Source: an optimization exercise on an open RTL-to-GDS flow (aim: small area, a short achievable clock period and few clock cycles). Production flows keep margins and buffers that such runs may drop. RTL that was checked went through simulation tests only; none was proved equivalent to the original. Some runs may be left out. An edit can pass the tests and still lose a function that they never use. The RTL of run 1 was laid out without a check of its function. Power and IR drop assume default switching activity.

--- flow/design.v: outline only ---
// module MulPP: 3045 lines
// module MulFin: 249 lines
// module RegisterFile: 20 lines
// module CPU: 227 lines
module CPU(input  logic        clk_i, rst_i,
           output logic [63:0] imem_addr_o,
           input  logic [31:0] imem_data_i,
           output logic        dmem_we_o, dmem_re_o,
           output logic [2:0]  dmem_funct3_o,
           output logic [63:0] dmem_addr_o, dmem_wdata_o,
           input  logic [63:0] dmem_rdata_i,
           output logic        wb_we_o,
           output logic [4:0]  wb_rd_o,
           output logic [63:0] wb_data_o);
  // ...
==> flow/flow/run.sh <==
#!/bin/bash
# The standard synthesis, then the standard layout (standard.sh) with these changes:
#  - the delay cells (clkdlybuf4s*, dlygate*, dlymetal*) are kept out of the layout steps,
#    so the port buffers and the resizer's buffers are plain buffers;
#  - the resizer's timing repair (after CTS and after global routing) works to a setup
#    margin, so that paths end well inside the clock period (the SDC is the standard flow's, unchanged).
set -euo pipefail
PLATFORM_DONT_USE="sky130_fd_sc_hd__probe_p_8 sky130_fd_sc_hd__probec_p_8 sky130_fd_sc_hd__lpflow_bleeder_1 sky130_fd_sc_hd__lpflow_clkbufkapwr_1 sky130_fd_sc_hd__lpflow_clkbufkapwr_16 sky130_fd_sc_hd__lpflow_clkbufkapwr_2 sky130_fd_sc_hd__lpflow_clkbufkapwr_4 sky130_fd_sc_hd__lpflow_clkbufkapwr_8 sky130_fd_sc_hd__lpflow_clkinvkapwr_1 sky130_fd_sc_hd__lpflow_clkinvkapwr_16 sky130_fd_sc_hd__lpflow_clkinvkapwr_2 sky130_fd_sc_hd__lpflow_clkinvkapwr_4 sky130_fd_sc_hd__lpflow_clkinvkapwr_8 sky130_fd_sc_hd__lpflow_decapkapwr_12 sky130_fd_sc_hd__lpflow_decapkapwr_3 sky130_fd_sc_hd__lpflow_decapkapwr_4 sky130_fd_sc_hd__lpflow_decapkapwr_6 sky130_fd_sc_hd__lpflow_decapkapwr_8 sky130_fd_sc_hd__lpflow_inputiso0n_1 sky130_fd_sc_hd__lpflow_inputiso0p_1 sky130_fd_sc_hd__lpflow_inputiso1n_1 sky130_fd_sc_hd__lpflow_inputiso1p_1 sky130_fd_sc_hd__lpflow_inputisolatch_1 sky130_fd_sc_hd__lpflow_isobufsrc_1 sky130_fd_sc_hd__lpflow_isobufsrc_16 sky130_fd_sc_hd__lpflow_isobufsrc_2 sky130_fd_sc_hd__lpflow_isobufsrc_4 sky130_fd_sc_hd__lpflow_isobufsrc_8 sky130_fd_sc_hd__lpflow_isobufsrckapwr_16 sky130_fd_sc_hd__lpflow_lsbuf_lh_hl_isowell_tap_1 sky130_fd_sc_hd__lpflow_lsbuf_lh_hl_isowell_tap_2 sky130_fd_sc_hd__lpflow_lsbuf_lh_hl_isowell_tap_4 sky130_fd_sc_hd__lpflow_lsbuf_lh_isowell_4 sky130_fd_sc_hd__lpflow_lsbuf_lh_isowell_tap_1 sky130_fd_sc_hd__lpflow_lsbuf_lh_isowell_tap_2 sky130_fd_sc_hd__lpflow_lsbuf_lh_isowell_tap_4"
EXTRA_DONT_USE="sky130_fd_sc_hd__clkdlybuf4s* sky130_fd_sc_hd__dlygate* sky130_fd_sc_hd__dlymetal*"
MARGIN=$(cat flow/margin.txt)
bash standard.sh synth > synth.log 2>&1
bash standard.sh "DONT_USE_CELLS=$PLATFORM_DONT_USE $EXTRA_DONT_USE" "SETUP_SLACK_MARGIN=$MARGIN" finish > layout.log 2>&1
==> flow/flow/margin.txt <==
11
==> flow/standard.sh <==
#!/bin/bash
# synth_recipe.tcl (not shown) runs the flow's synth.tcl, then flattens the netlist and writes it again
# the make line also repeats each setting of config.mk as NAME=value (left out here)
make -C /OpenROAD-flow-scripts/flow DESIGN_CONFIG=/design/flow/config.mk WORK_HOME=/design/flow/orfs CLKGATE_MAP_FILE= SYNTH_SCRIPT=/design/flow/synth_recipe.tcl "${@:-finish}"
==> flow/config.mk <==
export PLATFORM = sky130hd
export DESIGN_NAME = CPU
export DESIGN_NICKNAME = CPU
export VERILOG_FILES = /design/flow/design.v
export SDC_FILE = /design/flow/constraint.sdc
export NUM_CORES = 8
export LEC_CHECK = 0
export CAP_MARGIN = 20
export CORE_MARGIN = 2
export CORE_UTILIZATION = 40
export SLEW_MARGIN = 20
==> flow/constraint.sdc <==
create_clock -name core_clock -period 16.0 [get_ports {clk_i}]
set_input_delay 3.2000 -clock core_clock [delete_from_list [all_inputs] [get_ports {clk_i}]]
set_output_delay 3.2000 -clock core_clock [all_outputs]
set_load 0.01 [all_outputs]
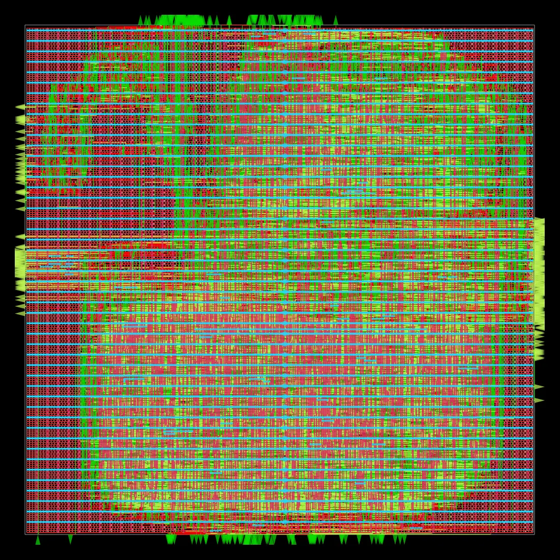
Figure 1: run 1, the whole layout, all layers.
placement row count: 241
Die Footprint: 439000 µm²

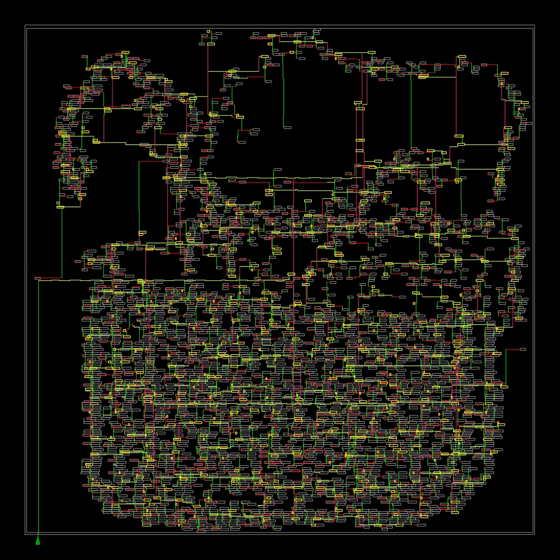
Figure 2: run 1, the clock network.
number of buffers created by CTS: 348
Clock group: 8440 µW

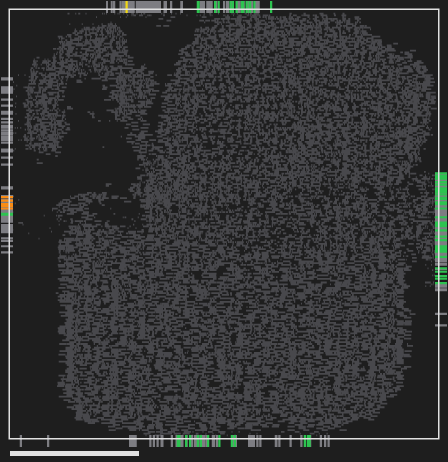
Figure 3: run 1, ports around the boundary.
The bar under the picture is 200 µm long. Pins as bars across the die edge, other pins in grey.
legend:
  green:
    port: dmem_addr_o
    pins: 64
    direction: output
    edge: 35 right, 14 top, 13 bottom, 2 left
  orange:
    port: wb_rd_o
    pins: 5
    direction: output
    edge: left
  yellow:
    port: rst_i
    pins: 1
    direction: input
    edge: top

==> impl_metrics.py, run 1 <==
metrics = {
    "critical_path": {
        "r2r_slack_ns": 10.42,
        "wp_data_arrival_ns": 6.53,
        "worstSetupEndpointType": "flip-flop",
        "required_ns": 16.95,
        "critPathKind": "reg2reg",
        "worst_path_cell_trace": "buf_4 -> buf_2 -> buf_2 -> a22oi_1 -> nand4_1 -> nor3_1 -> o21ai_1 -> buf_1 -> and2_1",
        "critical_path.most_common_cell": "sky130_fd_sc_hd__buf_2",
        "reg2reg_depth": 9,
        "critical-path-max-stage-delay_ns": 0.89,
        "cp_slowest_cell": "sky130_fd_sc_hd__edfxtp_1",
    },
    "route": {
        "remaining_drc_errors": 0,
        "via_count": 151494,
        "post_drt_via_cell_ratio": 7.093,
        "drt-pass1-iter-count": 13,
        "routed_wire_length_per_instance_um": 43.07,
        "route.antenna.remaining_nets": 0,
        "detail_route.iter0.violations": 32341,
    },
    "global_routing": {
        "grt_start_max_net_pins": 83,
        "first_global_vias": 141647,
        "global_route.overflow_total": 0,
        "grt_util_all_layers": 0.4030,
    },
    "min_path": {
        "worst_min_delay_path_category": "reg2reg",
        "hold_path_depth": 0,
    },
    "cts": {
        "clock_sinks": 3139,
        "cts_max_path_buffers": 4,
        "clkTransAtPathRegs_ns": 0.07,
        "h-tree-depth": 5,
        "ctsRootBufferMaster": "sky130_fd_sc_hd__clkbuf_16",
        "clk-insertion-delay-late_ns": 1.09,
    },
    "sta": {
        "report.final.hold_viol_count": 0,
        "timing_worst_slew_pin_value_ns": 1.383,
        "fin_crit_sh": 0.3485,
        "slew_violations": 0,
        "achievable-frequency_ghz": 0.1794,
        "timing.max_slew.rel_slack": 0.07095,
        "finalWorstPathRequiredPeriod_ns": 5.575,
        "unrepaired_setup_endpoints_after_global_routing": "true",
        "timing.clock.skew_ns": 0.1193,
        "finalSetupViolations": 0,
    },
    "placed_design": {
        "post-dp-hpwl_mm": 574.1,
        "port_buffers": 362,
        "placement.cell_area_um2": 181200,
        "pre_cts_worst_setup_slack_ns": 8.284,
        "gp_congestion": 1.018,
    },
    "synth": {
        "postSynthAreaPerCell_um2": 11.64,
        "synth_ff_type": "sky130_fd_sc_hd__edfxtp_1",
        "area_share_of_the_largest_cell_type_after_synthesis": 0.3709,
        "yosys-top-cells-count": "sky130_fd_sc_hd__edfxtp_1, sky130_fd_sc_hd__a22oi_1, sky130_fd_sc_hd__dfxtp_1, sky130_fd_sc_hd__clkbuf_1, sky130_fd_sc_hd__fa_1",
        "ys_ff_latch": 3139,
        "synth_top_area_cell": "sky130_fd_sc_hd__edfxtp_1",
        "synth-edff-count": 2143,
        "async_reset_ff_frac": 0,
        "synth_cell_type_count": 87,
        "yosys-top-cells-area": "sky130_fd_sc_hd__edfxtp_1, sky130_fd_sc_hd__dfxtp_1, sky130_fd_sc_hd__fa_1",
        "synth_seq_area_share": 0.4859,
        "count_leader_synth": "sky130_fd_sc_hd__edfxtp_1",
    },
    "final_layout": {
        "stdcell_area_um2": 198200,
        "filler_cell_count": 39461,
        "layout_cell_share_with_drive_strength_beyond_1": 0.1212,
        "largest_register_ff_count": 1984,
        "synthToLayoutAreaGrowth_pct": 14.24,
        "layout.nets": 16505,
    },
    "floorplanning": {
        "die_width_um": 662.6,
        "vertical_die_dimension_um": 662.6,
        "floorplan.initialDensity": 0.4021,
        "io_pins": 365,
    },
    "power": {
        "ir_worst_vdd_uv": 113.7,
        "power-per-cell-area_nw_per_um2": 116.8,
        "post-layout-total-power_uw": 23160,
        "p_leak_uw": 0.07106,
    },
    "outcome": {
        "run_status": "finished clean",
    },
}
run 1: cell families (layout without fill, tap and decap cells):
group                      count (synthesis)  count (layout)  share of synthesized area
DFF                                     3139            3139                     0.4859
muxes                                    270             270                    0.01565
buffers and inverters                   2151            2701                    0.04664
other                                      1             190                 0.00002162
and+or+nand+nor                         2260            2265                    0.06275
adders and majority gates               1241            1241                     0.1283
xor gates and xnor gates                1430            1430                    0.07219
AOI/OAI and AO/OA                       4411            4412                     0.1886
run 1: final cells by class:
class	instances	area [µm²]	share of cell area
Clock buffer	455	9595	0.04841
Timing Repair Buffer	1177	7760	0.03915
Tap cell	5710	7144	0.03605
Sequential cell	3139	84900	0.4283
Antenna cell	188	470.5	0.002374
Clock inverter	189	2101	0.01060
Inverter	879	3314	0.01672
Multi-Input combinational cell	9620	82910	0.4183
Timing Repair inverter	1	7.507	0.00003788
run 1: layout by cell type, fill, tap and decap left out, types with 81 or more instances in the layout:
master | netlist | routed
sky130_fd_sc_hd__xnor2_1 | 635 | 624
sky130_fd_sc_hd__nor2_1 | 557 | 547
sky130_fd_sc_hd__buf_6 | 0 | 81
sky130_fd_sc_hd__buf_2 | 6 | 319
sky130_fd_sc_hd__a222oi_1 | 130 | 130
sky130_fd_sc_hd__inv_1 | 878 | 864
sky130_fd_sc_hd__diode_2 | 0 | 188
sky130_fd_sc_hd__nand4_1 | 320 | 320
sky130_fd_sc_hd__edfxtp_1 | 2143 | 2143
sky130_fd_sc_hd__mux2i_1 | 260 | 255
sky130_fd_sc_hd__dfxtp_2 | 0 | 108
sky130_fd_sc_hd__clkbuf_16 | 0 | 360
sky130_fd_sc_hd__nand3_1 | 215 | 210
sky130_fd_sc_hd__a21o_1 | 158 | 158
sky130_fd_sc_hd__a21oi_2 | 0 | 81
sky130_fd_sc_hd__and2_1 | 108 | 108
sky130_fd_sc_hd__ha_1 | 344 | 311
sky130_fd_sc_hd__dfxtp_1 | 996 | 762
sky130_fd_sc_hd__fa_1 | 897 | 895
sky130_fd_sc_hd__o21ai_0 | 350 | 268
sky130_fd_sc_hd__buf_1 | 359 | 413
sky130_fd_sc_hd__nor3_1 | 213 | 186
sky130_fd_sc_hd__buf_4 | 2 | 241
sky130_fd_sc_hd__dfxtp_4 | 0 | 126
sky130_fd_sc_hd__a221oi_1 | 536 | 532
sky130_fd_sc_hd__a22o_1 | 518 | 518
sky130_fd_sc_hd__nand2_1 | 589 | 584
sky130_fd_sc_hd__o21a_1 | 88 | 87
sky130_fd_sc_hd__a22oi_1 | 1873 | 1873
sky130_fd_sc_hd__a21oi_1 | 488 | 402
sky130_fd_sc_hd__xor2_1 | 795 | 791
run 1: per-stage QoR:
| stage | hold slack (ns) | std cells | util |
|---|---|---|---|
| global route | 0.3212 | 21285 | 0.4589 |
| finish | 0.3007 | 21358 | 0.4593 |
| floorplan | 0.3096 | 14904 | - |
| CTS | 0.3041 | 21079 | 0.4545 |
| detailed placement | 0.3132 | 20258 | 0.4198 |
| global placement | 0.3129 | 20250 | 0.4194 |
run 1: where the power goes:
part / switching (µW) / leakage, µW / internal (µW)
combinational: 3130 / 0.0373 / 1050
sequential: 782 / 0.0280 / 9760
clock: 3660 / 0.00573 / 4780
run 1: critical path, delay by kind of cell, from the launching register on:
family / cells / cell delay (ns)
flops: 1 / 0.89
buf+inv: 4 / 3.21
compound gates: 2 / 0.76
simple gates: 3 / 0.46
run 1: metal layers:
metal,wire (µm),track usage
met1,311700,0.4964
met2,355500,0.5397
met3,158700,0.1859
met4,93050,0.3158
met5,994,0.006186
run 1: repair_timing:
action	in CTS	in global routing
buffers inserted	161	80
gates cloned	16	6
gates resized for setup	611	237
hold buffers	0	0
pin swaps	40	76
endpoints found under the setup margin	505	185
## Run 2: large edit since run 1, in outline
flow/design.v: 3543 -> 2166 lines; modules unchanged: 1
  MulStep: new, 1891 lines
  CPU: edited, 227 -> 253 lines
  removed: MulPP, MulFin
==> module CPU as of run 2 <==
module CPU(input  logic        clk_i, rst_i,
           output logic [63:0] imem_addr_o,
           input  logic [31:0] imem_data_i,
           output logic        dmem_we_o, dmem_re_o,
           output logic [2:0]  dmem_funct3_o,
           output logic [63:0] dmem_addr_o, dmem_wdata_o,
           input  logic [63:0] dmem_rdata_i,
           output logic        wb_we_o,
           output logic [4:0]  wb_rd_o,
           output logic [63:0] wb_data_o);
    logic [13:2]  pc_lo;
    logic [63:14] pc_hi;
    logic [1:0]   pc_adj;         
    logic         d_v;
    logic [31:0]  d_ins;
    logic [31:1]  d_rs1oh, d_rs2oh;
    logic         d_pred;
    logic [13:2]  d_alt_lo;
    logic [1:0]   d_alt_adj;
    logic         e_v;
    logic [63:0]  e_a, e_sd;
    logic [11:0]  e_imm;
    logic         e_fa_m, e_fa_w, e_fa_r, e_fs_m, e_fs_w, e_fs_r, e_fb_m, e_fb_w, e_fb_r, e_fb_i;
    logic         e_sub, e_and, e_or, e_mul;
    logic         e_ld, e_st, e_br, e_wr;
    logic [4:0]   e_rd;
    logic [2:0]   e_f3;
    logic         e_beq, e_bne, e_blt, e_bge;
    logic         e_pred;
    logic [13:2]  e_alt_lo;
    logic [1:0]   e_alt_adj;
    logic [31:0]  e_one, e_two, e_neg;   
    logic         e_p2;                  
    logic         m_wr, m_ld, m_mul, m_we, m_re;
    logic [4:0]   m_rd;
    logic [2:0]   m_f3;
    logic [63:0]  m_res, m_sd;
    logic [63:0]  m_addr;         
    logic         w_wr;
    logic [4:0]   w_rd;
    logic [31:1]  w_oh;
    logic [63:0]  w_data;
    logic [63:0]  w_out;          
    logic [31:0] ins;
    assign ins = imem_data_i;
    assign imem_addr_o = {pc_hi, pc_lo, 2'b00};
    logic        f_immok, f_isbr, f_same, f_pred, f_busy, f_hold;
    logic [13:2] f_off;           
    logic [14:2] f_seq, f_tgt;    
    logic [1:0]  f_seq_adj, f_tgt_adj;
    logic [31:1] f_rs1oh, f_rs2oh;
    assign f_busy  = pc_adj != 2'b00;
    assign f_hold  = (d_v && d_ins[6:2] == 5'b11000) || (e_v && e_br);
    assign f_immok = ins[1:0] == 2'b11;
    assign f_isbr  = ins[6:2] == 5'b11000;
    assign f_off   = f_immok ? {ins[31], ins[7], ins[30:25], ins[11:8]} : 12'b0;
    assign f_same  = ins[19:15] == ins[24:20];
    always_comb begin
        if (f_same)
            f_pred = (ins[14:12] == 3'b000) || (ins[14:12] == 3'b101) || (ins[14:12] == 3'b111);
        else
            f_pred = (f_off[13] || ins[14:12] == 3'b001 || ins[14:12] == 3'b101 || ins[14:12] == 3'b111)
                     && ins[14:13] != 2'b01;
        f_pred = f_pred && f_isbr && !(f_off == 12'd1);
    end
    assign f_seq     = {1'b0, pc_lo} + 13'd1;
    assign f_seq_adj = {1'b0, f_seq[14]};
    assign f_tgt     = {1'b0, pc_lo} + {1'b0, f_off};
    assign f_tgt_adj = f_off[13] ? {~f_tgt[14], 1'b0} : {1'b0, f_tgt[14]};
    always_comb begin
        for (int i = 1; i < 32; i++) begin
            f_rs1oh[i] = ins[19:15] == i[4:0];
            f_rs2oh[i] = ins[24:20] == i[4:0];
        end
    end
    logic [4:0]  d_op, d_rs1, d_rs2, d_rd;
    logic [2:0]  d_f3;
    logic [6:0]  d_f7;
    logic        d_immok, d_r, d_i, d_ld, d_st, d_br, d_alu, d_mul, d_wr, d_use1, d_use2, d_useimm;
    logic [11:0] d_imm;
    logic [63:0] d_rf1, d_rf2, d_v1, d_v2, d_op2;
    logic [31:0] d_one, d_two, d_neg;
    logic        d_byp1, d_byp2;
    logic        stall, hold, stall_f;
    assign d_op    = d_ins[6:2];
    assign d_rs1   = d_ins[19:15];
    assign d_rs2   = d_ins[24:20];
    assign d_rd    = d_ins[11:7];
    assign d_f3    = d_ins[14:12];
    assign d_f7    = d_ins[31:25];
    assign d_immok = d_ins[1:0] == 2'b11;
    assign d_r     = d_op == 5'b01100;
    assign d_i     = d_op == 5'b00100;
    assign d_ld    = d_op == 5'b00000;
    assign d_st    = d_op == 5'b01000;
    assign d_br    = d_op == 5'b11000 && !(d_immok && {d_ins[31], d_ins[7], d_ins[30:25], d_ins[11:8]} == 12'd1);
    assign d_alu   = d_r | d_i;
    assign d_mul   = d_alu && d_f7 == 7'b0000001 && d_f3 == 3'b000;
    assign d_wr    = (d_alu | d_ld) && d_rd != 5'd0;
    assign d_use1  = d_alu | d_ld | d_st | d_br;
    assign d_use2  = d_r | d_st | d_br;
    assign d_useimm = d_i | d_ld | d_st;
    assign d_imm   = !d_immok ? 12'd0 : d_st ? {d_ins[31:25], d_ins[11:7]} : d_ins[31:20];
    RegisterFile rf(.clk_i, .we_i(w_oh), .wd_i(w_data),
                    .rs1_i(d_rs1oh), .rs2_i(d_rs2oh), .rd1_o(d_rf1), .rd2_o(d_rf2));
    assign d_byp1 = |(w_oh & d_rs1oh);
    assign d_byp2 = |(w_oh & d_rs2oh);
    logic d_mbyp1, d_mbyp2;
    assign d_mbyp1 = m_wr && !m_ld && !m_mul && m_rd == d_rs1;
    assign d_mbyp2 = m_wr && !m_ld && !m_mul && m_rd == d_rs2;
    assign d_v1 = d_mbyp1 ? m_res : d_byp1 ? w_data : d_rf1;
    assign d_v2 = d_mbyp2 ? m_res : d_byp2 ? w_data : d_rf2;
    assign d_op2 = d_useimm ? {{52{d_imm[11]}}, d_imm} : d_v2;
    always_comb begin
        for (int k = 0; k < 32; k++) begin
            logic b2, b1, b0;
            b2 = d_op2[2*k+1];
            b1 = d_op2[2*k];
            b0 = (k == 0) ? 1'b0 : d_op2[2*k-1];
            d_one[(k % 2) * 16 + k / 2] = b1 ^ b0;
            d_two[(k % 2) * 16 + k / 2] = (b2 & ~b1 & ~b0) | (~b2 & b1 & b0);
            d_neg[(k % 2) * 16 + k / 2] = b2 & ~(b1 & b0);
        end
    end
    assign stall = d_v && (
                   (e_v && e_wr && (e_ld || e_mul) &&
                    ((d_use1 && d_rs1 == e_rd) || (d_use2 && d_rs2 == e_rd))) ||
                   (d_mul && e_v && e_wr &&
                    ((d_use1 && d_rs1 == e_rd) || (d_use2 && d_rs2 == e_rd))) ||
                   (d_mul && m_wr && (m_ld || m_mul) &&
                    ((d_use1 && d_rs1 == m_rd) || (d_use2 && d_rs2 == m_rd))));
    logic d_fa_m, d_fa_w, d_fs_m, d_fs_w;
    assign d_fa_m = e_v && e_wr && e_rd == d_rs1;
    assign d_fa_w = !d_fa_m && m_wr && m_rd == d_rs1;
    assign d_fs_m = e_v && e_wr && e_rd == d_rs2;
    assign d_fs_w = !d_fs_m && m_wr && m_rd == d_rs2;
    assign hold    = e_v && e_mul && !e_p2;
    assign stall_f = stall || hold;
    logic [63:0] x_a, x_b, x_s, x_sum, x_res, x_op2;
    logic        x_eq, x_ltu, x_taken, x_redir;
    assign x_a = ({64{e_fa_m}} & m_res) | ({64{e_fa_w}} & w_data) | ({64{e_fa_r}} & e_a);
    assign x_s = ({64{e_fs_m}} & m_res) | ({64{e_fs_w}} & w_data) | ({64{e_fs_r}} & e_sd);
    assign x_b = ({64{e_fb_m}} & m_res) | ({64{e_fb_w}} & w_data) | ({64{e_fb_r}} & e_sd) |
                 ({64{e_fb_i}} & {{52{e_imm[11]}}, e_imm});
    assign x_op2 = e_sub ? ~x_b : x_b;
    assign x_sum = x_a + x_op2 + {63'd0, e_sub};
    always_comb begin
        x_res = x_sum;
        if (e_and) x_res = x_a & x_b;
        if (e_or)  x_res = x_a | x_b;
    end
    assign x_eq  = x_a == x_s;
    assign x_ltu = x_a < x_s;
    assign x_taken = (e_beq & x_eq) | (e_bne & ~x_eq) | (e_blt & x_ltu) | (e_bge & ~x_ltu);
    assign x_redir = e_v && e_br && (x_taken != e_pred);
    logic [63:0] x_ms, x_mc, m_ms, m_mc;
    MulStep mul_step(.a(e_a & {64{e_mul}}), .one(e_one[15:0]), .two(e_two[15:0]), .neg(e_neg[15:0]),
                     .acc0(m_ms & {64{e_p2}}), .acc1(m_mc & {64{e_p2}}), .s(x_ms), .c(x_mc));
    logic [63:0] m_prod;
    assign m_prod = m_ms + m_mc;
    assign dmem_we_o     = m_we;
    assign dmem_re_o     = m_re;
    assign dmem_funct3_o = m_f3;
    assign dmem_addr_o   = m_addr;
    assign dmem_wdata_o  = m_sd;
    assign wb_we_o   = w_wr;
    assign wb_rd_o   = w_rd;
    assign wb_data_o = w_out;
    always_ff @(posedge clk_i) begin
        if (rst_i) begin
            pc_lo  <= 12'd0;
            pc_hi  <= 50'd0;
            pc_adj <= 2'b00;
        end else if (x_redir) begin
            pc_lo  <= e_alt_lo;
            pc_adj <= e_alt_adj;
        end else if (f_busy) begin
            if (!f_hold) begin
                pc_hi  <= pc_adj[0] ? pc_hi + 50'd1 : pc_hi - 50'd1;
                pc_adj <= 2'b00;
            end
        end else if (!stall_f) begin
            pc_lo  <= f_pred ? f_tgt[13:2] : f_seq[13:2];
            pc_adj <= f_pred ? f_tgt_adj : f_seq_adj;
        end
        if (rst_i || x_redir)
            d_v <= 1'b0;
        else if (!stall_f)
            d_v <= !f_busy;
        if (!stall_f) begin
            d_ins     <= ins;
            d_rs1oh   <= f_rs1oh;
            d_rs2oh   <= f_rs2oh;
            d_pred    <= f_pred;
            d_alt_lo  <= f_pred ? f_seq[13:2] : f_tgt[13:2];
            d_alt_adj <= f_pred ? f_seq_adj : f_tgt_adj;
        end
        e_v    <= !rst_i && (hold || (!x_redir && d_v && !stall));
        e_p2   <= hold;
        e_a    <= hold ? {e_a[61:0], 2'b00} : d_v1;
        e_sd   <= d_v2;
        e_imm  <= d_imm;
        e_fa_m <= d_fa_m;
        e_fa_w <= d_fa_w;
        e_fa_r <= !d_fa_m && !d_fa_w;
        e_fs_m <= d_fs_m;
        e_fs_w <= d_fs_w;
        e_fs_r <= !d_fs_m && !d_fs_w;
        e_fb_m <= !d_useimm && d_fs_m;
        e_fb_w <= !d_useimm && d_fs_w;
        e_fb_r <= !d_useimm && !d_fs_m && !d_fs_w;
        e_fb_i <= d_useimm;
        e_sub  <= d_alu && d_f7 == 7'b0100000 && d_f3 == 3'b000;
        e_and  <= d_alu && d_f7 == 7'b0000000 && d_f3 == 3'b111;
        e_or   <= d_alu && d_f7 == 7'b0000000 && d_f3 == 3'b110;
        e_mul  <= hold || d_mul;
        e_one  <= hold ? {16'd0, e_one[31:16]} : d_mul ? d_one : 32'd0;
        e_two  <= hold ? {16'd0, e_two[31:16]} : d_mul ? d_two : 32'd0;
        e_neg  <= hold ? {16'd0, e_neg[31:16]} : d_mul ? d_neg : 32'd0;
        e_ld   <= !hold && d_ld;
        e_st   <= !hold && d_st;
        e_br   <= !hold && d_br;
        e_wr   <= hold ? e_wr : d_wr;
        e_rd   <= hold ? e_rd : d_rd;
        e_f3   <= d_f3;
        e_beq  <= d_f3 == 3'b000;
        e_bne  <= d_f3 == 3'b001;
        e_blt  <= d_f3 == 3'b100 || d_f3 == 3'b110;
        e_bge  <= d_f3 == 3'b101 || d_f3 == 3'b111;
        e_pred <= d_pred;
        e_alt_lo  <= d_alt_lo;
        e_alt_adj <= d_alt_adj;
        m_wr  <= e_v && e_wr && !hold;
        m_we  <= e_v && e_st;
        m_re  <= e_v && e_ld;
        m_ld  <= e_ld;
        m_mul <= e_mul;
        m_rd  <= e_rd;
        m_f3  <= e_f3;
        m_res <= x_res;
        if (e_ld || e_st)
            m_addr <= x_sum;
        m_sd  <= x_s;
        m_ms  <= x_ms;
        m_mc  <= x_mc;
        w_wr   <= !rst_i && m_wr;
        w_rd   <= m_rd;
        for (int i = 1; i < 32; i++)
            w_oh[i] <= !rst_i && m_wr && m_rd == i[4:0];
        w_data <= m_ld ? dmem_rdata_i : m_mul ? m_prod : m_res;
        w_out  <= (m_ld ? dmem_rdata_i : m_mul ? m_prod : m_res) & {64{m_wr}};
    end
endmodule
--- a/flow/config.mk
+++ b/flow/config.mk
@@ -6,6 +6,8 @@
 export NUM_CORES = 8
 export LEC_CHECK = 0
-export CAP_MARGIN = 20
+export CAP_MARGIN = 40
 export CORE_MARGIN = 2
 export CORE_UTILIZATION = 40
-export SLEW_MARGIN = 20
+export CTS_CLUSTER_DIAMETER = 80
+export CTS_CLUSTER_SIZE = 24
+export SLEW_MARGIN = 60
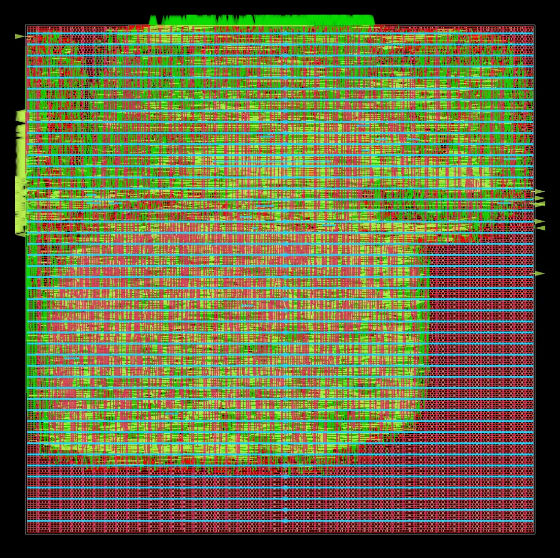
Figure 4: run 2, the whole layout, all layers.
Die Footprint: 390800 µm²
die boundary width: 625.1 µm

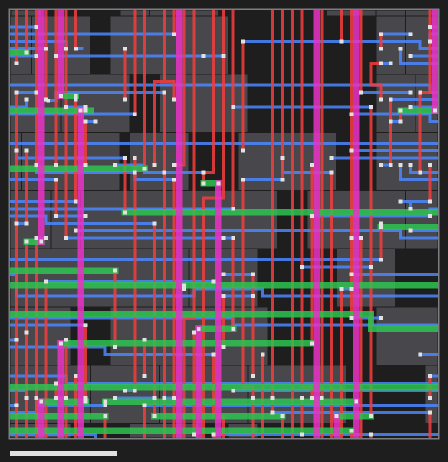
Figure 5: run 2, a small window of the routed layout.
The bar under the picture is 5 µm long. Region (459, 459) to (479, 479) µm. Cells in grey, sequential cells in the stronger grey; small squares are vias.
legend:
  red:
    layer: metal 2
  magenta:
    layer: metal 4
  blue:
    layer: metal 1
  green:
    layer: metal 3
cells with their middle in the window: 29
sequential cells in the window: 0
most frequent: a22oi_1 (3), ha_1 (3)

==> impl_metrics.py, run 2 <==
metrics = {
    "outcome": {
        "run_status": "finished clean",
    },
    "sta": {
        "post-route-worst-setup-slack_ns": 10.97,
        "finalWorstPathRequiredPeriod_ns": 5.033,
        "timing_worst_slew_pin_value_ns": 0.8018,
        "finalSetupViolations": 0,
        "setup-tns-final_ns": 0,
        "achievable-frequency_ghz": 0.1987,
        "unrepaired_setup_endpoints_after_global_routing": "true",
        "fin_crit_sh": 0.3146,
        "report.final.hold_viol_count": 0,
        "slew_violations": 0,
        "timing.max_slew.rel_slack": 0.4655,
    },
    "placed_design": {
        "gp_congestion": 1.034,
        "pre_cts_worst_setup_slack_ns": 9.905,
        "post-place-cells": 18404,
        "post-dp-hpwl_mm": 510.9,
        "port_buffers": 362,
        "placement.cell_area_um2": 165600,
    },
    "critical_path": {
        "startpoint_class": "flip-flop",
        "reg2reg_depth": 12,
        "r2r_slack_ns": 10.97,
        "wp_data_arrival_ns": 5.80,
        "critPathKind": "reg2reg",
        "worstPathMaxFanout": 45,
        "required_ns": 16.76,
        "worstSetupEndpointType": "flip-flop",
    },
    "min_path": {
        "hold_path_depth": 0,
        "worst_min_delay_path_category": "reg2reg",
    },
    "power": {
        "power-per-cell-area_nw_per_um2": 106.7,
        "ir_worst_vdd_uv": 110.7,
        "p_leak_uw": 0.06248,
    },
    "synth": {
        "async_reset_ff_frac": 0,
        "ys.warnings.count": 3,
        "synth_seq_area_share": 0.5216,
        "yosys-top-cells-area": "sky130_fd_sc_hd__edfxtp_1, sky130_fd_sc_hd__dfxtp_1, sky130_fd_sc_hd__fa_1",
        "synth_cell_type_count": 93,
        "postSynthAreaPerCell_um2": 11.49,
        "yosys-top-cells-count": "sky130_fd_sc_hd__edfxtp_1, sky130_fd_sc_hd__a22oi_1, sky130_fd_sc_hd__nand2_1, sky130_fd_sc_hd__inv_1, sky130_fd_sc_hd__clkbuf_1",
        "synth_top_area_cell": "sky130_fd_sc_hd__edfxtp_1",
        "synth-edff-count": 2163,
        "ys_ff_latch": 2939,
        "synth_ff_type": "sky130_fd_sc_hd__edfxtp_1",
        "area_share_of_the_largest_cell_type_after_synthesis": 0.4209,
        "synth_area_um2": 154300,
        "syn-instance-count": 13429,
        "count_leader_synth": "sky130_fd_sc_hd__edfxtp_1",
    },
    "final_layout": {
        "ff_latch_area_um2": 80960,
        "synthToLayoutAreaGrowth_pct": 12.18,
        "layout_cell_share_with_drive_strength_beyond_1": 0.1030,
        "mostFrequentLayoutCells": "sky130_fd_sc_hd__edfxtp_1, sky130_fd_sc_hd__a22oi_1, sky130_fd_sc_hd__nand2_1, sky130_fd_sc_hd__inv_1, sky130_fd_sc_hd__a22o_1",
        "multi_input_area_um2": 68070,
        "final_common_cell": "sky130_fd_sc_hd__edfxtp_1",
        "filler_cell_count": 35292,
        "post_layout_nonfiller_instances": 18815,
        "largest_register_ff_count": 1984,
        "layout.nets": 14599,
        "stdcell_area_um2": 173100,
    },
    "route": {
        "routed_wire_length_per_instance_um": 41.17,
        "detail_route.iter0.violations": 29985,
        "via_count": 134941,
        "remaining_drc_errors": 0,
        "route.antenna.remaining_nets": 0,
        "postRouteWirelength_mm": 774.6,
        "post_drt_via_cell_ratio": 7.172,
        "drt-pass1-iter-count": 13,
    },
    "floorplanning": {
        "floorplan.initialDensity": 0.4010,
        "rows": 228,
        "floorplan.core_area_um2": 384800,
        "io_pins": 365,
    },
    "cts": {
        "clkTransAtPathRegs_ns": 0.10,
        "clk-insertion-delay-late_ns": 1.01,
        "ctsRootBufferMaster": "sky130_fd_sc_hd__clkbuf_16",
        "clock_sinks": 2939,
        "cts_tree": "done",
        "h-tree-depth": 4,
        "cts_max_path_buffers": 4,
    },
    "global_routing": {
        "global_route.overflow_total": 0,
        "antenna_found_initial": 68,
        "grt_start_max_net_pins": 79,
        "grt_pass1_wl_mm": 1037,
        "first_global_vias": 125986,
        "grt_util_all_layers": 0.3802,
    },
    "run": {
        "drv.max_cap_violation_count": 0,
    },
}
Testbench counts for the RTL of run 2, summed over its fixed seeds: cycles 47,033.
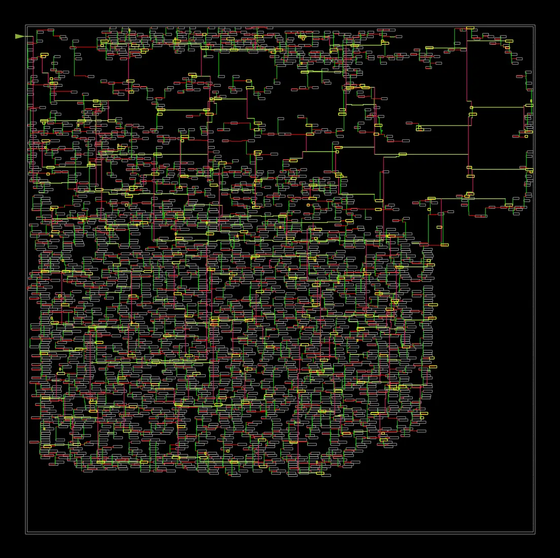
Figure 6: run 2, the clock network.
layout clock buffer count: 205
Clock group: 4950 µW
worst-case clock skew: 0.1106 ns
number of buffers created by CTS: 170

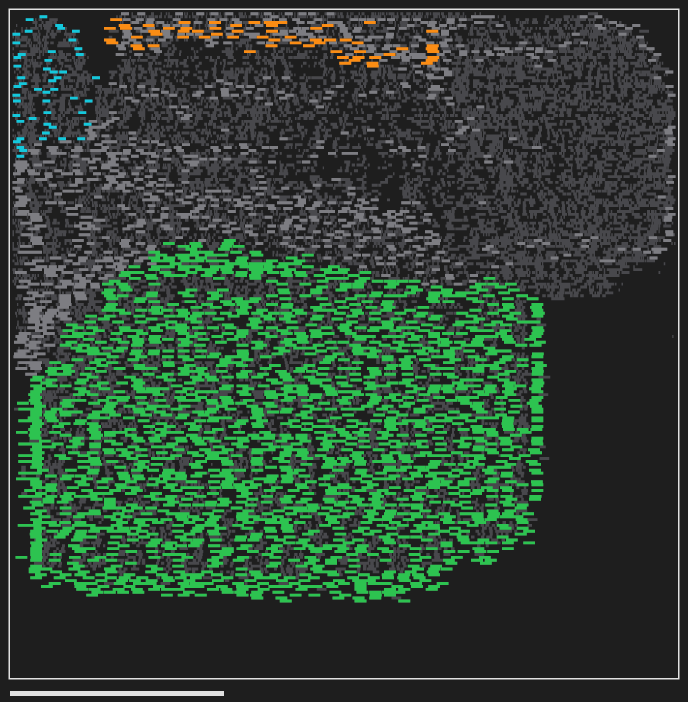
Figure 7: run 2, sequential cells grouped by signal name.
The bar under the picture is 200 µm long. Other sequential cells in the stronger grey, the rest of the logic in the fainter grey.
legend:
  orange:
    signal: m_addr
    placed_flops: 64
  cyan:
    signal: pc_hi
    placed_flops: 50
    where: upper left
  green:
    signal: rf.regs
    placed_flops: 1984

[run 2: changes by cell type in the layout (fill, tap and decap cells not counted), sizes merged, moves of 99 or more]
| cell | previous run | this run |
|---|---|---|
| a22o | 518 | 710 |
| a22oi | 1873 | 1256 |
| fa | 897 | 526 |
| mux2i | 260 | 86 |
| nor2 | 558 | 380 |
| diode | 188 | 31 |
| xnor2 | 635 | 396 |
| nand2 | 590 | 1066 |
| dfxtp | 996 | 776 |
| clkbuf | 505 | 259 |
| clkinv | 125 | 26 |
| xor2 | 795 | 439 |
[run 2: logic make-up (layout without fill, tap and decap cells)]
logic type               Yosys count  after routing  share of synthesized area
adder cells (fa/ha/maj)          871            871                    0.09622
flip-flops                      2939           2939                     0.5216
AO/OA/AOI/OAI                   4101           4102                     0.2009
AND/OR/NAND/NOR                 2675           2676                    0.08132
buffers and inverters           1918           2210                    0.04677
XOR/XNOR                         835            835                    0.04739
multiplexers                      89             89                   0.005798
other                              1             33                 0.00002430
[run 2: timing repair]
action,4_1_cts,5_1_grt
resized for setup,80,168
gates cloned,3,9
setup endpoints to repair,93,88
pin swaps,7,52
buffers inserted,33,43
hold buffers,0,0
[run 2: metal layers]
layer  track usage  up-vias  share of wire
li1              -    51393              -
met5      0.008149        -        0.00047
met4        0.2562       36          0.087
met1        0.4823    66309           0.34
met2        0.5346    13771           0.40
met3        0.1451     3432           0.17
[run 2: layout make-up]
| type | instances | area share |
|---|---|---|
| sequential | 2939 | 0.4677 |
| multi-input combinational | 8575 | 0.3932 |
| timing repair buffer | 1125 | 0.05398 |
| tap | 5060 | 0.03658 |
| clock buffer | 205 | 0.02588 |
| inverter | 819 | 0.01779 |
| clock inverter | 61 | 0.004380 |
| antenna | 31 | 0.0004482 |
[run 2: critical path, stage by stage, from the launching register on]
cell	delay [ns]
sky130_fd_sc_hd__dfxtp_4	0.58
sky130_fd_sc_hd__buf_6	0.44
sky130_fd_sc_hd__a22o_1	0.23
sky130_fd_sc_hd__nand2_1	0.06
sky130_fd_sc_hd__xnor2_1	0.25
sky130_fd_sc_hd__fa_1	0.51
sky130_fd_sc_hd__fa_1	0.56
sky130_fd_sc_hd__fa_1	0.45
sky130_fd_sc_hd__fa_1	0.53
sky130_fd_sc_hd__inv_1	0.06
sky130_fd_sc_hd__fa_1	0.52
sky130_fd_sc_hd__inv_1	0.05
sky130_fd_sc_hd__fa_1	0.45
[run 2: power by group]
part	total (µW)	switching (µW)	leakage [µW]	internal [µW]
clock	4950	2840	0.00253	2110
combinational	3030	2220	0.0337	802
sequential	10500	1240	0.0262	9250
total	18500	6310	0.0625	12200
[run 2: stage by stage]
step                      utilization  hold WS [ns]  power, µW
after floorplan                     -        0.3096      11220
after global placement         0.4184        0.3186      13260
after detailed placement       0.4304        0.3121      13360
after CTS                      0.4453        0.3419      18110
after global routing           0.4496        0.3424      18660
final                          0.4498        0.3449      18460
## Run 3: what changed since run 2
==> flow/flow/margin.txt (replaced) <==
11.2
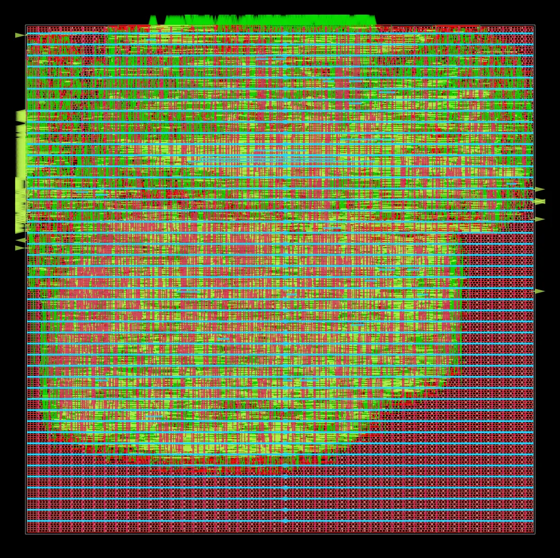
Figure 8: run 3, the whole layout, all layers.
final non-filler cell total: 18.90k
final standard cell utilization of the core: 0.4523
placement row count: 228
Routed Wire Length: 782.5 mm

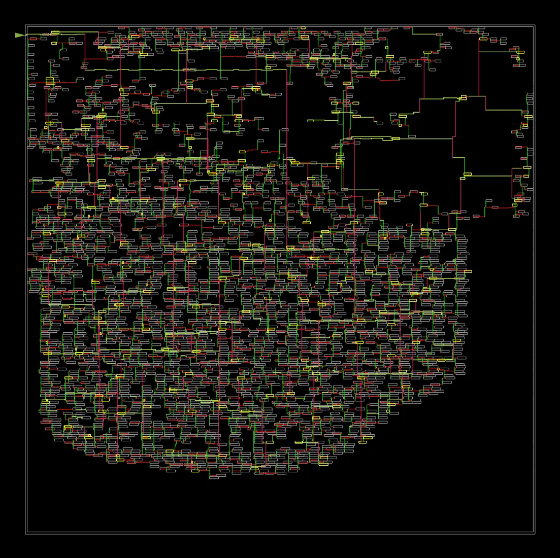
Figure 9: run 3, the clock network.
number of buffers created by CTS: 165
layout clock buffer count: 207
Clock group: 4900 µW
Sink Count: 2939

==> impl_metrics.py, run 3 <==
metrics = {
    "critical_path": {
        "reg2reg_depth": 18,
        "critical-path-max-stage-delay_ns": 0.54,
        "wp_data_arrival_ns": 5.79,
        "worstPathMaxFanout": 6,
        "startpoint_class": "flip-flop",
        "cp_slowest_cell": "sky130_fd_sc_hd__fa_1",
        "cp.buffers_inverters": 4,
        "worst_path_cell_trace": "buf_12 -> and2_4 -> buf_6 -> a22oi_1 -> xor2_1 -> fa_1 -> fa_1 -> inv_1 -> fa_1 -> inv_1 -> fa_1 -> xnor2_2 -> xnor2_1 -> xnor2_1 -> xnor2_1 -> xnor2_1 -> xnor2_1 -> xnor2_1",
        "timing.critical_path.depth": 18,
        "required_ns": 16.83,
        "worstSetupEndpointType": "flip-flop",
    },
    "cts": {
        "clkTransAtPathRegs_ns": 0.10,
        "cts_tree": "done",
        "ctsRootBufferMaster": "sky130_fd_sc_hd__clkbuf_16",
        "postCtsHoldBufs": 0,
        "cts_max_path_buffers": 4,
        "h-tree-depth": 4,
    },
    "synth": {
        "synth_ff_type": "sky130_fd_sc_hd__edfxtp_1",
        "async_reset_ff_frac": 0,
        "yosys-top-cells-area": "sky130_fd_sc_hd__edfxtp_1, sky130_fd_sc_hd__dfxtp_1, sky130_fd_sc_hd__fa_1",
        "synth-edff-count": 2163,
        "synth_area_um2": 154300,
        "area_share_of_the_largest_cell_type_after_synthesis": 0.4209,
        "synth_cell_type_count": 93,
        "synth_seq_area_share": 0.5216,
        "postSynthAreaPerCell_um2": 11.49,
        "ys.warnings.count": 3,
        "syn-instance-count": 13429,
        "synth_top_area_cell": "sky130_fd_sc_hd__edfxtp_1",
        "yosys-top-cells-count": "sky130_fd_sc_hd__edfxtp_1, sky130_fd_sc_hd__a22oi_1, sky130_fd_sc_hd__nand2_1, sky130_fd_sc_hd__inv_1, sky130_fd_sc_hd__clkbuf_1",
    },
    "sta": {
        "finalWorstPathRequiredPeriod_ns": 4.958,
        "report.final.hold_viol_count": 0,
        "achievable-frequency_ghz": 0.2017,
        "timing_worst_slew_pin_value_ns": 0.8410,
        "slew_violations": 0,
        "setup-tns-final_ns": 0,
        "unrepaired_setup_endpoints_after_global_routing": "true",
    },
    "route": {
        "routed_wire_length_per_instance_um": 41.41,
        "via_count": 136142,
        "route.antenna.remaining_nets": 0,
    },
    "power": {
        "power_switching_share": 0.3384,
        "p_clk_frac": 0.266,
        "seqPwrFrac": 0.568,
        "p_leak_uw": 0.06322,
        "power.internal_uw": 12170,
    },
    "outcome": {
        "run_status": "finished clean",
    },
    "floorplanning": {
        "floorplan.die_area_um2": 390800,
        "io_pins": 365,
        "die_width_um": 625.1,
        "floorplan.core_area_um2": 384800,
    },
    "placed_design": {
        "post-dp-hpwl_mm": 509.0,
        "gp_congestion": 1.044,
    },
    "final_layout": {
        "mostFrequentLayoutCells": "sky130_fd_sc_hd__edfxtp_1, sky130_fd_sc_hd__a22oi_1, sky130_fd_sc_hd__nand2_1, sky130_fd_sc_hd__inv_1, sky130_fd_sc_hd__a22o_1",
        "synthToLayoutAreaGrowth_pct": 12.80,
        "final_common_cell": "sky130_fd_sc_hd__edfxtp_1",
        "largest_register_ff_count": 1984,
        "layout_cell_share_with_drive_strength_beyond_1": 0.1125,
    },
    "min_path": {
        "hold_path_depth": 0,
    },
    "global_routing": {
        "grt_util_all_layers": 0.3838,
        "global_route.overflow_total": 0,
        "antenna_found_initial": 73,
        "grt_pass1_wl_mm": 1046,
    },
    "run": {
        "drv.max_cap_violation_count": 0,
    },
}
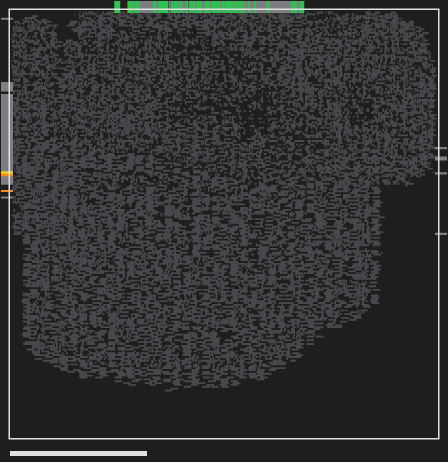
Figure 10: run 3, ports around the boundary.
The bar under the picture is 200 µm long. Pins as bars across the die edge, other pins in grey.
legend:
  yellow:
    port: rst_i
    pins: 1
    direction: input
    edge: left
  green:
    port: dmem_addr_o
    pins: 64
    direction: output
    edge: top
  orange:
    port: wb_rd_o
    pins: 5
    direction: output
    edge: 3 left, 2 top
Buffers on Ports: 362
vertical die dimension: 625.1 µm

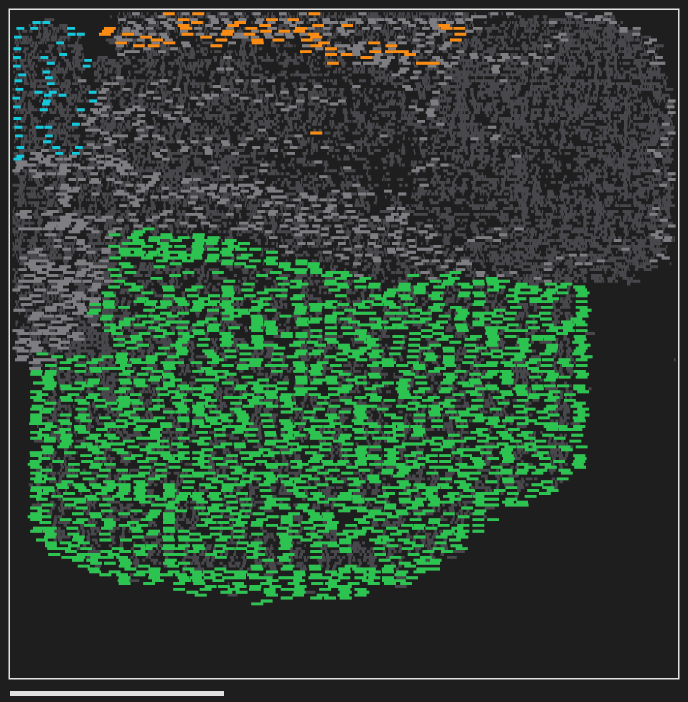
Figure 11: run 3, sequential cells grouped by signal name.
The bar under the picture is 200 µm long. Other sequential cells in the stronger grey, the rest of the logic in the fainter grey.
legend:
  cyan:
    signal: pc_hi
    placed_flops: 50
    where: upper left
  orange:
    signal: m_addr
    placed_flops: 64
  green:
    signal: rf.regs
    placed_flops: 1984
not coloured: 841
Storage cell area: 81000 µm²
sequential portion of the cell area: 0.4654
Power Sequential: 10400 µW

-- run 3: cell types whose count changed in the layout (fill, tap and decap cells not counted), moves of 11 or more --
cell | previous run | this run
sky130_fd_sc_hd__buf_12 | 125 | 136
sky130_fd_sc_hd__dfxtp_1 | 583 | 570
sky130_fd_sc_hd__buf_2 | 153 | 225
sky130_fd_sc_hd__diode_2 | 31 | 66
sky130_fd_sc_hd__dfxtp_4 | 91 | 103
sky130_fd_sc_hd__buf_4 | 153 | 189
sky130_fd_sc_hd__buf_1 | 437 | 376
sky130_fd_sc_hd__buf_6 | 126 | 108
-- run 3: worst reg2reg max path: stages, from the launching register on --
cell and delay (ns):
sky130_fd_sc_hd__dfxtp_4 0.41, sky130_fd_sc_hd__buf_12 0.17, sky130_fd_sc_hd__and2_4 0.33, sky130_fd_sc_hd__buf_6 0.29
sky130_fd_sc_hd__a22oi_1 0.17, sky130_fd_sc_hd__xor2_1 0.20, sky130_fd_sc_hd__fa_1 0.53, sky130_fd_sc_hd__fa_1 0.54
sky130_fd_sc_hd__inv_1 0.06, sky130_fd_sc_hd__fa_1 0.50, sky130_fd_sc_hd__inv_1 0.06, sky130_fd_sc_hd__fa_1 0.45
sky130_fd_sc_hd__xnor2_2 0.15, sky130_fd_sc_hd__xnor2_1 0.20, sky130_fd_sc_hd__xnor2_1 0.15, sky130_fd_sc_hd__xnor2_1 0.18
sky130_fd_sc_hd__xnor2_1 0.17, sky130_fd_sc_hd__xnor2_1 0.15, sky130_fd_sc_hd__xnor2_1 0.13
-- run 3: power by group through the flow --
stage	clock network, µW	registers [µW]	logic, µW
finish	4900	10400	3050
floorplan	0	10000	1220
global placement	0	10500	2720
global route	5090	10300	3150
CTS	4860	10300	2850
detailed placement	0	10500	2830
-- run 3: per-layer routing --
metal  routed length [µm]  global-route usage
met3               134000              0.1577
met5                  845            0.004445
met2               312600              0.5355
met4                66690              0.2548
met1               268400              0.4847
-- run 3: cell type report --
| cell class | count | area (µm²) | area share |
|---|---|---|---|
| repair buffers | 1174 | 10100 | 0.05801 |
| clock buffers | 207 | 4434 | 0.02548 |
| well taps | 5060 | 6331 | 0.03637 |
| clock inverters | 56 | 704.4 | 0.004047 |
| diodes | 66 | 165.2 | 0.0009489 |
| flip-flops and latches | 2939 | 81000 | 0.4654 |
| inverters | 819 | 3085 | 0.01773 |
| multi-input cells | 8575 | 68230 | 0.3920 |
-- run 3: logic make-up after synthesis --
logic type | after synthesis | synth area share
flops | 2939 | 0.5216
compound gates | 4101 | 0.2009
mux | 89 | 0.005798
xor+xnor | 835 | 0.04739
other cells | 1 | 0.00002430
simple gates | 2675 | 0.08132
buf+inv | 1918 | 0.04677
fa+ha+maj | 871 | 0.09622
-- run 3: metrics by stage --
| step | setup slack, ns | instances | area [µm²] | hold slack (ns) |
|---|---|---|---|---|
| finish | 11.04 | 18896 | 174100 | 0.3354 |
| global route | 10.91 | 18844 | 173900 | 0.3473 |
| CTS | 11.06 | 18739 | 172200 | 0.3388 |
| detailed placement | 9.823 | 18411 | 165700 | 0.3154 |
| global placement | 9.199 | 18214 | 161200 | 0.3103 |
| floorplan | 10.60 | 13430 | 154700 | 0.3096 |
-- run 3: what timing repair did --
item	4_1_cts	5_1_grt
setup buffers	52	65
cloned	13	10
setup endpoints to repair	184	96
resized for setup	264	161
pin swaps	24	62
## Run 4: what changed since run 3
==> flow/flow/margin.txt (replaced) <==
11
--- a/flow/config.mk
+++ b/flow/config.mk
@@ -9,5 +9,5 @@
 export CORE_MARGIN = 2
 export CORE_UTILIZATION = 40
 export CTS_CLUSTER_DIAMETER = 80
-export CTS_CLUSTER_SIZE = 24
+export CTS_CLUSTER_SIZE = 20
 export SLEW_MARGIN = 60
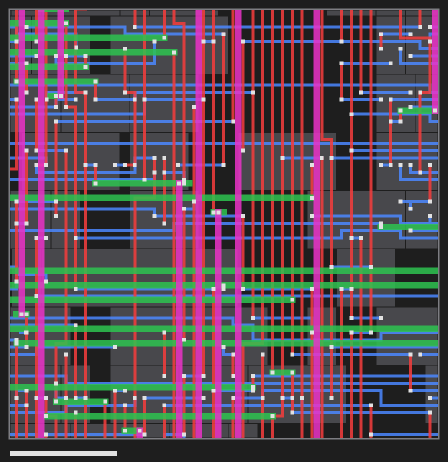
Figure 12: run 4, a small window of the routed layout.
The bar under the picture is 5 µm long. Region (459, 459) to (479, 479) µm. Cells in grey, sequential cells in the stronger grey; small squares are vias.
legend:
  red:
    layer: metal 2
  blue:
    layer: metal 1
  green:
    layer: metal 3
  magenta:
    layer: metal 4
most frequent: buf_1 (4)
sequential cells in the window: 0
cells with their middle in the window: 30

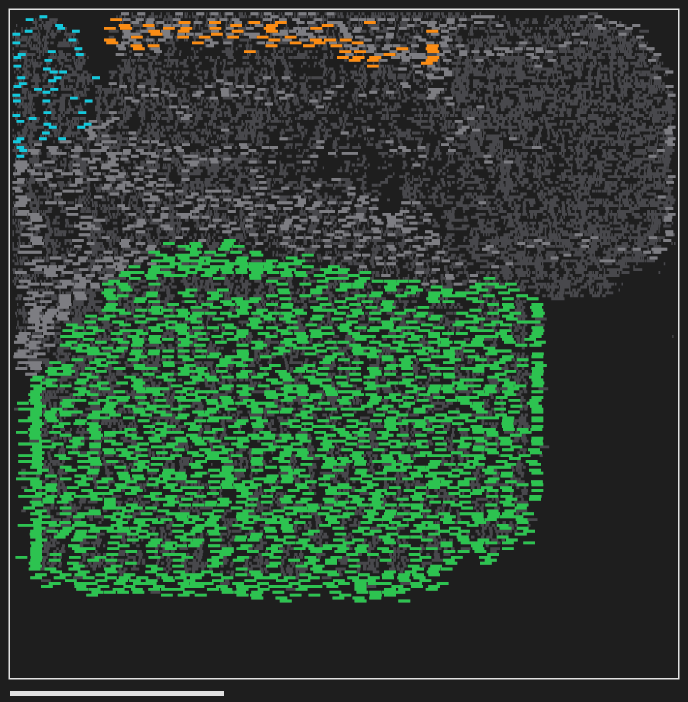
Figure 13: run 4, sequential cells grouped by signal name.
The bar under the picture is 200 µm long. Other sequential cells in the stronger grey, the rest of the logic in the fainter grey.
legend:
  green:
    signal: rf.regs
    placed_flops: 1984
  orange:
    signal: m_addr
    placed_flops: 64
  cyan:
    signal: pc_hi
    placed_flops: 50
    where: upper left
not coloured: 841

==> impl_metrics.py, run 4 <==
metrics = {
    "outcome": {
        "run_status": "finished clean",
    },
    "synth": {
        "syn-instance-count": 13429,
        "ys.warnings.count": 3,
        "async_reset_ff_frac": 0,
        "synth-edff-count": 2163,
        "postSynthAreaPerCell_um2": 11.49,
        "yosys-top-cells-area": "sky130_fd_sc_hd__edfxtp_1, sky130_fd_sc_hd__dfxtp_1, sky130_fd_sc_hd__fa_1",
        "synth_area_um2": 154300,
        "synth_ff_type": "sky130_fd_sc_hd__edfxtp_1",
        "synth_top_area_cell": "sky130_fd_sc_hd__edfxtp_1",
        "synth_seq_area_share": 0.5216,
        "count_leader_synth": "sky130_fd_sc_hd__edfxtp_1",
        "ys_ff_latch": 2939,
        "area_share_of_the_largest_cell_type_after_synthesis": 0.4209,
        "synth_cell_type_count": 93,
        "yosys-top-cells-count": "sky130_fd_sc_hd__edfxtp_1, sky130_fd_sc_hd__a22oi_1, sky130_fd_sc_hd__nand2_1, sky130_fd_sc_hd__inv_1, sky130_fd_sc_hd__clkbuf_1",
    },
    "critical_path": {
        "worstSetupEndpointType": "flip-flop",
        "wp_data_arrival_ns": 5.93,
        "cp.buffers_inverters": 10,
        "critPathKind": "reg2reg",
        "worst_path_cell_trace": "buf_12 -> buf_12 -> buf_16 -> and2_4 -> buf_1 -> buf_6 -> buf_6 -> buf_6 -> a22oi_2 -> xor2_1 -> fa_2 -> fa_1 -> inv_2 -> fa_2 -> fa_1 -> inv_2 -> fa_1 -> inv_1 -> fa_2",
        "cp_slowest_cell": "sky130_fd_sc_hd__fa_1",
        "startpoint_class": "flip-flop",
        "worstPathMaxFanout": 6,
        "r2r_slack_ns": 10.90,
        "timing.critical_path.depth": 19,
        "reg2reg_depth": 19,
        "critical-path-max-stage-delay_ns": 0.57,
        "timing.critical_path.max_delay_family": "adder cells",
        "required_ns": 16.84,
    },
    "cts": {
        "clkTransAtPathRegs_ns": 0.08,
        "cts_tree": "done",
        "ctsRootBufferMaster": "sky130_fd_sc_hd__clkbuf_16",
        "h-tree-depth": 4,
        "clock_sinks": 2939,
        "postCtsHoldBufs": 0,
        "cts_max_path_buffers": 4,
    },
    "sta": {
        "timing_worst_slew_pin_value_ns": 0.7673,
        "finalWorstPathRequiredPeriod_ns": 5.095,
        "setup-tns-final_ns": 0,
        "unrepaired_setup_endpoints_after_global_routing": "true",
        "fin_crit_sh": 0.3185,
        "finalSetupViolations": 0,
        "report.final.hold_viol_count": 0,
        "timing.max_slew.rel_slack": 0.4885,
        "slew_violations": 0,
        "achievable-frequency_ghz": 0.1963,
    },
    "global_routing": {
        "antenna_found_initial": 64,
        "grt_start_max_net_pins": 79,
        "grt_pass1_wl_mm": 1038,
        "global_route.overflow_total": 0,
        "grt_util_all_layers": 0.3802,
        "first_global_vias": 126404,
    },
    "run": {
        "drv.max_cap_violation_count": 0,
    },
    "final_layout": {
        "mostFrequentLayoutCells": "sky130_fd_sc_hd__edfxtp_1, sky130_fd_sc_hd__a22oi_1, sky130_fd_sc_hd__nand2_1, sky130_fd_sc_hd__inv_1, sky130_fd_sc_hd__a22o_1",
        "layout.nets": 14617,
        "layout_cell_share_with_drive_strength_beyond_1": 0.1038,
        "final_common_cell": "sky130_fd_sc_hd__edfxtp_1",
        "largest_register_ff_count": 1984,
        "post_layout_nonfiller_instances": 18839,
        "synthToLayoutAreaGrowth_pct": 12.41,
    },
    "min_path": {
        "hold_path_depth": 0,
        "worst_min_delay_path_category": "reg2reg",
    },
    "route": {
        "drt-pass1-iter-count": 14,
        "detail_route.iter0.violations": 28860,
        "route.antenna.remaining_nets": 0,
        "post_drt_via_cell_ratio": 7.159,
        "remaining_drc_errors": 0,
        "via_count": 134876,
        "routed_wire_length_per_instance_um": 41.20,
    },
    "floorplanning": {
        "vertical_die_dimension_um": 625.1,
        "rows": 228,
        "floorplan.die_area_um2": 390800,
        "die_width_um": 625.1,
        "floorplan.initialDensity": 0.4010,
        "floorplan.core_area_um2": 384800,
    },
    "power": {
        "ir_worst_vdd_uv": 117.0,
        "power-per-cell-area_nw_per_um2": 107.5,
        "p_leak_uw": 0.06267,
    },
    "placed_design": {
        "post-dp-hpwl_mm": 510.9,
        "post-place-cells": 18404,
        "port_buffers": 362,
        "gp_congestion": 1.034,
    },
}
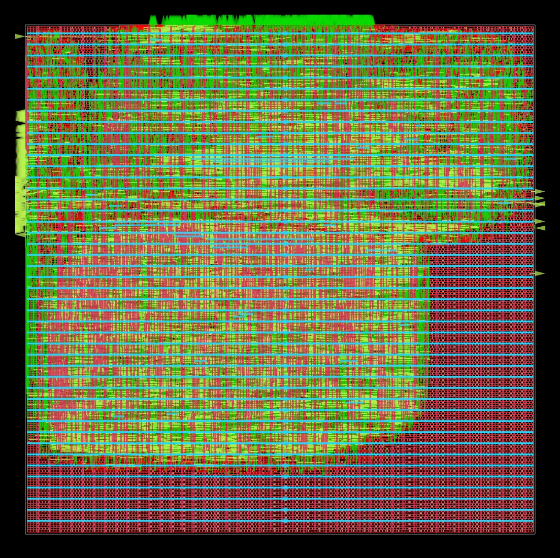
Figure 14: run 4, the whole layout, all layers.
# IOs: 365
final standard cell utilization of the core: 0.4507
Routed Wire Length: 776.1 mm

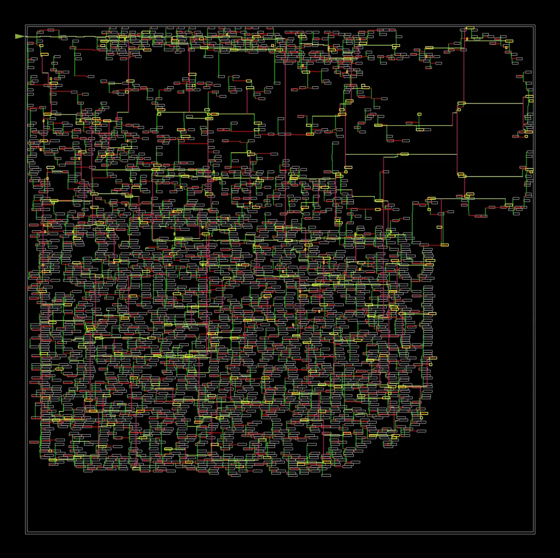
Figure 15: run 4, the clock network.
worst-skew pair later-pin latency: 1.01 ns
worst-case clock skew: 0.1274 ns
sequential cell count: 2939
number of buffers created by CTS: 188

run 4: cells by family after synthesis:
logic type	after synthesis	share of synthesized area
compound gates	4101	0.2009
flops	2939	0.5216
simple gates	2675	0.08132
buf+inv	1918	0.04677
fa+ha+maj	871	0.09622
xor+xnor	835	0.04739
mux	89	0.005798
other cells	1	0.00002430
run 4: per-stage QoR:
step           instance area (µm²)  power [µW]  setup WS (ns)  hold WS, ns
2_1_floorplan               154600       11220          10.61       0.3096
3_3_place_gp                161000       13260          9.262       0.3186
3_5_place_dp                165600       13360          9.905       0.3121
4_1_cts                     171600       18270          10.73       0.3390
5_1_grt                     173400       18840          10.79       0.3500
6_report                    173500       18650          10.90       0.3418
run 4: area by class of cell:
cell class	count	area [µm²]
Clock buffer	239	5042
Fill cell	35288	211400
Sequential cell	2939	80960
Inverter	819	3079
Tap cell	5060	6331
Multi-Input combinational cell	8575	68140
Antenna cell	40	100.1
Timing Repair Buffer	1125	9315
Clock inverter	42	499.2
run 4: per-layer routing:
| layer | vias up | wire length, µm | track usage |
|---|---|---|---|
| met5 | - | 961 | 0.008890 |
| met4 | 56 | 68670 | 0.2601 |
| met3 | 3582 | 128200 | 0.1489 |
| met2 | 13645 | 312100 | 0.5355 |
| met1 | 66120 | 266200 | 0.4772 |
| li1 | 51473 | - | - |
run 4: power breakdown:
| part | total, µW | internal, µW | leakage [µW] | switching, µW |
|---|---|---|---|---|
| clock | 5120 | 2290 | 0.00270 | 2830 |
| sequential | 10500 | 9250 | 0.0262 | 1250 |
| combinational | 3030 | 802 | 0.0337 | 2230 |
run 4: timing repair:
item	in CTS	in global routing
buffers inserted	25	53
gates cloned	2	13
pin swaps	6	57
endpoints found under the setup margin	93	85
gates resized for setup	78	172
==> run 5: too many edits to list; what changed since run 4 <==
flow/design.v: 2166 -> 2232 lines; modules unchanged: 1
  MulStep: edited, 1891 -> 1955 lines
  CPU: edited, 253 -> 255 lines
==> module CPU as of run 5 <==
module CPU(input  logic        clk_i, rst_i,
           output logic [63:0] imem_addr_o,
           input  logic [31:0] imem_data_i,
           output logic        dmem_we_o, dmem_re_o,
           output logic [2:0]  dmem_funct3_o,
           output logic [63:0] dmem_addr_o, dmem_wdata_o,
           input  logic [63:0] dmem_rdata_i,
           output logic        wb_we_o,
           output logic [4:0]  wb_rd_o,
           output logic [63:0] wb_data_o);
    logic [13:2]  pc_lo;
    logic [63:14] pc_hi;
    logic [1:0]   pc_adj;         
    logic         d_v;
    logic [31:0]  d_ins;
    logic [31:1]  d_rs1oh, d_rs2oh;
    logic         d_pred;
    logic [13:2]  d_alt_lo;
    logic [1:0]   d_alt_adj;
    logic         e_v;
    logic [63:0]  e_a, e_sd;
    logic [11:0]  e_imm;
    logic         e_fa_m, e_fa_w, e_fa_r, e_fs_m, e_fs_w, e_fs_r, e_fb_m, e_fb_w, e_fb_r, e_fb_i;
    logic         e_sub, e_and, e_or, e_mul;
    logic         e_ld, e_st, e_br, e_wr;
    logic [4:0]   e_rd;
    logic [2:0]   e_f3;
    logic         e_beq, e_bne, e_blt, e_bge;
    logic         e_pred;
    logic [13:2]  e_alt_lo;
    logic [1:0]   e_alt_adj;
    logic [31:0]  e_one, e_two, e_neg;   
    logic         e_p2;                  
    logic         m_wr, m_ld, m_mul, m_we, m_re;
    logic [4:0]   m_rd;
    logic [2:0]   m_f3;
    logic [63:0]  m_res, m_sd;
    logic [63:0]  m_addr;         
    logic         w_wr;
    logic [4:0]   w_rd;
    logic [31:1]  w_oh;
    logic [63:0]  w_data;
    logic [63:0]  w_out;          
    logic [31:0] ins;
    assign ins = imem_data_i;
    assign imem_addr_o = {pc_hi, pc_lo, 2'b00};
    logic        f_immok, f_isbr, f_same, f_pred, f_busy, f_hold;
    logic [13:2] f_off;           
    logic [14:2] f_seq, f_tgt;    
    logic [1:0]  f_seq_adj, f_tgt_adj;
    logic [31:1] f_rs1oh, f_rs2oh;
    assign f_busy  = pc_adj != 2'b00;
    assign f_hold  = (d_v && d_ins[6:2] == 5'b11000) || (e_v && e_br);
    assign f_immok = ins[1:0] == 2'b11;
    assign f_isbr  = ins[6:2] == 5'b11000;
    assign f_off   = f_immok ? {ins[31], ins[7], ins[30:25], ins[11:8]} : 12'b0;
    assign f_same  = ins[19:15] == ins[24:20];
    always_comb begin
        if (f_same)
            f_pred = (ins[14:12] == 3'b000) || (ins[14:12] == 3'b101) || (ins[14:12] == 3'b111);
        else
            f_pred = (f_off[13] || ins[14:12] == 3'b001 || ins[14:12] == 3'b101 || ins[14:12] == 3'b111)
                     && ins[14:13] != 2'b01;
        f_pred = f_pred && f_isbr && !(f_off == 12'd1);
    end
    assign f_seq     = {1'b0, pc_lo} + 13'd1;
    assign f_seq_adj = {1'b0, f_seq[14]};
    assign f_tgt     = {1'b0, pc_lo} + {1'b0, f_off};
    assign f_tgt_adj = f_off[13] ? {~f_tgt[14], 1'b0} : {1'b0, f_tgt[14]};
    always_comb begin
        for (int i = 1; i < 32; i++) begin
            f_rs1oh[i] = ins[19:15] == i[4:0];
            f_rs2oh[i] = ins[24:20] == i[4:0];
        end
    end
    logic [4:0]  d_op, d_rs1, d_rs2, d_rd;
    logic [2:0]  d_f3;
    logic [6:0]  d_f7;
    logic        d_immok, d_r, d_i, d_ld, d_st, d_br, d_alu, d_mul, d_wr, d_use1, d_use2, d_useimm;
    logic [11:0] d_imm;
    logic [63:0] d_rf1, d_rf2, d_v1, d_v2, d_op2;
    logic [31:0] d_one, d_two, d_neg;
    logic        d_byp1, d_byp2;
    logic        stall, hold, stall_f;
    assign d_op    = d_ins[6:2];
    assign d_rs1   = d_ins[19:15];
    assign d_rs2   = d_ins[24:20];
    assign d_rd    = d_ins[11:7];
    assign d_f3    = d_ins[14:12];
    assign d_f7    = d_ins[31:25];
    assign d_immok = d_ins[1:0] == 2'b11;
    assign d_r     = d_op == 5'b01100;
    assign d_i     = d_op == 5'b00100;
    assign d_ld    = d_op == 5'b00000;
    assign d_st    = d_op == 5'b01000;
    assign d_br    = d_op == 5'b11000 && !(d_immok && {d_ins[31], d_ins[7], d_ins[30:25], d_ins[11:8]} == 12'd1);
    assign d_alu   = d_r | d_i;
    assign d_mul   = d_alu && d_f7 == 7'b0000001 && d_f3 == 3'b000;
    assign d_wr    = (d_alu | d_ld) && d_rd != 5'd0;
    assign d_use1  = d_alu | d_ld | d_st | d_br;
    assign d_use2  = d_r | d_st | d_br;
    assign d_useimm = d_i | d_ld | d_st;
    assign d_imm   = !d_immok ? 12'd0 : d_st ? {d_ins[31:25], d_ins[11:7]} : d_ins[31:20];
    RegisterFile rf(.clk_i, .we_i(w_oh), .wd_i(w_data),
                    .rs1_i(d_rs1oh), .rs2_i(d_rs2oh), .rd1_o(d_rf1), .rd2_o(d_rf2));
    assign d_byp1 = |(w_oh & d_rs1oh);
    assign d_byp2 = |(w_oh & d_rs2oh);
    logic d_mbyp1, d_mbyp2;
    assign d_mbyp1 = m_wr && !m_ld && !m_mul && m_rd == d_rs1;
    assign d_mbyp2 = m_wr && !m_ld && !m_mul && m_rd == d_rs2;
    assign d_v1 = d_mbyp1 ? m_res : d_byp1 ? w_data : d_rf1;
    assign d_v2 = d_mbyp2 ? m_res : d_byp2 ? w_data : d_rf2;
    assign d_op2 = d_useimm ? {{52{d_imm[11]}}, d_imm} : d_v2;
    always_comb begin
        for (int k = 0; k < 32; k++) begin
            logic b2, b1, b0;
            b2 = d_op2[2*k+1];
            b1 = d_op2[2*k];
            b0 = (k == 0) ? 1'b0 : d_op2[2*k-1];
            d_one[(k % 2) * 16 + k / 2] = b1 ^ b0;
            d_two[(k % 2) * 16 + k / 2] = (b2 & ~b1 & ~b0) | (~b2 & b1 & b0);
            d_neg[(k % 2) * 16 + k / 2] = b2 & ~(b1 & b0);
        end
    end
    assign stall = d_v && (
                   (e_v && e_wr && (e_ld || e_mul) &&
                    ((d_use1 && d_rs1 == e_rd) || (d_use2 && d_rs2 == e_rd))) ||
                   (d_mul && e_v && e_wr &&
                    ((d_use1 && d_rs1 == e_rd) || (d_use2 && d_rs2 == e_rd))) ||
                   (d_mul && m_wr && (m_ld || m_mul) &&
                    ((d_use1 && d_rs1 == m_rd) || (d_use2 && d_rs2 == m_rd))));
    logic d_fa_m, d_fa_w, d_fs_m, d_fs_w;
    assign d_fa_m = e_v && e_wr && e_rd == d_rs1;
    assign d_fa_w = !d_fa_m && m_wr && m_rd == d_rs1;
    assign d_fs_m = e_v && e_wr && e_rd == d_rs2;
    assign d_fs_w = !d_fs_m && m_wr && m_rd == d_rs2;
    assign hold    = e_v && e_mul && !e_p2;
    assign stall_f = stall || hold;
    logic [63:0] x_a, x_b, x_s, x_sum, x_res, x_op2;
    logic        x_eq, x_ltu, x_taken, x_redir;
    assign x_a = ({64{e_fa_m}} & m_res) | ({64{e_fa_w}} & w_data) | ({64{e_fa_r}} & e_a);
    assign x_s = ({64{e_fs_m}} & m_res) | ({64{e_fs_w}} & w_data) | ({64{e_fs_r}} & e_sd);
    assign x_b = ({64{e_fb_m}} & m_res) | ({64{e_fb_w}} & w_data) | ({64{e_fb_r}} & e_sd) |
                 ({64{e_fb_i}} & {{52{e_imm[11]}}, e_imm});
    assign x_op2 = e_sub ? ~x_b : x_b;
    assign x_sum = x_a + x_op2 + {63'd0, e_sub};
    always_comb begin
        x_res = x_sum;
        if (e_and) x_res = x_a & x_b;
        if (e_or)  x_res = x_a | x_b;
    end
    assign x_eq  = x_a == x_s;
    assign x_ltu = x_a < x_s;
    assign x_taken = (e_beq & x_eq) | (e_bne & ~x_eq) | (e_blt & x_ltu) | (e_bge & ~x_ltu);
    assign x_redir = e_v && e_br && (x_taken != e_pred);
    logic [63:0] x_m0, x_m1, x_m2, m_m0, m_m1, m_m2;
    MulStep mul_step(.a(e_a & {64{e_mul}}), .one(e_one[15:0]), .two(e_two[15:0]), .neg(e_neg[15:0]),
                     .acc0(m_m0 & {64{e_p2}}), .acc1(m_m1 & {64{e_p2}}), .acc2(m_m2 & {64{e_p2}}),
                     .r0(x_m0), .r1(x_m1), .r2(x_m2));
    logic [63:0] m_prod;
    assign m_prod = m_m0 + m_m1 + m_m2;
    assign dmem_we_o     = m_we;
    assign dmem_re_o     = m_re;
    assign dmem_funct3_o = m_f3;
    assign dmem_addr_o   = m_addr;
    assign dmem_wdata_o  = m_sd;
    assign wb_we_o   = w_wr;
    assign wb_rd_o   = w_rd;
    assign wb_data_o = w_out;
    always_ff @(posedge clk_i) begin
        if (rst_i) begin
            pc_lo  <= 12'd0;
            pc_hi  <= 50'd0;
            pc_adj <= 2'b00;
        end else if (x_redir) begin
            pc_lo  <= e_alt_lo;
            pc_adj <= e_alt_adj;
        end else if (f_busy) begin
            if (!f_hold) begin
                pc_hi  <= pc_adj[0] ? pc_hi + 50'd1 : pc_hi - 50'd1;
                pc_adj <= 2'b00;
            end
        end else if (!stall_f) begin
            pc_lo  <= f_pred ? f_tgt[13:2] : f_seq[13:2];
            pc_adj <= f_pred ? f_tgt_adj : f_seq_adj;
        end
        if (rst_i || x_redir)
            d_v <= 1'b0;
        else if (!stall_f)
            d_v <= !f_busy;
        if (!stall_f) begin
            d_ins     <= ins;
            d_rs1oh   <= f_rs1oh;
            d_rs2oh   <= f_rs2oh;
            d_pred    <= f_pred;
            d_alt_lo  <= f_pred ? f_seq[13:2] : f_tgt[13:2];
            d_alt_adj <= f_pred ? f_seq_adj : f_tgt_adj;
        end
        e_v    <= !rst_i && (hold || (!x_redir && d_v && !stall));
        e_p2   <= hold;
        e_a    <= hold ? {e_a[61:0], 2'b00} : d_v1;
        e_sd   <= d_v2;
        e_imm  <= d_imm;
        e_fa_m <= d_fa_m;
        e_fa_w <= d_fa_w;
        e_fa_r <= !d_fa_m && !d_fa_w;
        e_fs_m <= d_fs_m;
        e_fs_w <= d_fs_w;
        e_fs_r <= !d_fs_m && !d_fs_w;
        e_fb_m <= !d_useimm && d_fs_m;
        e_fb_w <= !d_useimm && d_fs_w;
        e_fb_r <= !d_useimm && !d_fs_m && !d_fs_w;
        e_fb_i <= d_useimm;
        e_sub  <= d_alu && d_f7 == 7'b0100000 && d_f3 == 3'b000;
        e_and  <= d_alu && d_f7 == 7'b0000000 && d_f3 == 3'b111;
        e_or   <= d_alu && d_f7 == 7'b0000000 && d_f3 == 3'b110;
        e_mul  <= hold || d_mul;
        e_one  <= hold ? {16'd0, e_one[31:16]} : d_mul ? d_one : 32'd0;
        e_two  <= hold ? {16'd0, e_two[31:16]} : d_mul ? d_two : 32'd0;
        e_neg  <= hold ? {16'd0, e_neg[31:16]} : d_mul ? d_neg : 32'd0;
        e_ld   <= !hold && d_ld;
        e_st   <= !hold && d_st;
        e_br   <= !hold && d_br;
        e_wr   <= hold ? e_wr : d_wr;
        e_rd   <= hold ? e_rd : d_rd;
        e_f3   <= d_f3;
        e_beq  <= d_f3 == 3'b000;
        e_bne  <= d_f3 == 3'b001;
        e_blt  <= d_f3 == 3'b100 || d_f3 == 3'b110;
        e_bge  <= d_f3 == 3'b101 || d_f3 == 3'b111;
        e_pred <= d_pred;
        e_alt_lo  <= d_alt_lo;
        e_alt_adj <= d_alt_adj;
        m_wr  <= e_v && e_wr && !hold;
        m_we  <= e_v && e_st;
        m_re  <= e_v && e_ld;
        m_ld  <= e_ld;
        m_mul <= e_mul;
        m_rd  <= e_rd;
        m_f3  <= e_f3;
        m_res <= x_res;
        if (e_ld || e_st)
            m_addr <= x_sum;
        m_sd  <= x_s;
        m_m0  <= x_m0;
        m_m1  <= x_m1;
        m_m2  <= x_m2;
        w_wr   <= !rst_i && m_wr;
        w_rd   <= m_rd;
        for (int i = 1; i < 32; i++)
            w_oh[i] <= !rst_i && m_wr && m_rd == i[4:0];
        w_data <= m_ld ? dmem_rdata_i : m_mul ? m_prod : m_res;
        w_out  <= (m_ld ? dmem_rdata_i : m_mul ? m_prod : m_res) & {64{m_wr}};
    end
endmodule
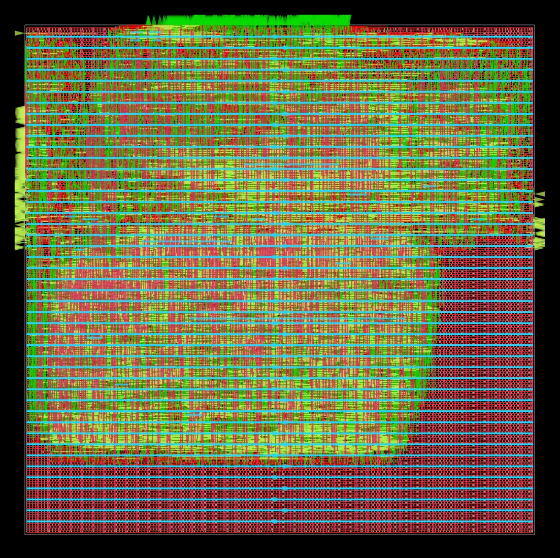
Figure 16: run 5, the whole layout, all layers.
final non-filler cell total: 18.92k
die boundary width: 629.4 µm
Die Footprint: 396100 µm²
vertical die dimension: 629.4 µm

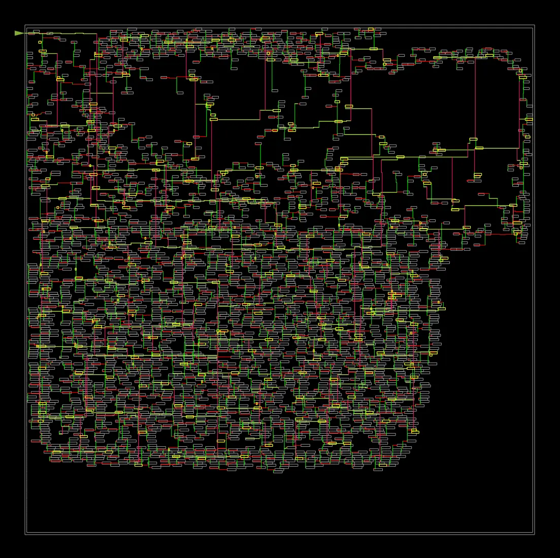
Figure 17: run 5, the clock network.
Clock group: 5180 µW
layout clock buffer count: 253
sequential cell count: 3003
worst-skew pair later-pin latency: 1.02 ns

==> impl_metrics.py, run 5 <==
metrics = {
    "sta": {
        "achievable-frequency_ghz": 0.1938,
        "finalSetupViolations": 0,
        "timing.max_slew.rel_slack": 0.5188,
        "timing_worst_slew_pin_value_ns": 0.7218,
        "timing.clock.skew_ns": 0.1215,
        "slew_violations": 0,
        "report.final.hold_viol_count": 0,
        "unrepaired_setup_endpoints_after_global_routing": "true",
        "setup-tns-final_ns": 0,
        "finalWorstPathRequiredPeriod_ns": 5.159,
        "fin_crit_sh": 0.3224,
    },
    "final_layout": {
        "layout.nets": 14610,
        "synthToLayoutAreaGrowth_pct": 11.94,
        "largest_register_ff_count": 1984,
        "mostFrequentLayoutCells": "sky130_fd_sc_hd__edfxtp_1, sky130_fd_sc_hd__a22oi_1, sky130_fd_sc_hd__nand2_1, sky130_fd_sc_hd__a22o_1, sky130_fd_sc_hd__dfxtp_1",
        "layout_cell_share_with_drive_strength_beyond_1": 0.1015,
        "filler_cell_count": 36167,
        "final_common_cell": "sky130_fd_sc_hd__edfxtp_1",
    },
    "power": {
        "power-per-cell-area_nw_per_um2": 107.8,
        "power_switching_share": 0.3377,
        "seqPwrFrac": 0.559,
        "combPwrFrac": 0.167,
        "power.internal_uw": 12500,
        "ir_worst_vdd_uv": 91.03,
        "p_clk_frac": 0.274,
        "total_switching_power_uw": 6376,
        "p_leak_uw": 0.06228,
    },
    "floorplanning": {
        "floorplan.core_area_um2": 389100,
        "floorplan.initialDensity": 0.4020,
        "rows": 229,
        "io_pins": 365,
    },
    "synth": {
        "syn-instance-count": 13421,
        "synth_top_area_cell": "sky130_fd_sc_hd__edfxtp_1",
        "synth_ff_type": "sky130_fd_sc_hd__edfxtp_1",
        "yosys-top-cells-count": "sky130_fd_sc_hd__edfxtp_1, sky130_fd_sc_hd__a22oi_1, sky130_fd_sc_hd__nand2_1, sky130_fd_sc_hd__dfxtp_1, sky130_fd_sc_hd__clkbuf_1",
        "postSynthAreaPerCell_um2": 11.66,
        "yosys-top-cells-area": "sky130_fd_sc_hd__edfxtp_1, sky130_fd_sc_hd__dfxtp_1, sky130_fd_sc_hd__fa_1",
        "ys_ff_latch": 3003,
        "synth_seq_area_share": 0.5227,
        "async_reset_ff_frac": 0,
        "area_share_of_the_largest_cell_type_after_synthesis": 0.4152,
        "ys.warnings.count": 3,
        "count_leader_synth": "sky130_fd_sc_hd__edfxtp_1",
        "synth_cell_type_count": 99,
        "synth_area_um2": 156400,
        "synth-edff-count": 2163,
    },
    "placed_design": {
        "post-dp-hpwl_mm": 516.4,
        "post-place-cells": 18533,
        "gp_congestion": 1.067,
        "port_buffers": 362,
    },
    "critical_path": {
        "wp_data_arrival_ns": 5.94,
        "reg2reg_depth": 15,
        "required_ns": 16.78,
        "r2r_slack_ns": 10.84,
        "critPathKind": "reg2reg",
        "startpoint_class": "flip-flop",
        "worstSetupEndpointType": "flip-flop",
        "worstPathMaxFanout": 4,
    },
    "cts": {
        "clkTransAtPathRegs_ns": 0.10,
        "cts_max_path_buffers": 4,
        "postCtsHoldBufs": 0,
        "clock_sinks": 3003,
        "cts-buffers-inserted": 188,
        "h-tree-depth": 4,
        "cts_tree": "done",
        "ctsRootBufferMaster": "sky130_fd_sc_hd__clkbuf_16",
    },
    "route": {
        "route.antenna.remaining_nets": 0,
        "postRouteWirelength_mm": 780.4,
        "routed_wire_length_per_instance_um": 41.26,
        "drt-pass1-iter-count": 14,
        "remaining_drc_errors": 0,
        "post_drt_via_cell_ratio": 7.161,
        "via_count": 135447,
        "detail_route.iter0.violations": 29136,
    },
    "global_routing": {
        "first_global_vias": 128001,
        "grt_util_all_layers": 0.3805,
        "global_route.overflow_total": 0,
        "grt_start_max_net_pins": 91,
        "grt_pass1_wl_mm": 1053,
        "antenna_found_initial": 51,
    },
    "outcome": {
        "run_status": "finished clean",
    },
    "min_path": {
        "hold_path_depth": 0,
        "worst_min_delay_path_category": "reg2reg",
    },
    "run": {
        "drv.max_cap_violation_count": 0,
    },
}
Testbench counts for the RTL of run 5, summed over its fixed seeds: cycles 47,033.
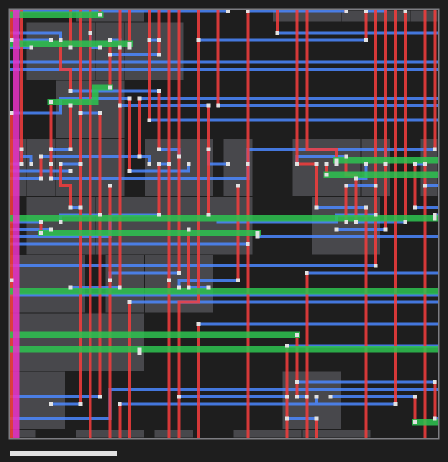
Figure 18: run 5, a small window of the routed layout.
The bar under the picture is 5 µm long. Region (462, 462) to (482, 482) µm. Cells in grey, sequential cells in the stronger grey; small squares are vias.

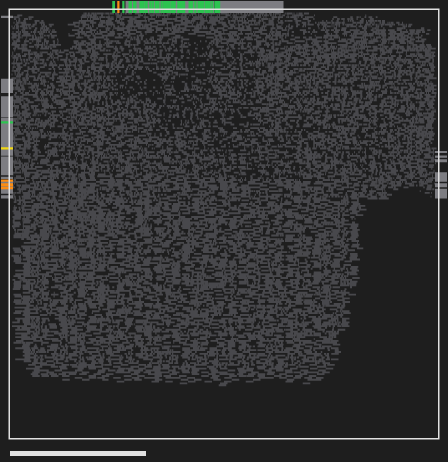
Figure 19: run 5, ports around the boundary.
The bar under the picture is 200 µm long. Pins as bars across the die edge, other pins in grey.

-- run 5: changes by cell type after synthesis, moves of 59 or more --
cell	previous run	this run
sky130_fd_sc_hd__xnor2_1	396	461
sky130_fd_sc_hd__inv_1	814	602
sky130_fd_sc_hd__dfxtp_1	776	840
sky130_fd_sc_hd__fa_1	526	588
sky130_fd_sc_hd__xor2_1	439	380
sky130_fd_sc_hd__nand2_1	1066	1177
-- run 5: kinds of logic (layout without fill, tap and decap cells) --
| family | count (synthesis) | count (layout) | synth area share |
|---|---|---|---|
| AOI/OAI and AO/OA | 4079 | 4079 | 0.1972 |
| DFF | 3003 | 3003 | 0.5227 |
| and+or+nand+nor | 2776 | 2776 | 0.08361 |
| buffers and inverters | 1708 | 1967 | 0.04120 |
| adders and majority gates | 932 | 932 | 0.1028 |
| xor gates and xnor gates | 842 | 842 | 0.04723 |
| muxes | 80 | 80 | 0.005231 |
| other | 1 | 39 | 0.00002397 |
-- run 5: critical path: stages, from the launching register on --
cell                       delay (ns)
sky130_fd_sc_hd__dfxtp_1         0.34
sky130_fd_sc_hd__fa_1            0.72
sky130_fd_sc_hd__ha_1            0.59
sky130_fd_sc_hd__and3_1          0.30
sky130_fd_sc_hd__nand3_1         0.14
sky130_fd_sc_hd__buf_2           0.30
sky130_fd_sc_hd__o31ai_4         0.35
sky130_fd_sc_hd__buf_6           0.21
sky130_fd_sc_hd__a21oi_1         0.14
sky130_fd_sc_hd__o21bai_1        0.17
sky130_fd_sc_hd__a21oi_1         0.14
sky130_fd_sc_hd__o21bai_1        0.16
sky130_fd_sc_hd__a21oi_1         0.10
sky130_fd_sc_hd__xnor2_1         0.51
sky130_fd_sc_hd__mux2i_2         0.28
sky130_fd_sc_hd__o21ai_1         0.56
-- run 5: final cells by class --
| class | count | area [µm²] | area share |
|---|---|---|---|
| multi-input cells | 8711 | 69770 | 0.3985 |
| flip-flops and latches | 3003 | 82170 | 0.4693 |
| clock inverters | 38 | 496.7 | 0.002837 |
| repair buffers | 1071 | 8656 | 0.04943 |
| diodes | 37 | 92.59 | 0.0005288 |
| inverters | 605 | 2291 | 0.01308 |
| clock buffers | 253 | 5127 | 0.02928 |
| well taps | 5197 | 6502 | 0.03713 |
-- run 5: timing repair --
| item | in CTS | in global routing |
|---|---|---|
| pin swaps | 3 | 13 |
| buffers inserted | 4 | 20 |
| cloned | 0 | 1 |
| endpoints found under the setup margin | 69 | 73 |
| gates resized for setup | 30 | 44 |
-- run 5: power by group through the flow --
stage | Clock [µW] | Combinational (µW) | Sequential, µW
2_1_floorplan | 0 | 1180 | 10200
3_3_place_gp | 0 | 2830 | 10600
3_5_place_dp | 0 | 2950 | 10600
4_1_cts | 5140 | 2960 | 10400
5_1_grt | 5390 | 3260 | 10500
6_report | 5180 | 3150 | 10500
-- run 5: layer usage --
metal,share of wire,up-vias,track usage
met1,0.34,66890,0.4768
met4,0.096,40,0.2835
met3,0.16,3487,0.1526
met5,0.00094,-,0.004348
met2,0.40,13546,0.5245
li1,-,51484,-
-- run 5: stage by stage --
| stage | total power [µW] | worst slack [ns] | utilization | instance area, µm² | hold WS [ns] |
|---|---|---|---|---|---|
| 2_1_floorplan | 11350 | 10.39 | - | 156600 | 0.3096 |
| 3_3_place_gp | 13450 | 8.923 | 0.4198 | 163400 | 0.3172 |
| 3_5_place_dp | 13570 | 9.588 | 0.4321 | 168100 | 0.3132 |
| 4_1_cts | 18540 | 11.00 | 0.4468 | 173900 | 0.3438 |
| 5_1_grt | 19100 | 10.97 | 0.4498 | 175000 | 0.3411 |
| 6_report | 18880 | 10.84 | 0.4500 | 175100 | 0.3431 |
## Run 6: what changed since run 5
==> flow/flow/margin.txt (replaced) <==
11.2
--- a/flow/config.mk
+++ b/flow/config.mk
@@ -9,5 +9,5 @@
 export CORE_MARGIN = 2
 export CORE_UTILIZATION = 40
 export CTS_CLUSTER_DIAMETER = 80
-export CTS_CLUSTER_SIZE = 20
+export CTS_CLUSTER_SIZE = 24
 export SLEW_MARGIN = 60
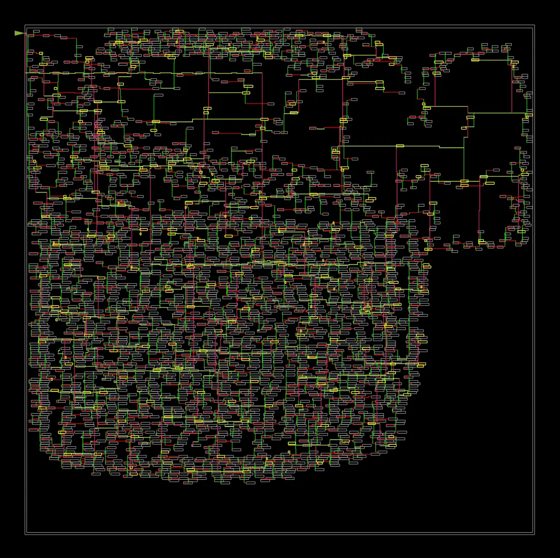
Figure 20: run 6, the clock network.
worst-case clock skew: 0.1142 ns
layout clock buffer count: 208
worst-skew pair later-pin latency: 1.03 ns
number of buffers created by CTS: 171

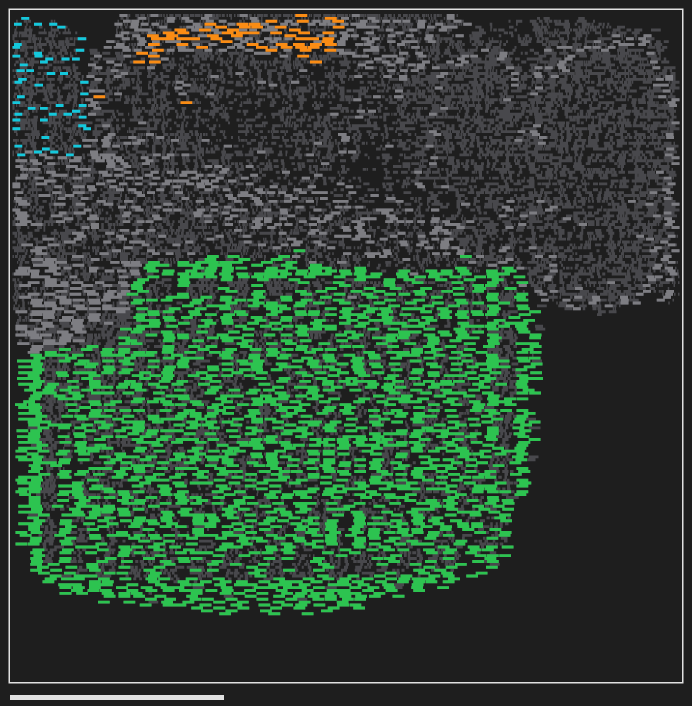
Figure 21: run 6, sequential cells grouped by signal name.
The bar under the picture is 200 µm long. Other sequential cells in the stronger grey, the rest of the logic in the fainter grey.
legend:
  orange:
    signal: m_addr
    placed_flops: 64
  cyan:
    signal: pc_hi
    placed_flops: 50
    where: upper left
  green:
    signal: rf.regs
    placed_flops: 1984
not coloured: 905
Storage cell area: 82240 µm²
sequential portion of the cell area: 0.4673
final standard cell utilization of the core: 0.4523
Power Sequential: 10500 µW

==> impl_metrics.py, run 6 <==
metrics = {
    "outcome": {
        "run_status": "finished clean",
    },
    "route": {
        "drt-pass1-iter-count": 11,
        "detail_route.iter0.violations": 29001,
        "via_count": 135591,
        "post_drt_via_cell_ratio": 7.143,
        "route.antenna.remaining_nets": 0,
        "remaining_drc_errors": 0,
        "routed_wire_length_per_instance_um": 41.29,
    },
    "sta": {
        "achievable-frequency_ghz": 0.2049,
        "report.final.hold_viol_count": 0,
        "unrepaired_setup_endpoints_after_global_routing": "true",
        "timing.max_slew.rel_slack": 0.5101,
        "fin_crit_sh": 0.3050,
        "setup-tns-final_ns": 0,
        "holdWs_ns": 0.3342,
        "slew_violations": 0,
        "finalSetupViolations": 0,
        "timing_worst_slew_pin_value_ns": 0.7348,
        "finalWorstPathRequiredPeriod_ns": 4.880,
    },
    "critical_path": {
        "wp_data_arrival_ns": 5.71,
        "critical_path.most_common_cell": "sky130_fd_sc_hd__buf_1",
        "r2r_slack_ns": 11.12,
        "critPathKind": "in2reg",
        "cp_slowest_cell": "sky130_fd_sc_hd__fa_2",
        "worstPathMaxFanout": 3,
        "worstSetupEndpointType": "flip-flop",
        "reg2reg_depth": 16,
        "worst_path_cell_trace": "buf_12 -> and3_4 -> ha_4 -> inv_2 -> fa_2 -> nor2b_4 -> o21ai_2 -> a21oi_2 -> o21ai_2 -> a21oi_2 -> a311oi_2 -> xnor2_1 -> buf_1 -> buf_1 -> buf_1 -> buf_1 -> buf_1 -> nor2_1 -> a21oi_1",
        "critical-path-max-stage-delay_ns": 0.36,
        "required_ns": 16.83,
        "startpoint_class": "input pin",
    },
    "global_routing": {
        "global_route.overflow_total": 0,
        "first_global_vias": 128004,
        "antenna_found_initial": 63,
        "grt_pass1_wl_mm": 1054,
        "grt_util_all_layers": 0.3806,
        "grt_start_max_net_pins": 99,
    },
    "synth": {
        "ys_ff_latch": 3003,
        "area_share_of_the_largest_cell_type_after_synthesis": 0.4152,
        "yosys-top-cells-area": "sky130_fd_sc_hd__edfxtp_1, sky130_fd_sc_hd__dfxtp_1, sky130_fd_sc_hd__fa_1",
        "synth_top_area_cell": "sky130_fd_sc_hd__edfxtp_1",
        "synth_seq_area_share": 0.5227,
        "synth_area_um2": 156400,
        "synth_ff_type": "sky130_fd_sc_hd__edfxtp_1",
        "syn-instance-count": 13421,
        "yosys-top-cells-count": "sky130_fd_sc_hd__edfxtp_1, sky130_fd_sc_hd__a22oi_1, sky130_fd_sc_hd__nand2_1, sky130_fd_sc_hd__dfxtp_1, sky130_fd_sc_hd__clkbuf_1",
        "count_leader_synth": "sky130_fd_sc_hd__edfxtp_1",
        "synth-edff-count": 2163,
        "synth_cell_type_count": 99,
        "async_reset_ff_frac": 0,
        "ys.warnings.count": 3,
        "postSynthAreaPerCell_um2": 11.66,
    },
    "final_layout": {
        "mostFrequentLayoutCells": "sky130_fd_sc_hd__edfxtp_1, sky130_fd_sc_hd__a22oi_1, sky130_fd_sc_hd__nand2_1, sky130_fd_sc_hd__a22o_1, sky130_fd_sc_hd__dfxtp_1",
        "final_common_cell": "sky130_fd_sc_hd__edfxtp_1",
        "synthToLayoutAreaGrowth_pct": 12.50,
        "layout.nets": 14677,
        "largest_register_ff_count": 1984,
        "layout_cell_share_with_drive_strength_beyond_1": 0.1132,
    },
    "power": {
        "combPwrFrac": 0.169,
        "power.internal_uw": 12410,
        "power-per-cell-area_nw_per_um2": 106.9,
        "post-layout-total-power_uw": 18810,
        "total_switching_power_uw": 6396,
        "power_switching_share": 0.3401,
        "ir_worst_vdd_uv": 93.87,
        "p_leak_uw": 0.06297,
        "p_clk_frac": 0.272,
        "seqPwrFrac": 0.559,
    },
    "floorplanning": {
        "die_width_um": 629.4,
        "floorplan.die_area_um2": 396100,
        "floorplan.core_area_um2": 389100,
        "io_pins": 365,
        "vertical_die_dimension_um": 629.4,
        "floorplan.initialDensity": 0.4020,
    },
    "placed_design": {
        "post-dp-hpwl_mm": 521.2,
        "gp_congestion": 1.048,
        "port_buffers": 362,
    },
    "min_path": {
        "worst_min_delay_path_category": "reg2reg",
        "hold_path_depth": 0,
    },
    "run": {
        "drv.max_cap_violation_count": 0,
    },
    "cts": {
        "cts_max_path_buffers": 4,
        "ctsRootBufferMaster": "sky130_fd_sc_hd__clkbuf_16",
        "cts_tree": "done",
        "clock_sinks": 3003,
        "clkTransAtPathRegs_ns": 0.09,
        "h-tree-depth": 4,
    },
}
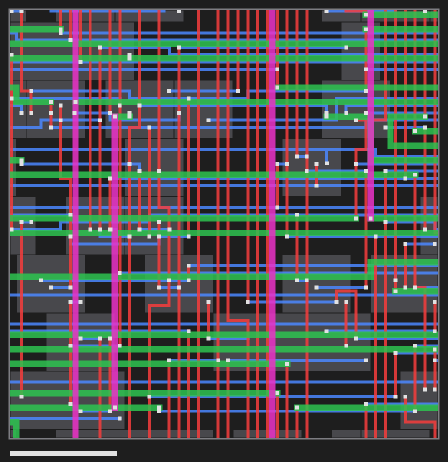
Figure 22: run 6, a small window of the routed layout.
The bar under the picture is 5 µm long. Region (462, 462) to (482, 482) µm. Cells in grey, sequential cells in the stronger grey; small squares are vias.

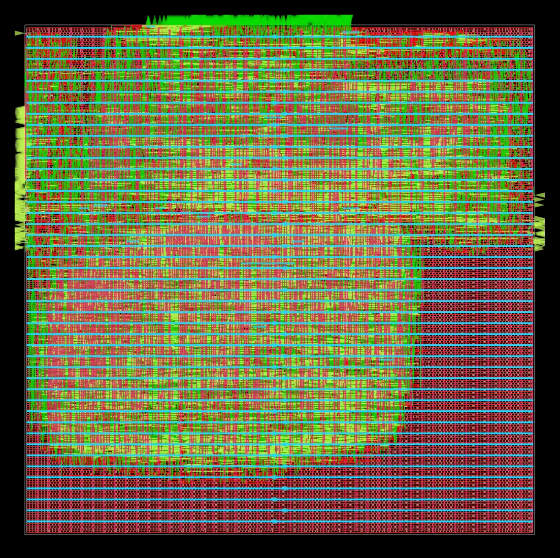
Figure 23: run 6, the whole layout, all layers.
final non-filler cell total: 18.98k
Routed Wire Length: 783.8 mm
Post-Layout Inst Area: 176000 µm²
placement row count: 229

-- run 6: metrics by stage --
stage                     area (µm²)  instances  setup WS [ns]
final                         176000      18982          11.12
after CTS                     174600      18880          11.10
after global placement        163400      18346          8.524
after global routing          175900      18942          10.99
after floorplan               156600      13422          10.39
after detailed placement      168600      18584          9.560
-- run 6: cells by family after synthesis --
kind of cell    count (synthesis)  share of synthesized area
mux                            80                   0.005231
flops                        3003                     0.5227
fa+ha+maj                     932                     0.1028
compound gates               4079                     0.1972
buf+inv                      1708                    0.04120
xor+xnor                      842                    0.04723
other cells                     1                 0.00002397
simple gates                 2776                    0.08361
-- run 6: power groups by stage --
stage	combinational (µW)	clock (µW)	sequential, µW
after detailed placement	2940	0	10600
after CTS	2960	5070	10400
after global routing	3250	5330	10400
final	3170	5110	10500
after floorplan	1180	0	10200
after global placement	2810	0	10600
-- run 6: critical path: cells and delay by family --
kind / cells / cell delay, ns
AO/OA/AOI/OAI: 6 / 0.75
XOR/XNOR: 1 / 0.26
adder cells (fa/ha/maj): 2 / 0.50
buffers and inverters: 7 / 0.61
AND/OR/NAND/NOR: 3 / 0.37
-- run 6: final cells by class --
| type | count | area (µm²) |
|---|---|---|
| Clock buffer | 208 | 4502 |
| Tap cell | 5197 | 6502 |
| Timing Repair Buffer | 1154 | 9535 |
| Clock inverter | 60 | 923.4 |
| Sequential cell | 3003 | 82240 |
| Multi-Input combinational cell | 8712 | 69870 |
| Inverter | 605 | 2297 |
| Fill cell | 36013 | 213100 |
| Antenna cell | 43 | 107.6 |
-- run 6: metal layers --
metal	GRT usage	up-vias	wire length [µm]
li1	-	51602	-
met1	0.4799	66888	270200
met2	0.5286	13541	310600
met3	0.1454	3530	128100
met4	0.2801	30	74620
met5	0.003019	-	267
-- run 6: timing repair --
action                     4_1_cts  5_1_grt
gates resized for setup        172       98
setup endpoints to repair      197      110
gates cloned                     0        2
pin swaps                       15       33
buffers inserted                28       33
hold buffers                     0        0
## Run 7: what changed since run 6
==> flow/flow/margin.txt (replaced) <==
11
--- a/flow/config.mk
+++ b/flow/config.mk
@@ -10,4 +10,4 @@
 export CORE_UTILIZATION = 40
 export CTS_CLUSTER_DIAMETER = 80
 export CTS_CLUSTER_SIZE = 24
-export SLEW_MARGIN = 60
+export SLEW_MARGIN = 50
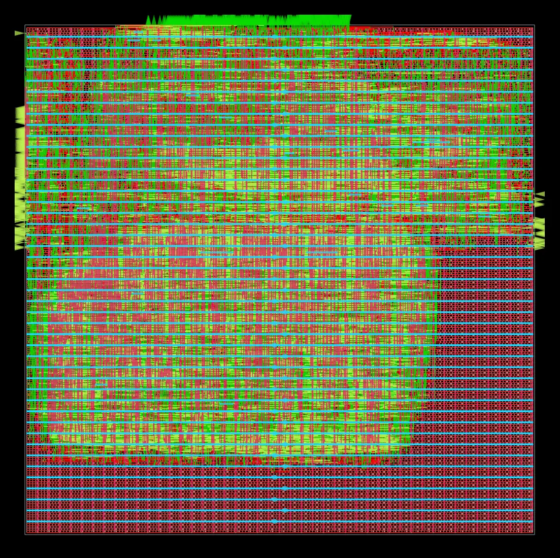
Figure 24: run 7, the whole layout, all layers.
final standard cell utilization of the core: 0.4425
Routed Wire Length: 778.3 mm
final non-filler cell total: 18.77k

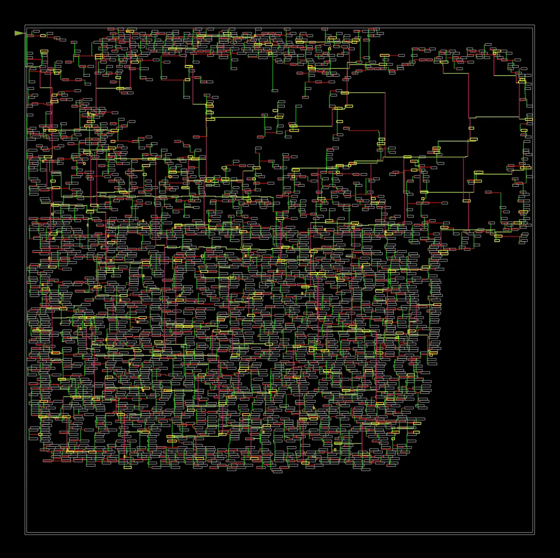
Figure 25: run 7, the clock network.
Clock group: 5100 µW
Sink Count: 3003
number of buffers created by CTS: 169

==> impl_metrics.py, run 7 <==
metrics = {
    "outcome": {
        "run_status": "finished clean",
    },
    "min_path": {
        "worst_min_delay_path_category": "reg2reg",
        "hold_path_depth": 0,
    },
    "final_layout": {
        "filler_cell_count": 36445,
        "synthToLayoutAreaGrowth_pct": 10.07,
        "final_common_cell": "sky130_fd_sc_hd__edfxtp_1",
        "layout_cell_share_with_drive_strength_beyond_1": 0.08524,
        "mostFrequentLayoutCells": "sky130_fd_sc_hd__edfxtp_1, sky130_fd_sc_hd__a22oi_1, sky130_fd_sc_hd__nand2_1, sky130_fd_sc_hd__a22o_1, sky130_fd_sc_hd__dfxtp_1",
        "layout.nets": 14467,
        "largest_register_ff_count": 1984,
    },
    "cts": {
        "postCtsHoldBufs": 0,
        "ctsRootBufferMaster": "sky130_fd_sc_hd__clkbuf_16",
        "clkTransAtPathRegs_ns": 0.10,
        "cts_max_path_buffers": 4,
        "cts_tree": "done",
        "h-tree-depth": 4,
    },
    "route": {
        "drt-pass1-iter-count": 13,
        "routed_wire_length_per_instance_um": 41.47,
        "via_count": 134556,
        "route.antenna.remaining_nets": 0,
        "post_drt_via_cell_ratio": 7.169,
        "detail_route.iter0.violations": 29353,
        "remaining_drc_errors": 0,
    },
    "sta": {
        "unrepaired_setup_endpoints_after_global_routing": "true",
        "timing.max_slew.rel_slack": 0.3959,
        "timing.clock.skew_ns": 0.1129,
        "slew_violations": 0,
        "holdWs_ns": 0.3452,
        "report.final.hold_viol_count": 0,
        "setup-tns-final_ns": 0,
        "fin_crit_sh": 0.3223,
        "timing_worst_slew_pin_value_ns": 0.9061,
        "achievable-frequency_ghz": 0.1939,
        "finalSetupViolations": 0,
        "finalWorstPathRequiredPeriod_ns": 5.157,
    },
    "global_routing": {
        "grt_pass1_wl_mm": 1047,
        "antenna_found_initial": 58,
        "global_route.overflow_total": 0,
        "grt_start_max_net_pins": 124,
        "first_global_vias": 126817,
    },
    "placed_design": {
        "port_buffers": 362,
        "post-dp-hpwl_mm": 502.4,
        "gp_congestion": 1.067,
    },
    "synth": {
        "synth_top_area_cell": "sky130_fd_sc_hd__edfxtp_1",
        "postSynthAreaPerCell_um2": 11.66,
        "yosys-top-cells-area": "sky130_fd_sc_hd__edfxtp_1, sky130_fd_sc_hd__dfxtp_1, sky130_fd_sc_hd__fa_1",
        "area_share_of_the_largest_cell_type_after_synthesis": 0.4152,
        "area_share_of_xor_xnor_cells_in_the_synthesized_design": 0.04723,
        "ys_ff_latch": 3003,
        "synth_seq_area_share": 0.5227,
        "count_leader_synth": "sky130_fd_sc_hd__edfxtp_1",
        "yosys.area_share.adder": 0.1028,
        "synth_cell_type_count": 99,
        "synth_ff_type": "sky130_fd_sc_hd__edfxtp_1",
        "syn-instance-count": 13421,
        "ys.warnings.count": 3,
        "synth-compound-area-share": 0.1972,
        "synth_area_um2": 156400,
        "synth.mux.area_fraction": 0.005231,
        "synth_simple_gate_area_frac": 0.08361,
        "main_combinational_cell_family_by_area_after_synthesis": "compound AO/OA/AOI/OAI gates",
        "yosys-top-cells-count": "sky130_fd_sc_hd__edfxtp_1, sky130_fd_sc_hd__a22oi_1, sky130_fd_sc_hd__nand2_1, sky130_fd_sc_hd__dfxtp_1, sky130_fd_sc_hd__clkbuf_1",
        "async_reset_ff_frac": 0,
        "synth-edff-count": 2163,
    },
    "floorplanning": {
        "floorplan.die_area_um2": 396100,
        "rows": 229,
        "die_width_um": 629.4,
        "vertical_die_dimension_um": 629.4,
        "io_pins": 365,
        "floorplan.core_area_um2": 389100,
    },
    "critical_path": {
        "r2r_slack_ns": 10.84,
        "required_ns": 16.76,
        "worstPathMaxFanout": 31,
        "worstSetupEndpointType": "flip-flop",
        "startpoint_class": "flip-flop",
        "critPathKind": "reg2reg",
        "reg2reg_depth": 15,
        "wp_data_arrival_ns": 5.92,
    },
    "run": {
        "drv.max_cap_violation_count": 0,
    },
    "power": {
        "power-per-cell-area_nw_per_um2": 108.7,
        "p_leak_uw": 0.06109,
        "ir_worst_vdd_uv": 92.69,
        "post-layout-total-power_uw": 18710,
    },
}
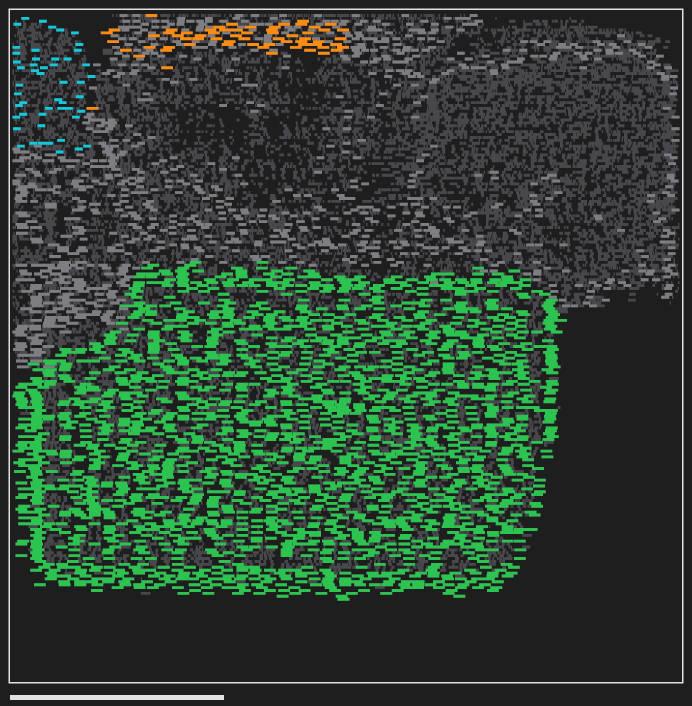
Figure 26: run 7, sequential cells grouped by signal name.
The bar under the picture is 200 µm long. Other sequential cells in the stronger grey, the rest of the logic in the fainter grey.
sequential portion of the cell area: 0.4767
Storage cell area: 82080 µm²

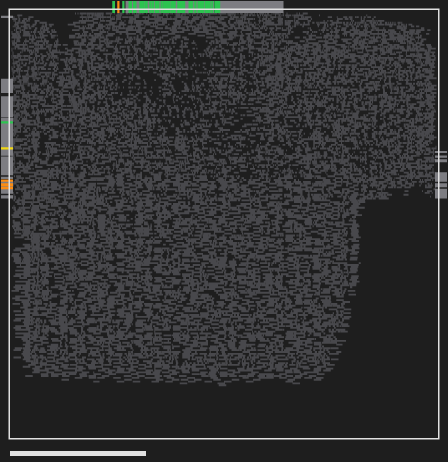
Figure 27: run 7, ports around the boundary.
The bar under the picture is 200 µm long. Pins as bars across the die edge, other pins in grey.

-- run 7: cell counts after synthesis --
No cell type changed its count.
-- run 7: layout make-up --
type	count	area, µm²	area share
diodes	33	82.58	0.0004796
clock buffers	212	4516	0.02623
clock inverters	61	910.9	0.005290
inverters	605	2283	0.01326
multi-input cells	8711	69380	0.4030
flip-flops and latches	3003	82080	0.4767
well taps	5197	6502	0.03777
repair buffers	947	6419	0.03728
-- run 7: cells by family after synthesis --
group           count (synthesis)
compound gates               4079
fa+ha+maj                     932
other cells                     1
xor+xnor                      842
buf+inv                      1708
simple gates                 2776
flops                        3003
mux                            80
-- run 7: per-layer routing --
| metal | GRT usage | part of all wire | up-vias | routed length [µm] |
|---|---|---|---|---|
| met5 | 0.0007246 | 0.00044 | - | 339 |
| met4 | 0.2830 | 0.096 | 40 | 74410 |
| met3 | 0.1467 | 0.16 | 3414 | 126400 |
| met2 | 0.5207 | 0.40 | 13292 | 308000 |
| met1 | 0.4784 | 0.35 | 66584 | 269200 |
| li1 | - | - | 51226 | - |
-- run 7: metrics by stage --
stage / cells / worst slack [ns] / cell area (µm²)
after floorplan: 13422 / 10.39 / 156600
after global placement: 18353 / 8.923 / 163400
after detailed placement: 18428 / 9.026 / 165600
after CTS: 18704 / 10.87 / 171200
after global routing: 18741 / 10.89 / 172100
final: 18769 / 10.84 / 172200
-- run 7: power breakdown --
group	leakage, µW	switching, µW	internal [µW]
clock network	0.00262	2910	2190
logic	0.0317	2330	744
registers	0.0267	1150	9390
total	0.0611	6390	12300
-- run 7: timing repair --
action                                 CTS  global route
resized for setup                       57            50
buffers inserted                         3            10
pin swaps                                2            10
endpoints found under the hold margin    0             0
setup endpoints to repair              159           104
gates cloned                             0             1
-- run 7: critical path, cell delays in order, from the launching register on --
cell,delay (ns)
sky130_fd_sc_hd__edfxtp_1,0.37
sky130_fd_sc_hd__buf_4,0.58
sky130_fd_sc_hd__buf_6,0.69
sky130_fd_sc_hd__buf_2,0.69
sky130_fd_sc_hd__a22oi_1,0.20
sky130_fd_sc_hd__nand3_1,0.13
sky130_fd_sc_hd__nor3_1,0.06
sky130_fd_sc_hd__buf_1,0.36
sky130_fd_sc_hd__nand2_1,0.17
sky130_fd_sc_hd__o21ai_0,0.10
sky130_fd_sc_hd__o21ai_1,0.42
sky130_fd_sc_hd__nand2_1,0.15
sky130_fd_sc_hd__nand2_1,0.12
sky130_fd_sc_hd__ha_1,0.14
sky130_fd_sc_hd__nand2_1,0.04
sky130_fd_sc_hd__o21ai_0,0.61
## Run 8: what changed since run 7
==> flow/flow/margin.txt (replaced) <==
11.25
--- a/flow/config.mk
+++ b/flow/config.mk
@@ -10,4 +10,4 @@
 export CORE_UTILIZATION = 40
 export CTS_CLUSTER_DIAMETER = 80
 export CTS_CLUSTER_SIZE = 24
-export SLEW_MARGIN = 50
+export SLEW_MARGIN = 55
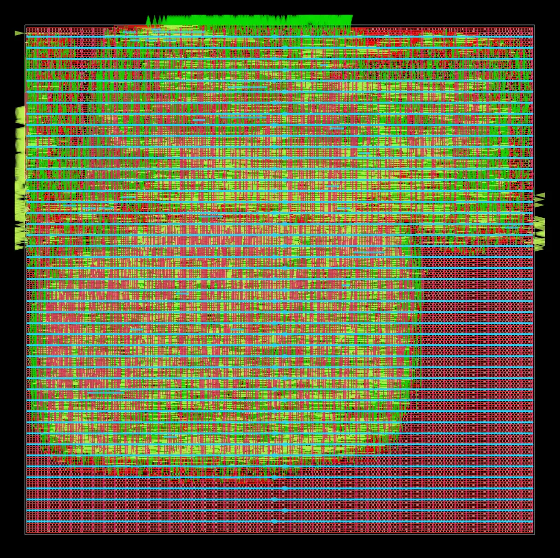
Figure 28: run 8, the whole layout, all layers.
final standard cell utilization of the core: 0.4487
Post-Layout Inst Area: 174600 µm²
Routed Wire Length: 785.4 mm
final non-filler cell total: 18.91k

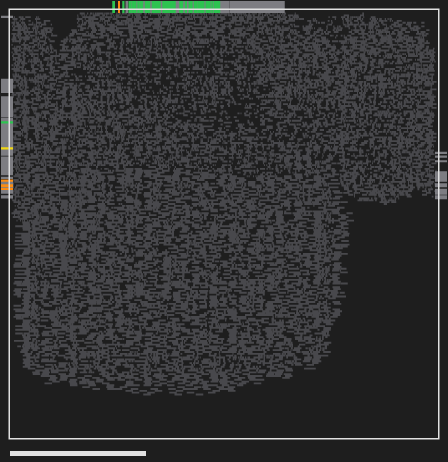
Figure 29: run 8, ports around the boundary.
The bar under the picture is 200 µm long. Pins as bars across the die edge, other pins in grey.
legend:
  green:
    port: dmem_addr_o
    pins: 64
    direction: output
    edge: 63 top, 1 left
  orange:
    port: wb_rd_o
    pins: 5
    direction: output
    edge: 4 left, 1 top
  yellow:
    port: rst_i
    pins: 1
    direction: input
    edge: left
all pins by edge: 238 top, 107 left, 20 right

==> impl_metrics.py, run 8 <==
metrics = {
    "synth": {
        "synth.mux.area_fraction": 0.005231,
        "count_leader_synth": "sky130_fd_sc_hd__edfxtp_1",
        "syn-instance-count": 13421,
        "main_combinational_cell_family_by_area_after_synthesis": "compound AO/OA/AOI/OAI gates",
        "synth_simple_gate_area_frac": 0.08361,
        "synth_top_area_cell": "sky130_fd_sc_hd__edfxtp_1",
        "area_share_of_the_largest_cell_type_after_synthesis": 0.4152,
        "synth_seq_area_share": 0.5227,
        "synth-edff-count": 2163,
        "synth_cell_type_count": 99,
        "ys.warnings.count": 3,
        "async_reset_ff_frac": 0,
        "ys_ff_latch": 3003,
    },
    "placed_design": {
        "pre_cts_worst_setup_slack_ns": 9.371,
        "post-dp-hpwl_mm": 513.8,
        "gp_congestion": 1.048,
    },
    "final_layout": {
        "filler_cell_count": 36211,
        "multi_input_area_um2": 69750,
        "ff_latch_area_um2": 82220,
        "final_common_cell": "sky130_fd_sc_hd__edfxtp_1",
        "mostFrequentLayoutCells": "sky130_fd_sc_hd__edfxtp_1, sky130_fd_sc_hd__a22oi_1, sky130_fd_sc_hd__nand2_1, sky130_fd_sc_hd__a22o_1, sky130_fd_sc_hd__dfxtp_1",
        "largest_register_ff_count": 1984,
    },
    "sta": {
        "achievable-frequency_ghz": 0.2021,
        "slew_violations": 0,
        "report.final.hold_viol_count": 0,
        "fin_crit_sh": 0.3092,
        "post-route-worst-setup-slack_ns": 11.05,
        "timing.max_slew.rel_slack": 0.4280,
        "unrepaired_setup_endpoints_after_global_routing": "true",
        "finalWorstPathRequiredPeriod_ns": 4.947,
    },
    "outcome": {
        "run_status": "finished clean",
    },
    "cts": {
        "clkTransAtPathRegs_ns": 0.10,
        "ctsRootBufferMaster": "sky130_fd_sc_hd__clkbuf_16",
        "postCtsHoldBufs": 0,
    },
    "critical_path": {
        "cp.buffers_inverters": 1,
        "startpoint_class": "flip-flop",
        "cp_slowest_cell": "sky130_fd_sc_hd__fa_2",
        "worst_path_cell_trace": "fa_2 -> ha_1 -> and3_1 -> nand3_1 -> buf_2 -> o31ai_4 -> a21oi_1 -> o21bai_1 -> a21oi_1 -> xnor2_2 -> mux2i_1 -> o21ai_2 -> and2_1",
        "worstSetupEndpointType": "flip-flop",
        "reg2reg_depth": 13,
        "critical-path-max-stage-delay_ns": 0.65,
    },
    "floorplanning": {
        "io_pins": 365,
        "floorplan.core_area_um2": 389100,
        "vertical_die_dimension_um": 629.4,
        "rows": 229,
    },
    "power": {
        "post-layout-total-power_uw": 18600,
        "ir_worst_vdd_uv": 93.23,
    },
    "min_path": {
        "hold_path_depth": 0,
    },
    "global_routing": {
        "grt_pass1_wl_mm": 1052,
        "global_route.overflow_total": 0,
    },
    "route": {
        "routed_wire_length_per_instance_um": 41.54,
        "drt-pass1-iter-count": 14,
    },
    "run": {
        "drv.max_cap_violation_count": 0,
    },
}
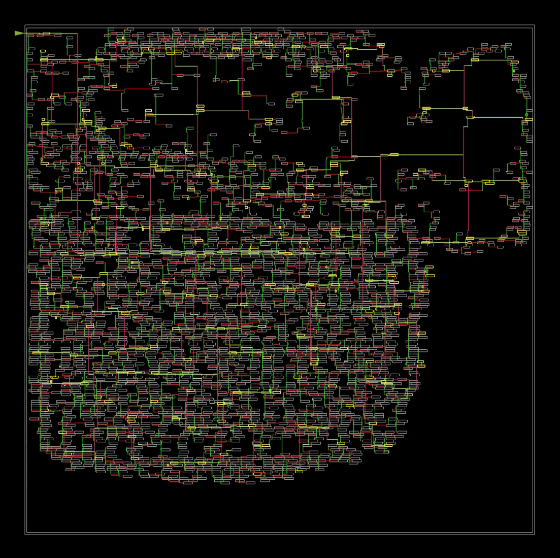
Figure 30: run 8, the clock network.
Clock group: 4950 µW
worst-skew pair later-pin latency: 1.01 ns
number of buffers created by CTS: 167
layout clock buffer count: 201
worst-case clock skew: 0.1048 ns

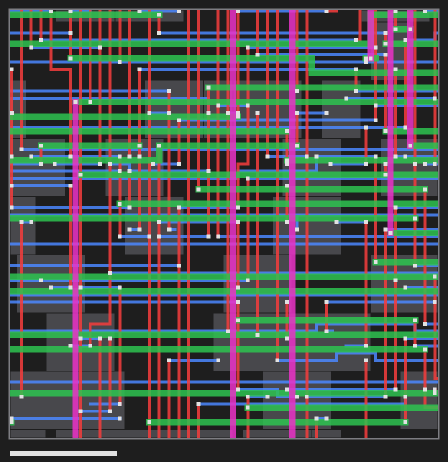
Figure 31: run 8, a small window of the routed layout.
The bar under the picture is 5 µm long. Region (462, 462) to (482, 482) µm. Cells in grey, sequential cells in the stronger grey; small squares are vias.

[run 8: changes by cell type in the layout (fill, tap and decap cells not counted), sizes merged]
cell | previous run | this run
clkinvlp | 2 | 3
bufinv | 6 | 5
diode | 33 | 40
bufbuf | 0 | 1
buf | 911 | 1061
clkinv | 27 | 24
clkbuf | 248 | 238
inv | 631 | 626
[run 8: logic make-up (layout without fill, tap and decap cells)]
group           Yosys count  after routing
xor+xnor                842            842
buf+inv                1708           1958
simple gates           2776           2776
flops                  3003           3003
other cells               1             42
compound gates         4079           4079
fa+ha+maj               932            932
mux                      80             80
[run 8: layout make-up]
cell class	instances	share of cell area
antenna	40	0.0005733
clock buffer	201	0.02533
clock inverter	53	0.004250
inverter	605	0.01314
multi-input combinational	8711	0.3995
sequential	3003	0.4709
tap	5197	0.03724
timing repair buffer	1099	0.04902
[run 8: worst register-to-register path, stage by stage (launching register included)]
cell and delay, ns:
sky130_fd_sc_hd__dfxtp_1 0.35, sky130_fd_sc_hd__fa_2 0.65, sky130_fd_sc_hd__ha_1 0.47, sky130_fd_sc_hd__and3_1 0.27
sky130_fd_sc_hd__nand3_1 0.16, sky130_fd_sc_hd__buf_2 0.30, sky130_fd_sc_hd__o31ai_4 0.63, sky130_fd_sc_hd__a21oi_1 0.26
sky130_fd_sc_hd__o21bai_1 0.20, sky130_fd_sc_hd__a21oi_1 0.14, sky130_fd_sc_hd__xnor2_2 0.51, sky130_fd_sc_hd__mux2i_1 0.45
sky130_fd_sc_hd__o21ai_2 0.39, sky130_fd_sc_hd__and2_1 0.17
[run 8: what timing repair did]
action,CTS,global route
hold endpoints to repair,0,0
pin swaps,19,45
setup endpoints to repair,303,141
cloned,1,3
gates resized for setup,279,133
buffers inserted,40,42
[run 8: layer usage]
layer / vias up / part of all wire / GRT usage
li1: 51473 / - / -
met2: 13683 / 0.40 / 0.5285
met4: 56 / 0.093 / 0.2681
met5: - / 0.00068 / 0.003261
met3: 3573 / 0.17 / 0.1533
met1: 66958 / 0.34 / 0.4784
[run 8: power breakdown]
group          switching, µW  internal [µW]  total [µW]
Combinational           2360            780        3140
Clock                   2840           2110        4950
Sequential              1120           9390       10500
Total                   6320          12300       18600
[run 8: through the flow]
step                std cells  hold WS (ns)  cell area (µm²)  utilization
floorplan               13422        0.3096           156600            -
global placement        18346        0.3192           163400       0.4199
detailed placement      18515        0.3135           167200       0.4296
CTS                     18810        0.3415           173200       0.4452
global route            18871        0.3508           174500       0.4485
finish                  18909        0.3403           174600       0.4487
## Run 9: what changed since run 8
==> flow/flow/margin.txt (replaced) <==
11.2
--- a/flow/config.mk
+++ b/flow/config.mk
@@ -5,9 +5,9 @@
 export SDC_FILE = /design/flow/constraint.sdc
 export NUM_CORES = 8
 export LEC_CHECK = 0
-export CAP_MARGIN = 40
+export CAP_MARGIN = 20
 export CORE_MARGIN = 2
 export CORE_UTILIZATION = 40
 export CTS_CLUSTER_DIAMETER = 80
 export CTS_CLUSTER_SIZE = 24
-export SLEW_MARGIN = 55
+export SLEW_MARGIN = 60
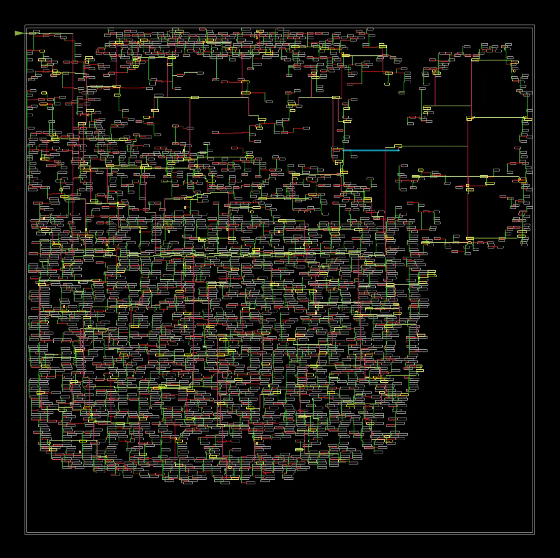
Figure 32: run 9, the clock network.
Clock group: 4960 µW
worst-skew pair later-pin latency: 1.03 ns
number of buffers created by CTS: 168
layout clock buffer count: 205
worst-case clock skew: 0.1179 ns

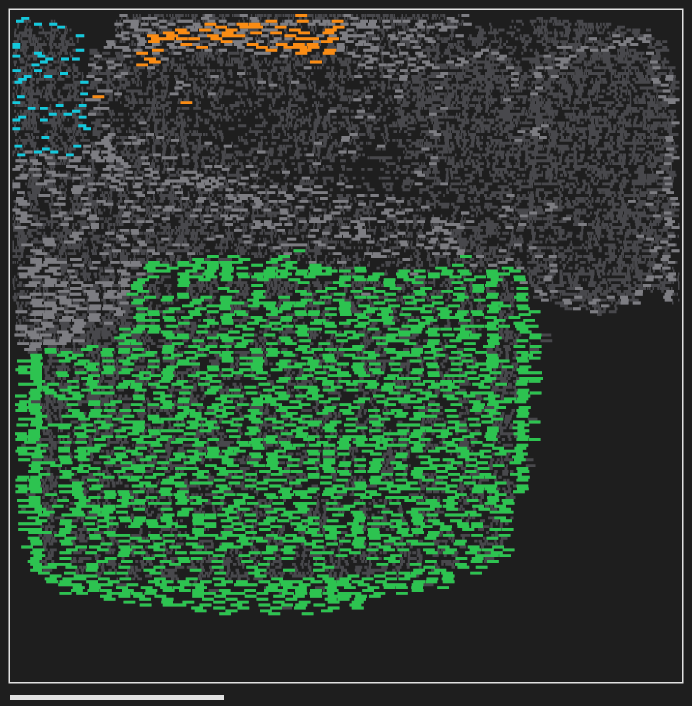
Figure 33: run 9, sequential cells grouped by signal name.
The bar under the picture is 200 µm long. Other sequential cells in the stronger grey, the rest of the logic in the fainter grey.
sequential portion of the cell area: 0.4678
final standard cell utilization of the core: 0.4518

==> impl_metrics.py, run 9 <==
metrics = {
    "synth": {
        "synth_area_um2": 156400,
        "synth_seq_area_share": 0.5227,
        "count_leader_synth": "sky130_fd_sc_hd__edfxtp_1",
        "syn-instance-count": 13421,
        "area_share_of_the_largest_cell_type_after_synthesis": 0.4152,
        "async_reset_ff_frac": 0,
        "synth_ff_type": "sky130_fd_sc_hd__edfxtp_1",
        "ys.warnings.count": 3,
        "synth_cell_type_count": 99,
        "yosys-top-cells-area": "sky130_fd_sc_hd__edfxtp_1, sky130_fd_sc_hd__dfxtp_1, sky130_fd_sc_hd__fa_1",
        "postSynthAreaPerCell_um2": 11.66,
        "synth-edff-count": 2163,
        "ys_ff_latch": 3003,
        "synth_top_area_cell": "sky130_fd_sc_hd__edfxtp_1",
        "yosys-top-cells-count": "sky130_fd_sc_hd__edfxtp_1, sky130_fd_sc_hd__a22oi_1, sky130_fd_sc_hd__nand2_1, sky130_fd_sc_hd__dfxtp_1, sky130_fd_sc_hd__clkbuf_1",
    },
    "placed_design": {
        "port_buffers": 362,
        "post-dp-hpwl_mm": 521.1,
        "post-place-cells": 18584,
        "gp_congestion": 1.048,
    },
    "outcome": {
        "run_status": "finished clean",
    },
    "critical_path": {
        "worstSetupEndpointType": "flip-flop",
        "timing.critical_path.max_delay_family": "compound AO/OA/AOI/OAI gates",
        "critical-path-max-stage-delay_ns": 0.36,
        "critPathKind": "in2reg",
        "worstPathMaxFanout": 4,
        "startpoint_class": "input pin",
        "timing.critical_path.depth": 13,
        "reg2reg_depth": 15,
        "wp_data_arrival_ns": 5.76,
        "critical_path.most_common_cell": "sky130_fd_sc_hd__mux2_4",
        "required_ns": 16.85,
        "worst_path_cell_trace": "buf_12 -> buf_6 -> and3_1 -> ha_1 -> or2_2 -> a21oi_1 -> a21oi_2 -> a311oi_2 -> xnor2_1 -> mux2_4 -> o22ai_2 -> nor2_1 -> mux2_4",
        "cp.buffers_inverters": 2,
        "r2r_slack_ns": 11.14,
        "cp_slowest_cell": "sky130_fd_sc_hd__ha_1",
    },
    "cts": {
        "h-tree-depth": 4,
        "clock_sinks": 3003,
        "clkTransAtPathRegs_ns": 0.10,
        "cts_tree": "done",
        "ctsRootBufferMaster": "sky130_fd_sc_hd__clkbuf_16",
        "cts_max_path_buffers": 4,
        "postCtsHoldBufs": 0,
    },
    "power": {
        "combPwrFrac": 0.169,
        "total_switching_power_uw": 6355,
        "p_leak_uw": 0.06284,
        "p_clk_frac": 0.266,
        "power-per-cell-area_nw_per_um2": 106.1,
        "seqPwrFrac": 0.565,
        "power.internal_uw": 12300,
        "ir_worst_vdd_uv": 80.15,
        "power_switching_share": 0.3407,
    },
    "sta": {
        "timing_worst_slew_pin_value_ns": 0.7237,
        "slew_violations": 0,
        "unrepaired_setup_endpoints_after_global_routing": "true",
        "report.final.hold_viol_count": 0,
        "fin_crit_sh": 0.3072,
        "finalWorstPathRequiredPeriod_ns": 4.915,
        "achievable-frequency_ghz": 0.2035,
        "setup-tns-final_ns": 0,
        "timing.max_slew.rel_slack": 0.5124,
        "finalSetupViolations": 0,
    },
    "route": {
        "detail_route.iter0.violations": 30016,
        "post_drt_via_cell_ratio": 7.181,
        "remaining_drc_errors": 0,
        "drt-pass1-iter-count": 14,
        "routed_wire_length_per_instance_um": 41.30,
        "via_count": 136390,
        "route.antenna.remaining_nets": 0,
        "postRouteWirelength_mm": 784.4,
    },
    "final_layout": {
        "final_common_cell": "sky130_fd_sc_hd__edfxtp_1",
        "layout.nets": 14675,
        "largest_register_ff_count": 1984,
        "post_layout_nonfiller_instances": 18994,
        "synthToLayoutAreaGrowth_pct": 12.38,
        "mostFrequentLayoutCells": "sky130_fd_sc_hd__edfxtp_1, sky130_fd_sc_hd__a22oi_1, sky130_fd_sc_hd__nand2_1, sky130_fd_sc_hd__a22o_1, sky130_fd_sc_hd__dfxtp_1",
        "layout_cell_share_with_drive_strength_beyond_1": 0.1121,
    },
    "global_routing": {
        "grt_start_max_net_pins": 99,
        "first_global_vias": 127129,
        "antenna_found_initial": 63,
        "grt_pass1_wl_mm": 1052,
        "grt_util_all_layers": 0.3799,
        "global_route.overflow_total": 0,
    },
    "run": {
        "drv.max_cap_violation_count": 0,
    },
    "floorplanning": {
        "die_width_um": 629.4,
        "vertical_die_dimension_um": 629.4,
        "rows": 229,
        "floorplan.core_area_um2": 389100,
        "floorplan.die_area_um2": 396100,
        "io_pins": 365,
        "floorplan.initialDensity": 0.4020,
    },
    "min_path": {
        "worst_min_delay_path_category": "reg2reg",
        "hold_path_depth": 0,
    },
}
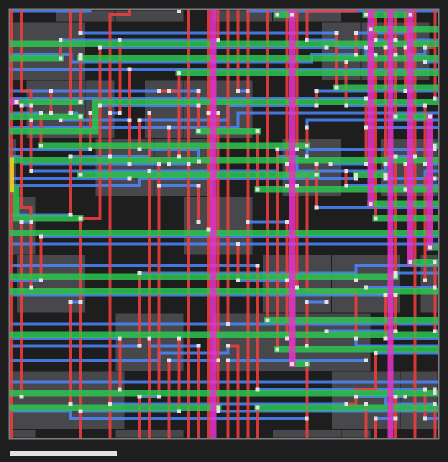
Figure 34: run 9, a small window of the routed layout.
The bar under the picture is 5 µm long. Region (462, 462) to (482, 482) µm. Cells in grey, sequential cells in the stronger grey; small squares are vias.

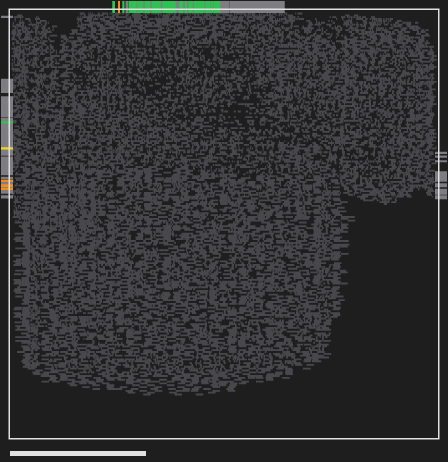
Figure 35: run 9, ports around the boundary.
The bar under the picture is 200 µm long. Pins as bars across the die edge, other pins in grey.

[run 9: cell counts after synthesis]
No cell type changed its count.
[run 9: cell families after synthesis]
family,after synthesis,share of synthesized area
DFF,3003,0.5227
and+or+nand+nor,2776,0.08361
xor gates and xnor gates,842,0.04723
adders and majority gates,932,0.1028
AOI/OAI and AO/OA,4079,0.1972
muxes,80,0.005231
other,1,0.00002397
buffers and inverters,1708,0.04120
[run 9: final cells by class]
cell class,instances,area (µm²)
Inverter,605,2297
Fill cell,35931,213300
Clock inverter,56,767.0
Sequential cell,3003,82240
Antenna cell,61,152.6
Tap cell,5197,6502
Clock buffer,205,4428
Timing Repair Buffer,1155,9492
Multi-Input combinational cell,8712,69920
[run 9: metal layers]
metal  GRT usage  part of all wire  vias to the layer above
met5    0.002174           0.00062                        -
met4      0.2706             0.094                       40
met3      0.1469              0.17                     3551
met2      0.5288              0.40                    14193
met1      0.4805              0.34                    66967
li1            -                 -                    51639
[run 9: timing repair]
action | in CTS | in global routing
gates cloned | 0 | 5
setup buffers | 26 | 41
pin swaps | 16 | 37
endpoints found under the setup margin | 197 | 109
gates resized for setup | 177 | 91
endpoints found under the hold margin | 0 | 0
[run 9: per-stage QoR]
stage	total power, µW	hold slack, ns	cell area [µm²]	utilization	setup slack [ns]
after CTS	18300	0.3444	174400	0.4482	11.09
after global placement	13410	0.3192	163400	0.4199	8.524
after detailed placement	13530	0.3150	168600	0.4333	9.540
final	18650	0.3454	175800	0.4518	11.09
after global routing	18840	0.3504	175700	0.4514	10.95
after floorplan	11350	0.3096	156600	-	10.39
[run 9: power by group through the flow]
stage	clock, µW	sequential, µW	combinational [µW]
2_1_floorplan	0	10200	1180
3_3_place_gp	0	10600	2810
3_5_place_dp	0	10600	2940
4_1_cts	4930	10400	2960
5_1_grt	5180	10400	3240
6_report	4960	10500	3160

[afterwards: timing with drivers on the ports]
The results above use ideal ports. As a check the final layouts listed here were re-extracted and re-timed, cells and wires unchanged. Step 1 sets driving cells, clkbuf_16 on the clock port and buf_2 on the other inputs (assumed; they add their load-dependent delay and slew). Step 2 also shifts input and output timing later by t, the mid clock arrival at the registers, as if the neighbouring blocks saw the same clock. Three values: ideal, step 1, step 2; two values: the first two.
| run | t (ns) | slack for setup (ns) | slew at the worst register clock pin (ns) | cell pins on the clock port's net |
|---|---|---|---|---|
| run 1 | 1.133 | 10.425 / 10.425 / 9.898 | 0.07 / 0.07 | 1 |
| run 2 | 1.074 | 10.967 / 10.923 / 10.224 | 0.11 / 0.11 | 1 |
| run 3 | 1.065 | 11.042 / 11.042 / 10.285 | 0.11 / 0.11 | 1 |
| run 4 | 1.079 | 10.905 / 10.905 / 10.206 | 0.10 / 0.10 | 1 |
| run 5 | 1.083 | 10.841 / 10.841 / 10.113 | 0.10 / 0.10 | 1 |
| run 6 | 1.091 | 11.120 / 10.998 / 10.093 | 0.11 / 0.11 | 1 |
| run 7 | 1.089 | 10.843 / 10.843 / 10.012 | 0.11 / 0.11 | 1 |
| run 8 | 1.075 | 11.053 / 11.009 / 10.081 | 0.11 / 0.11 | 1 |
| run 9 | 1.094 | 11.085 / 11.019 / 10.067 | 0.11 / 0.11 | 1 |
After both steps setup and hold are still met in every run listed. For run 6, which loses most, drivers alone change the setup slack by -0.122 ns; drivers and shift together by -1.027 ns.
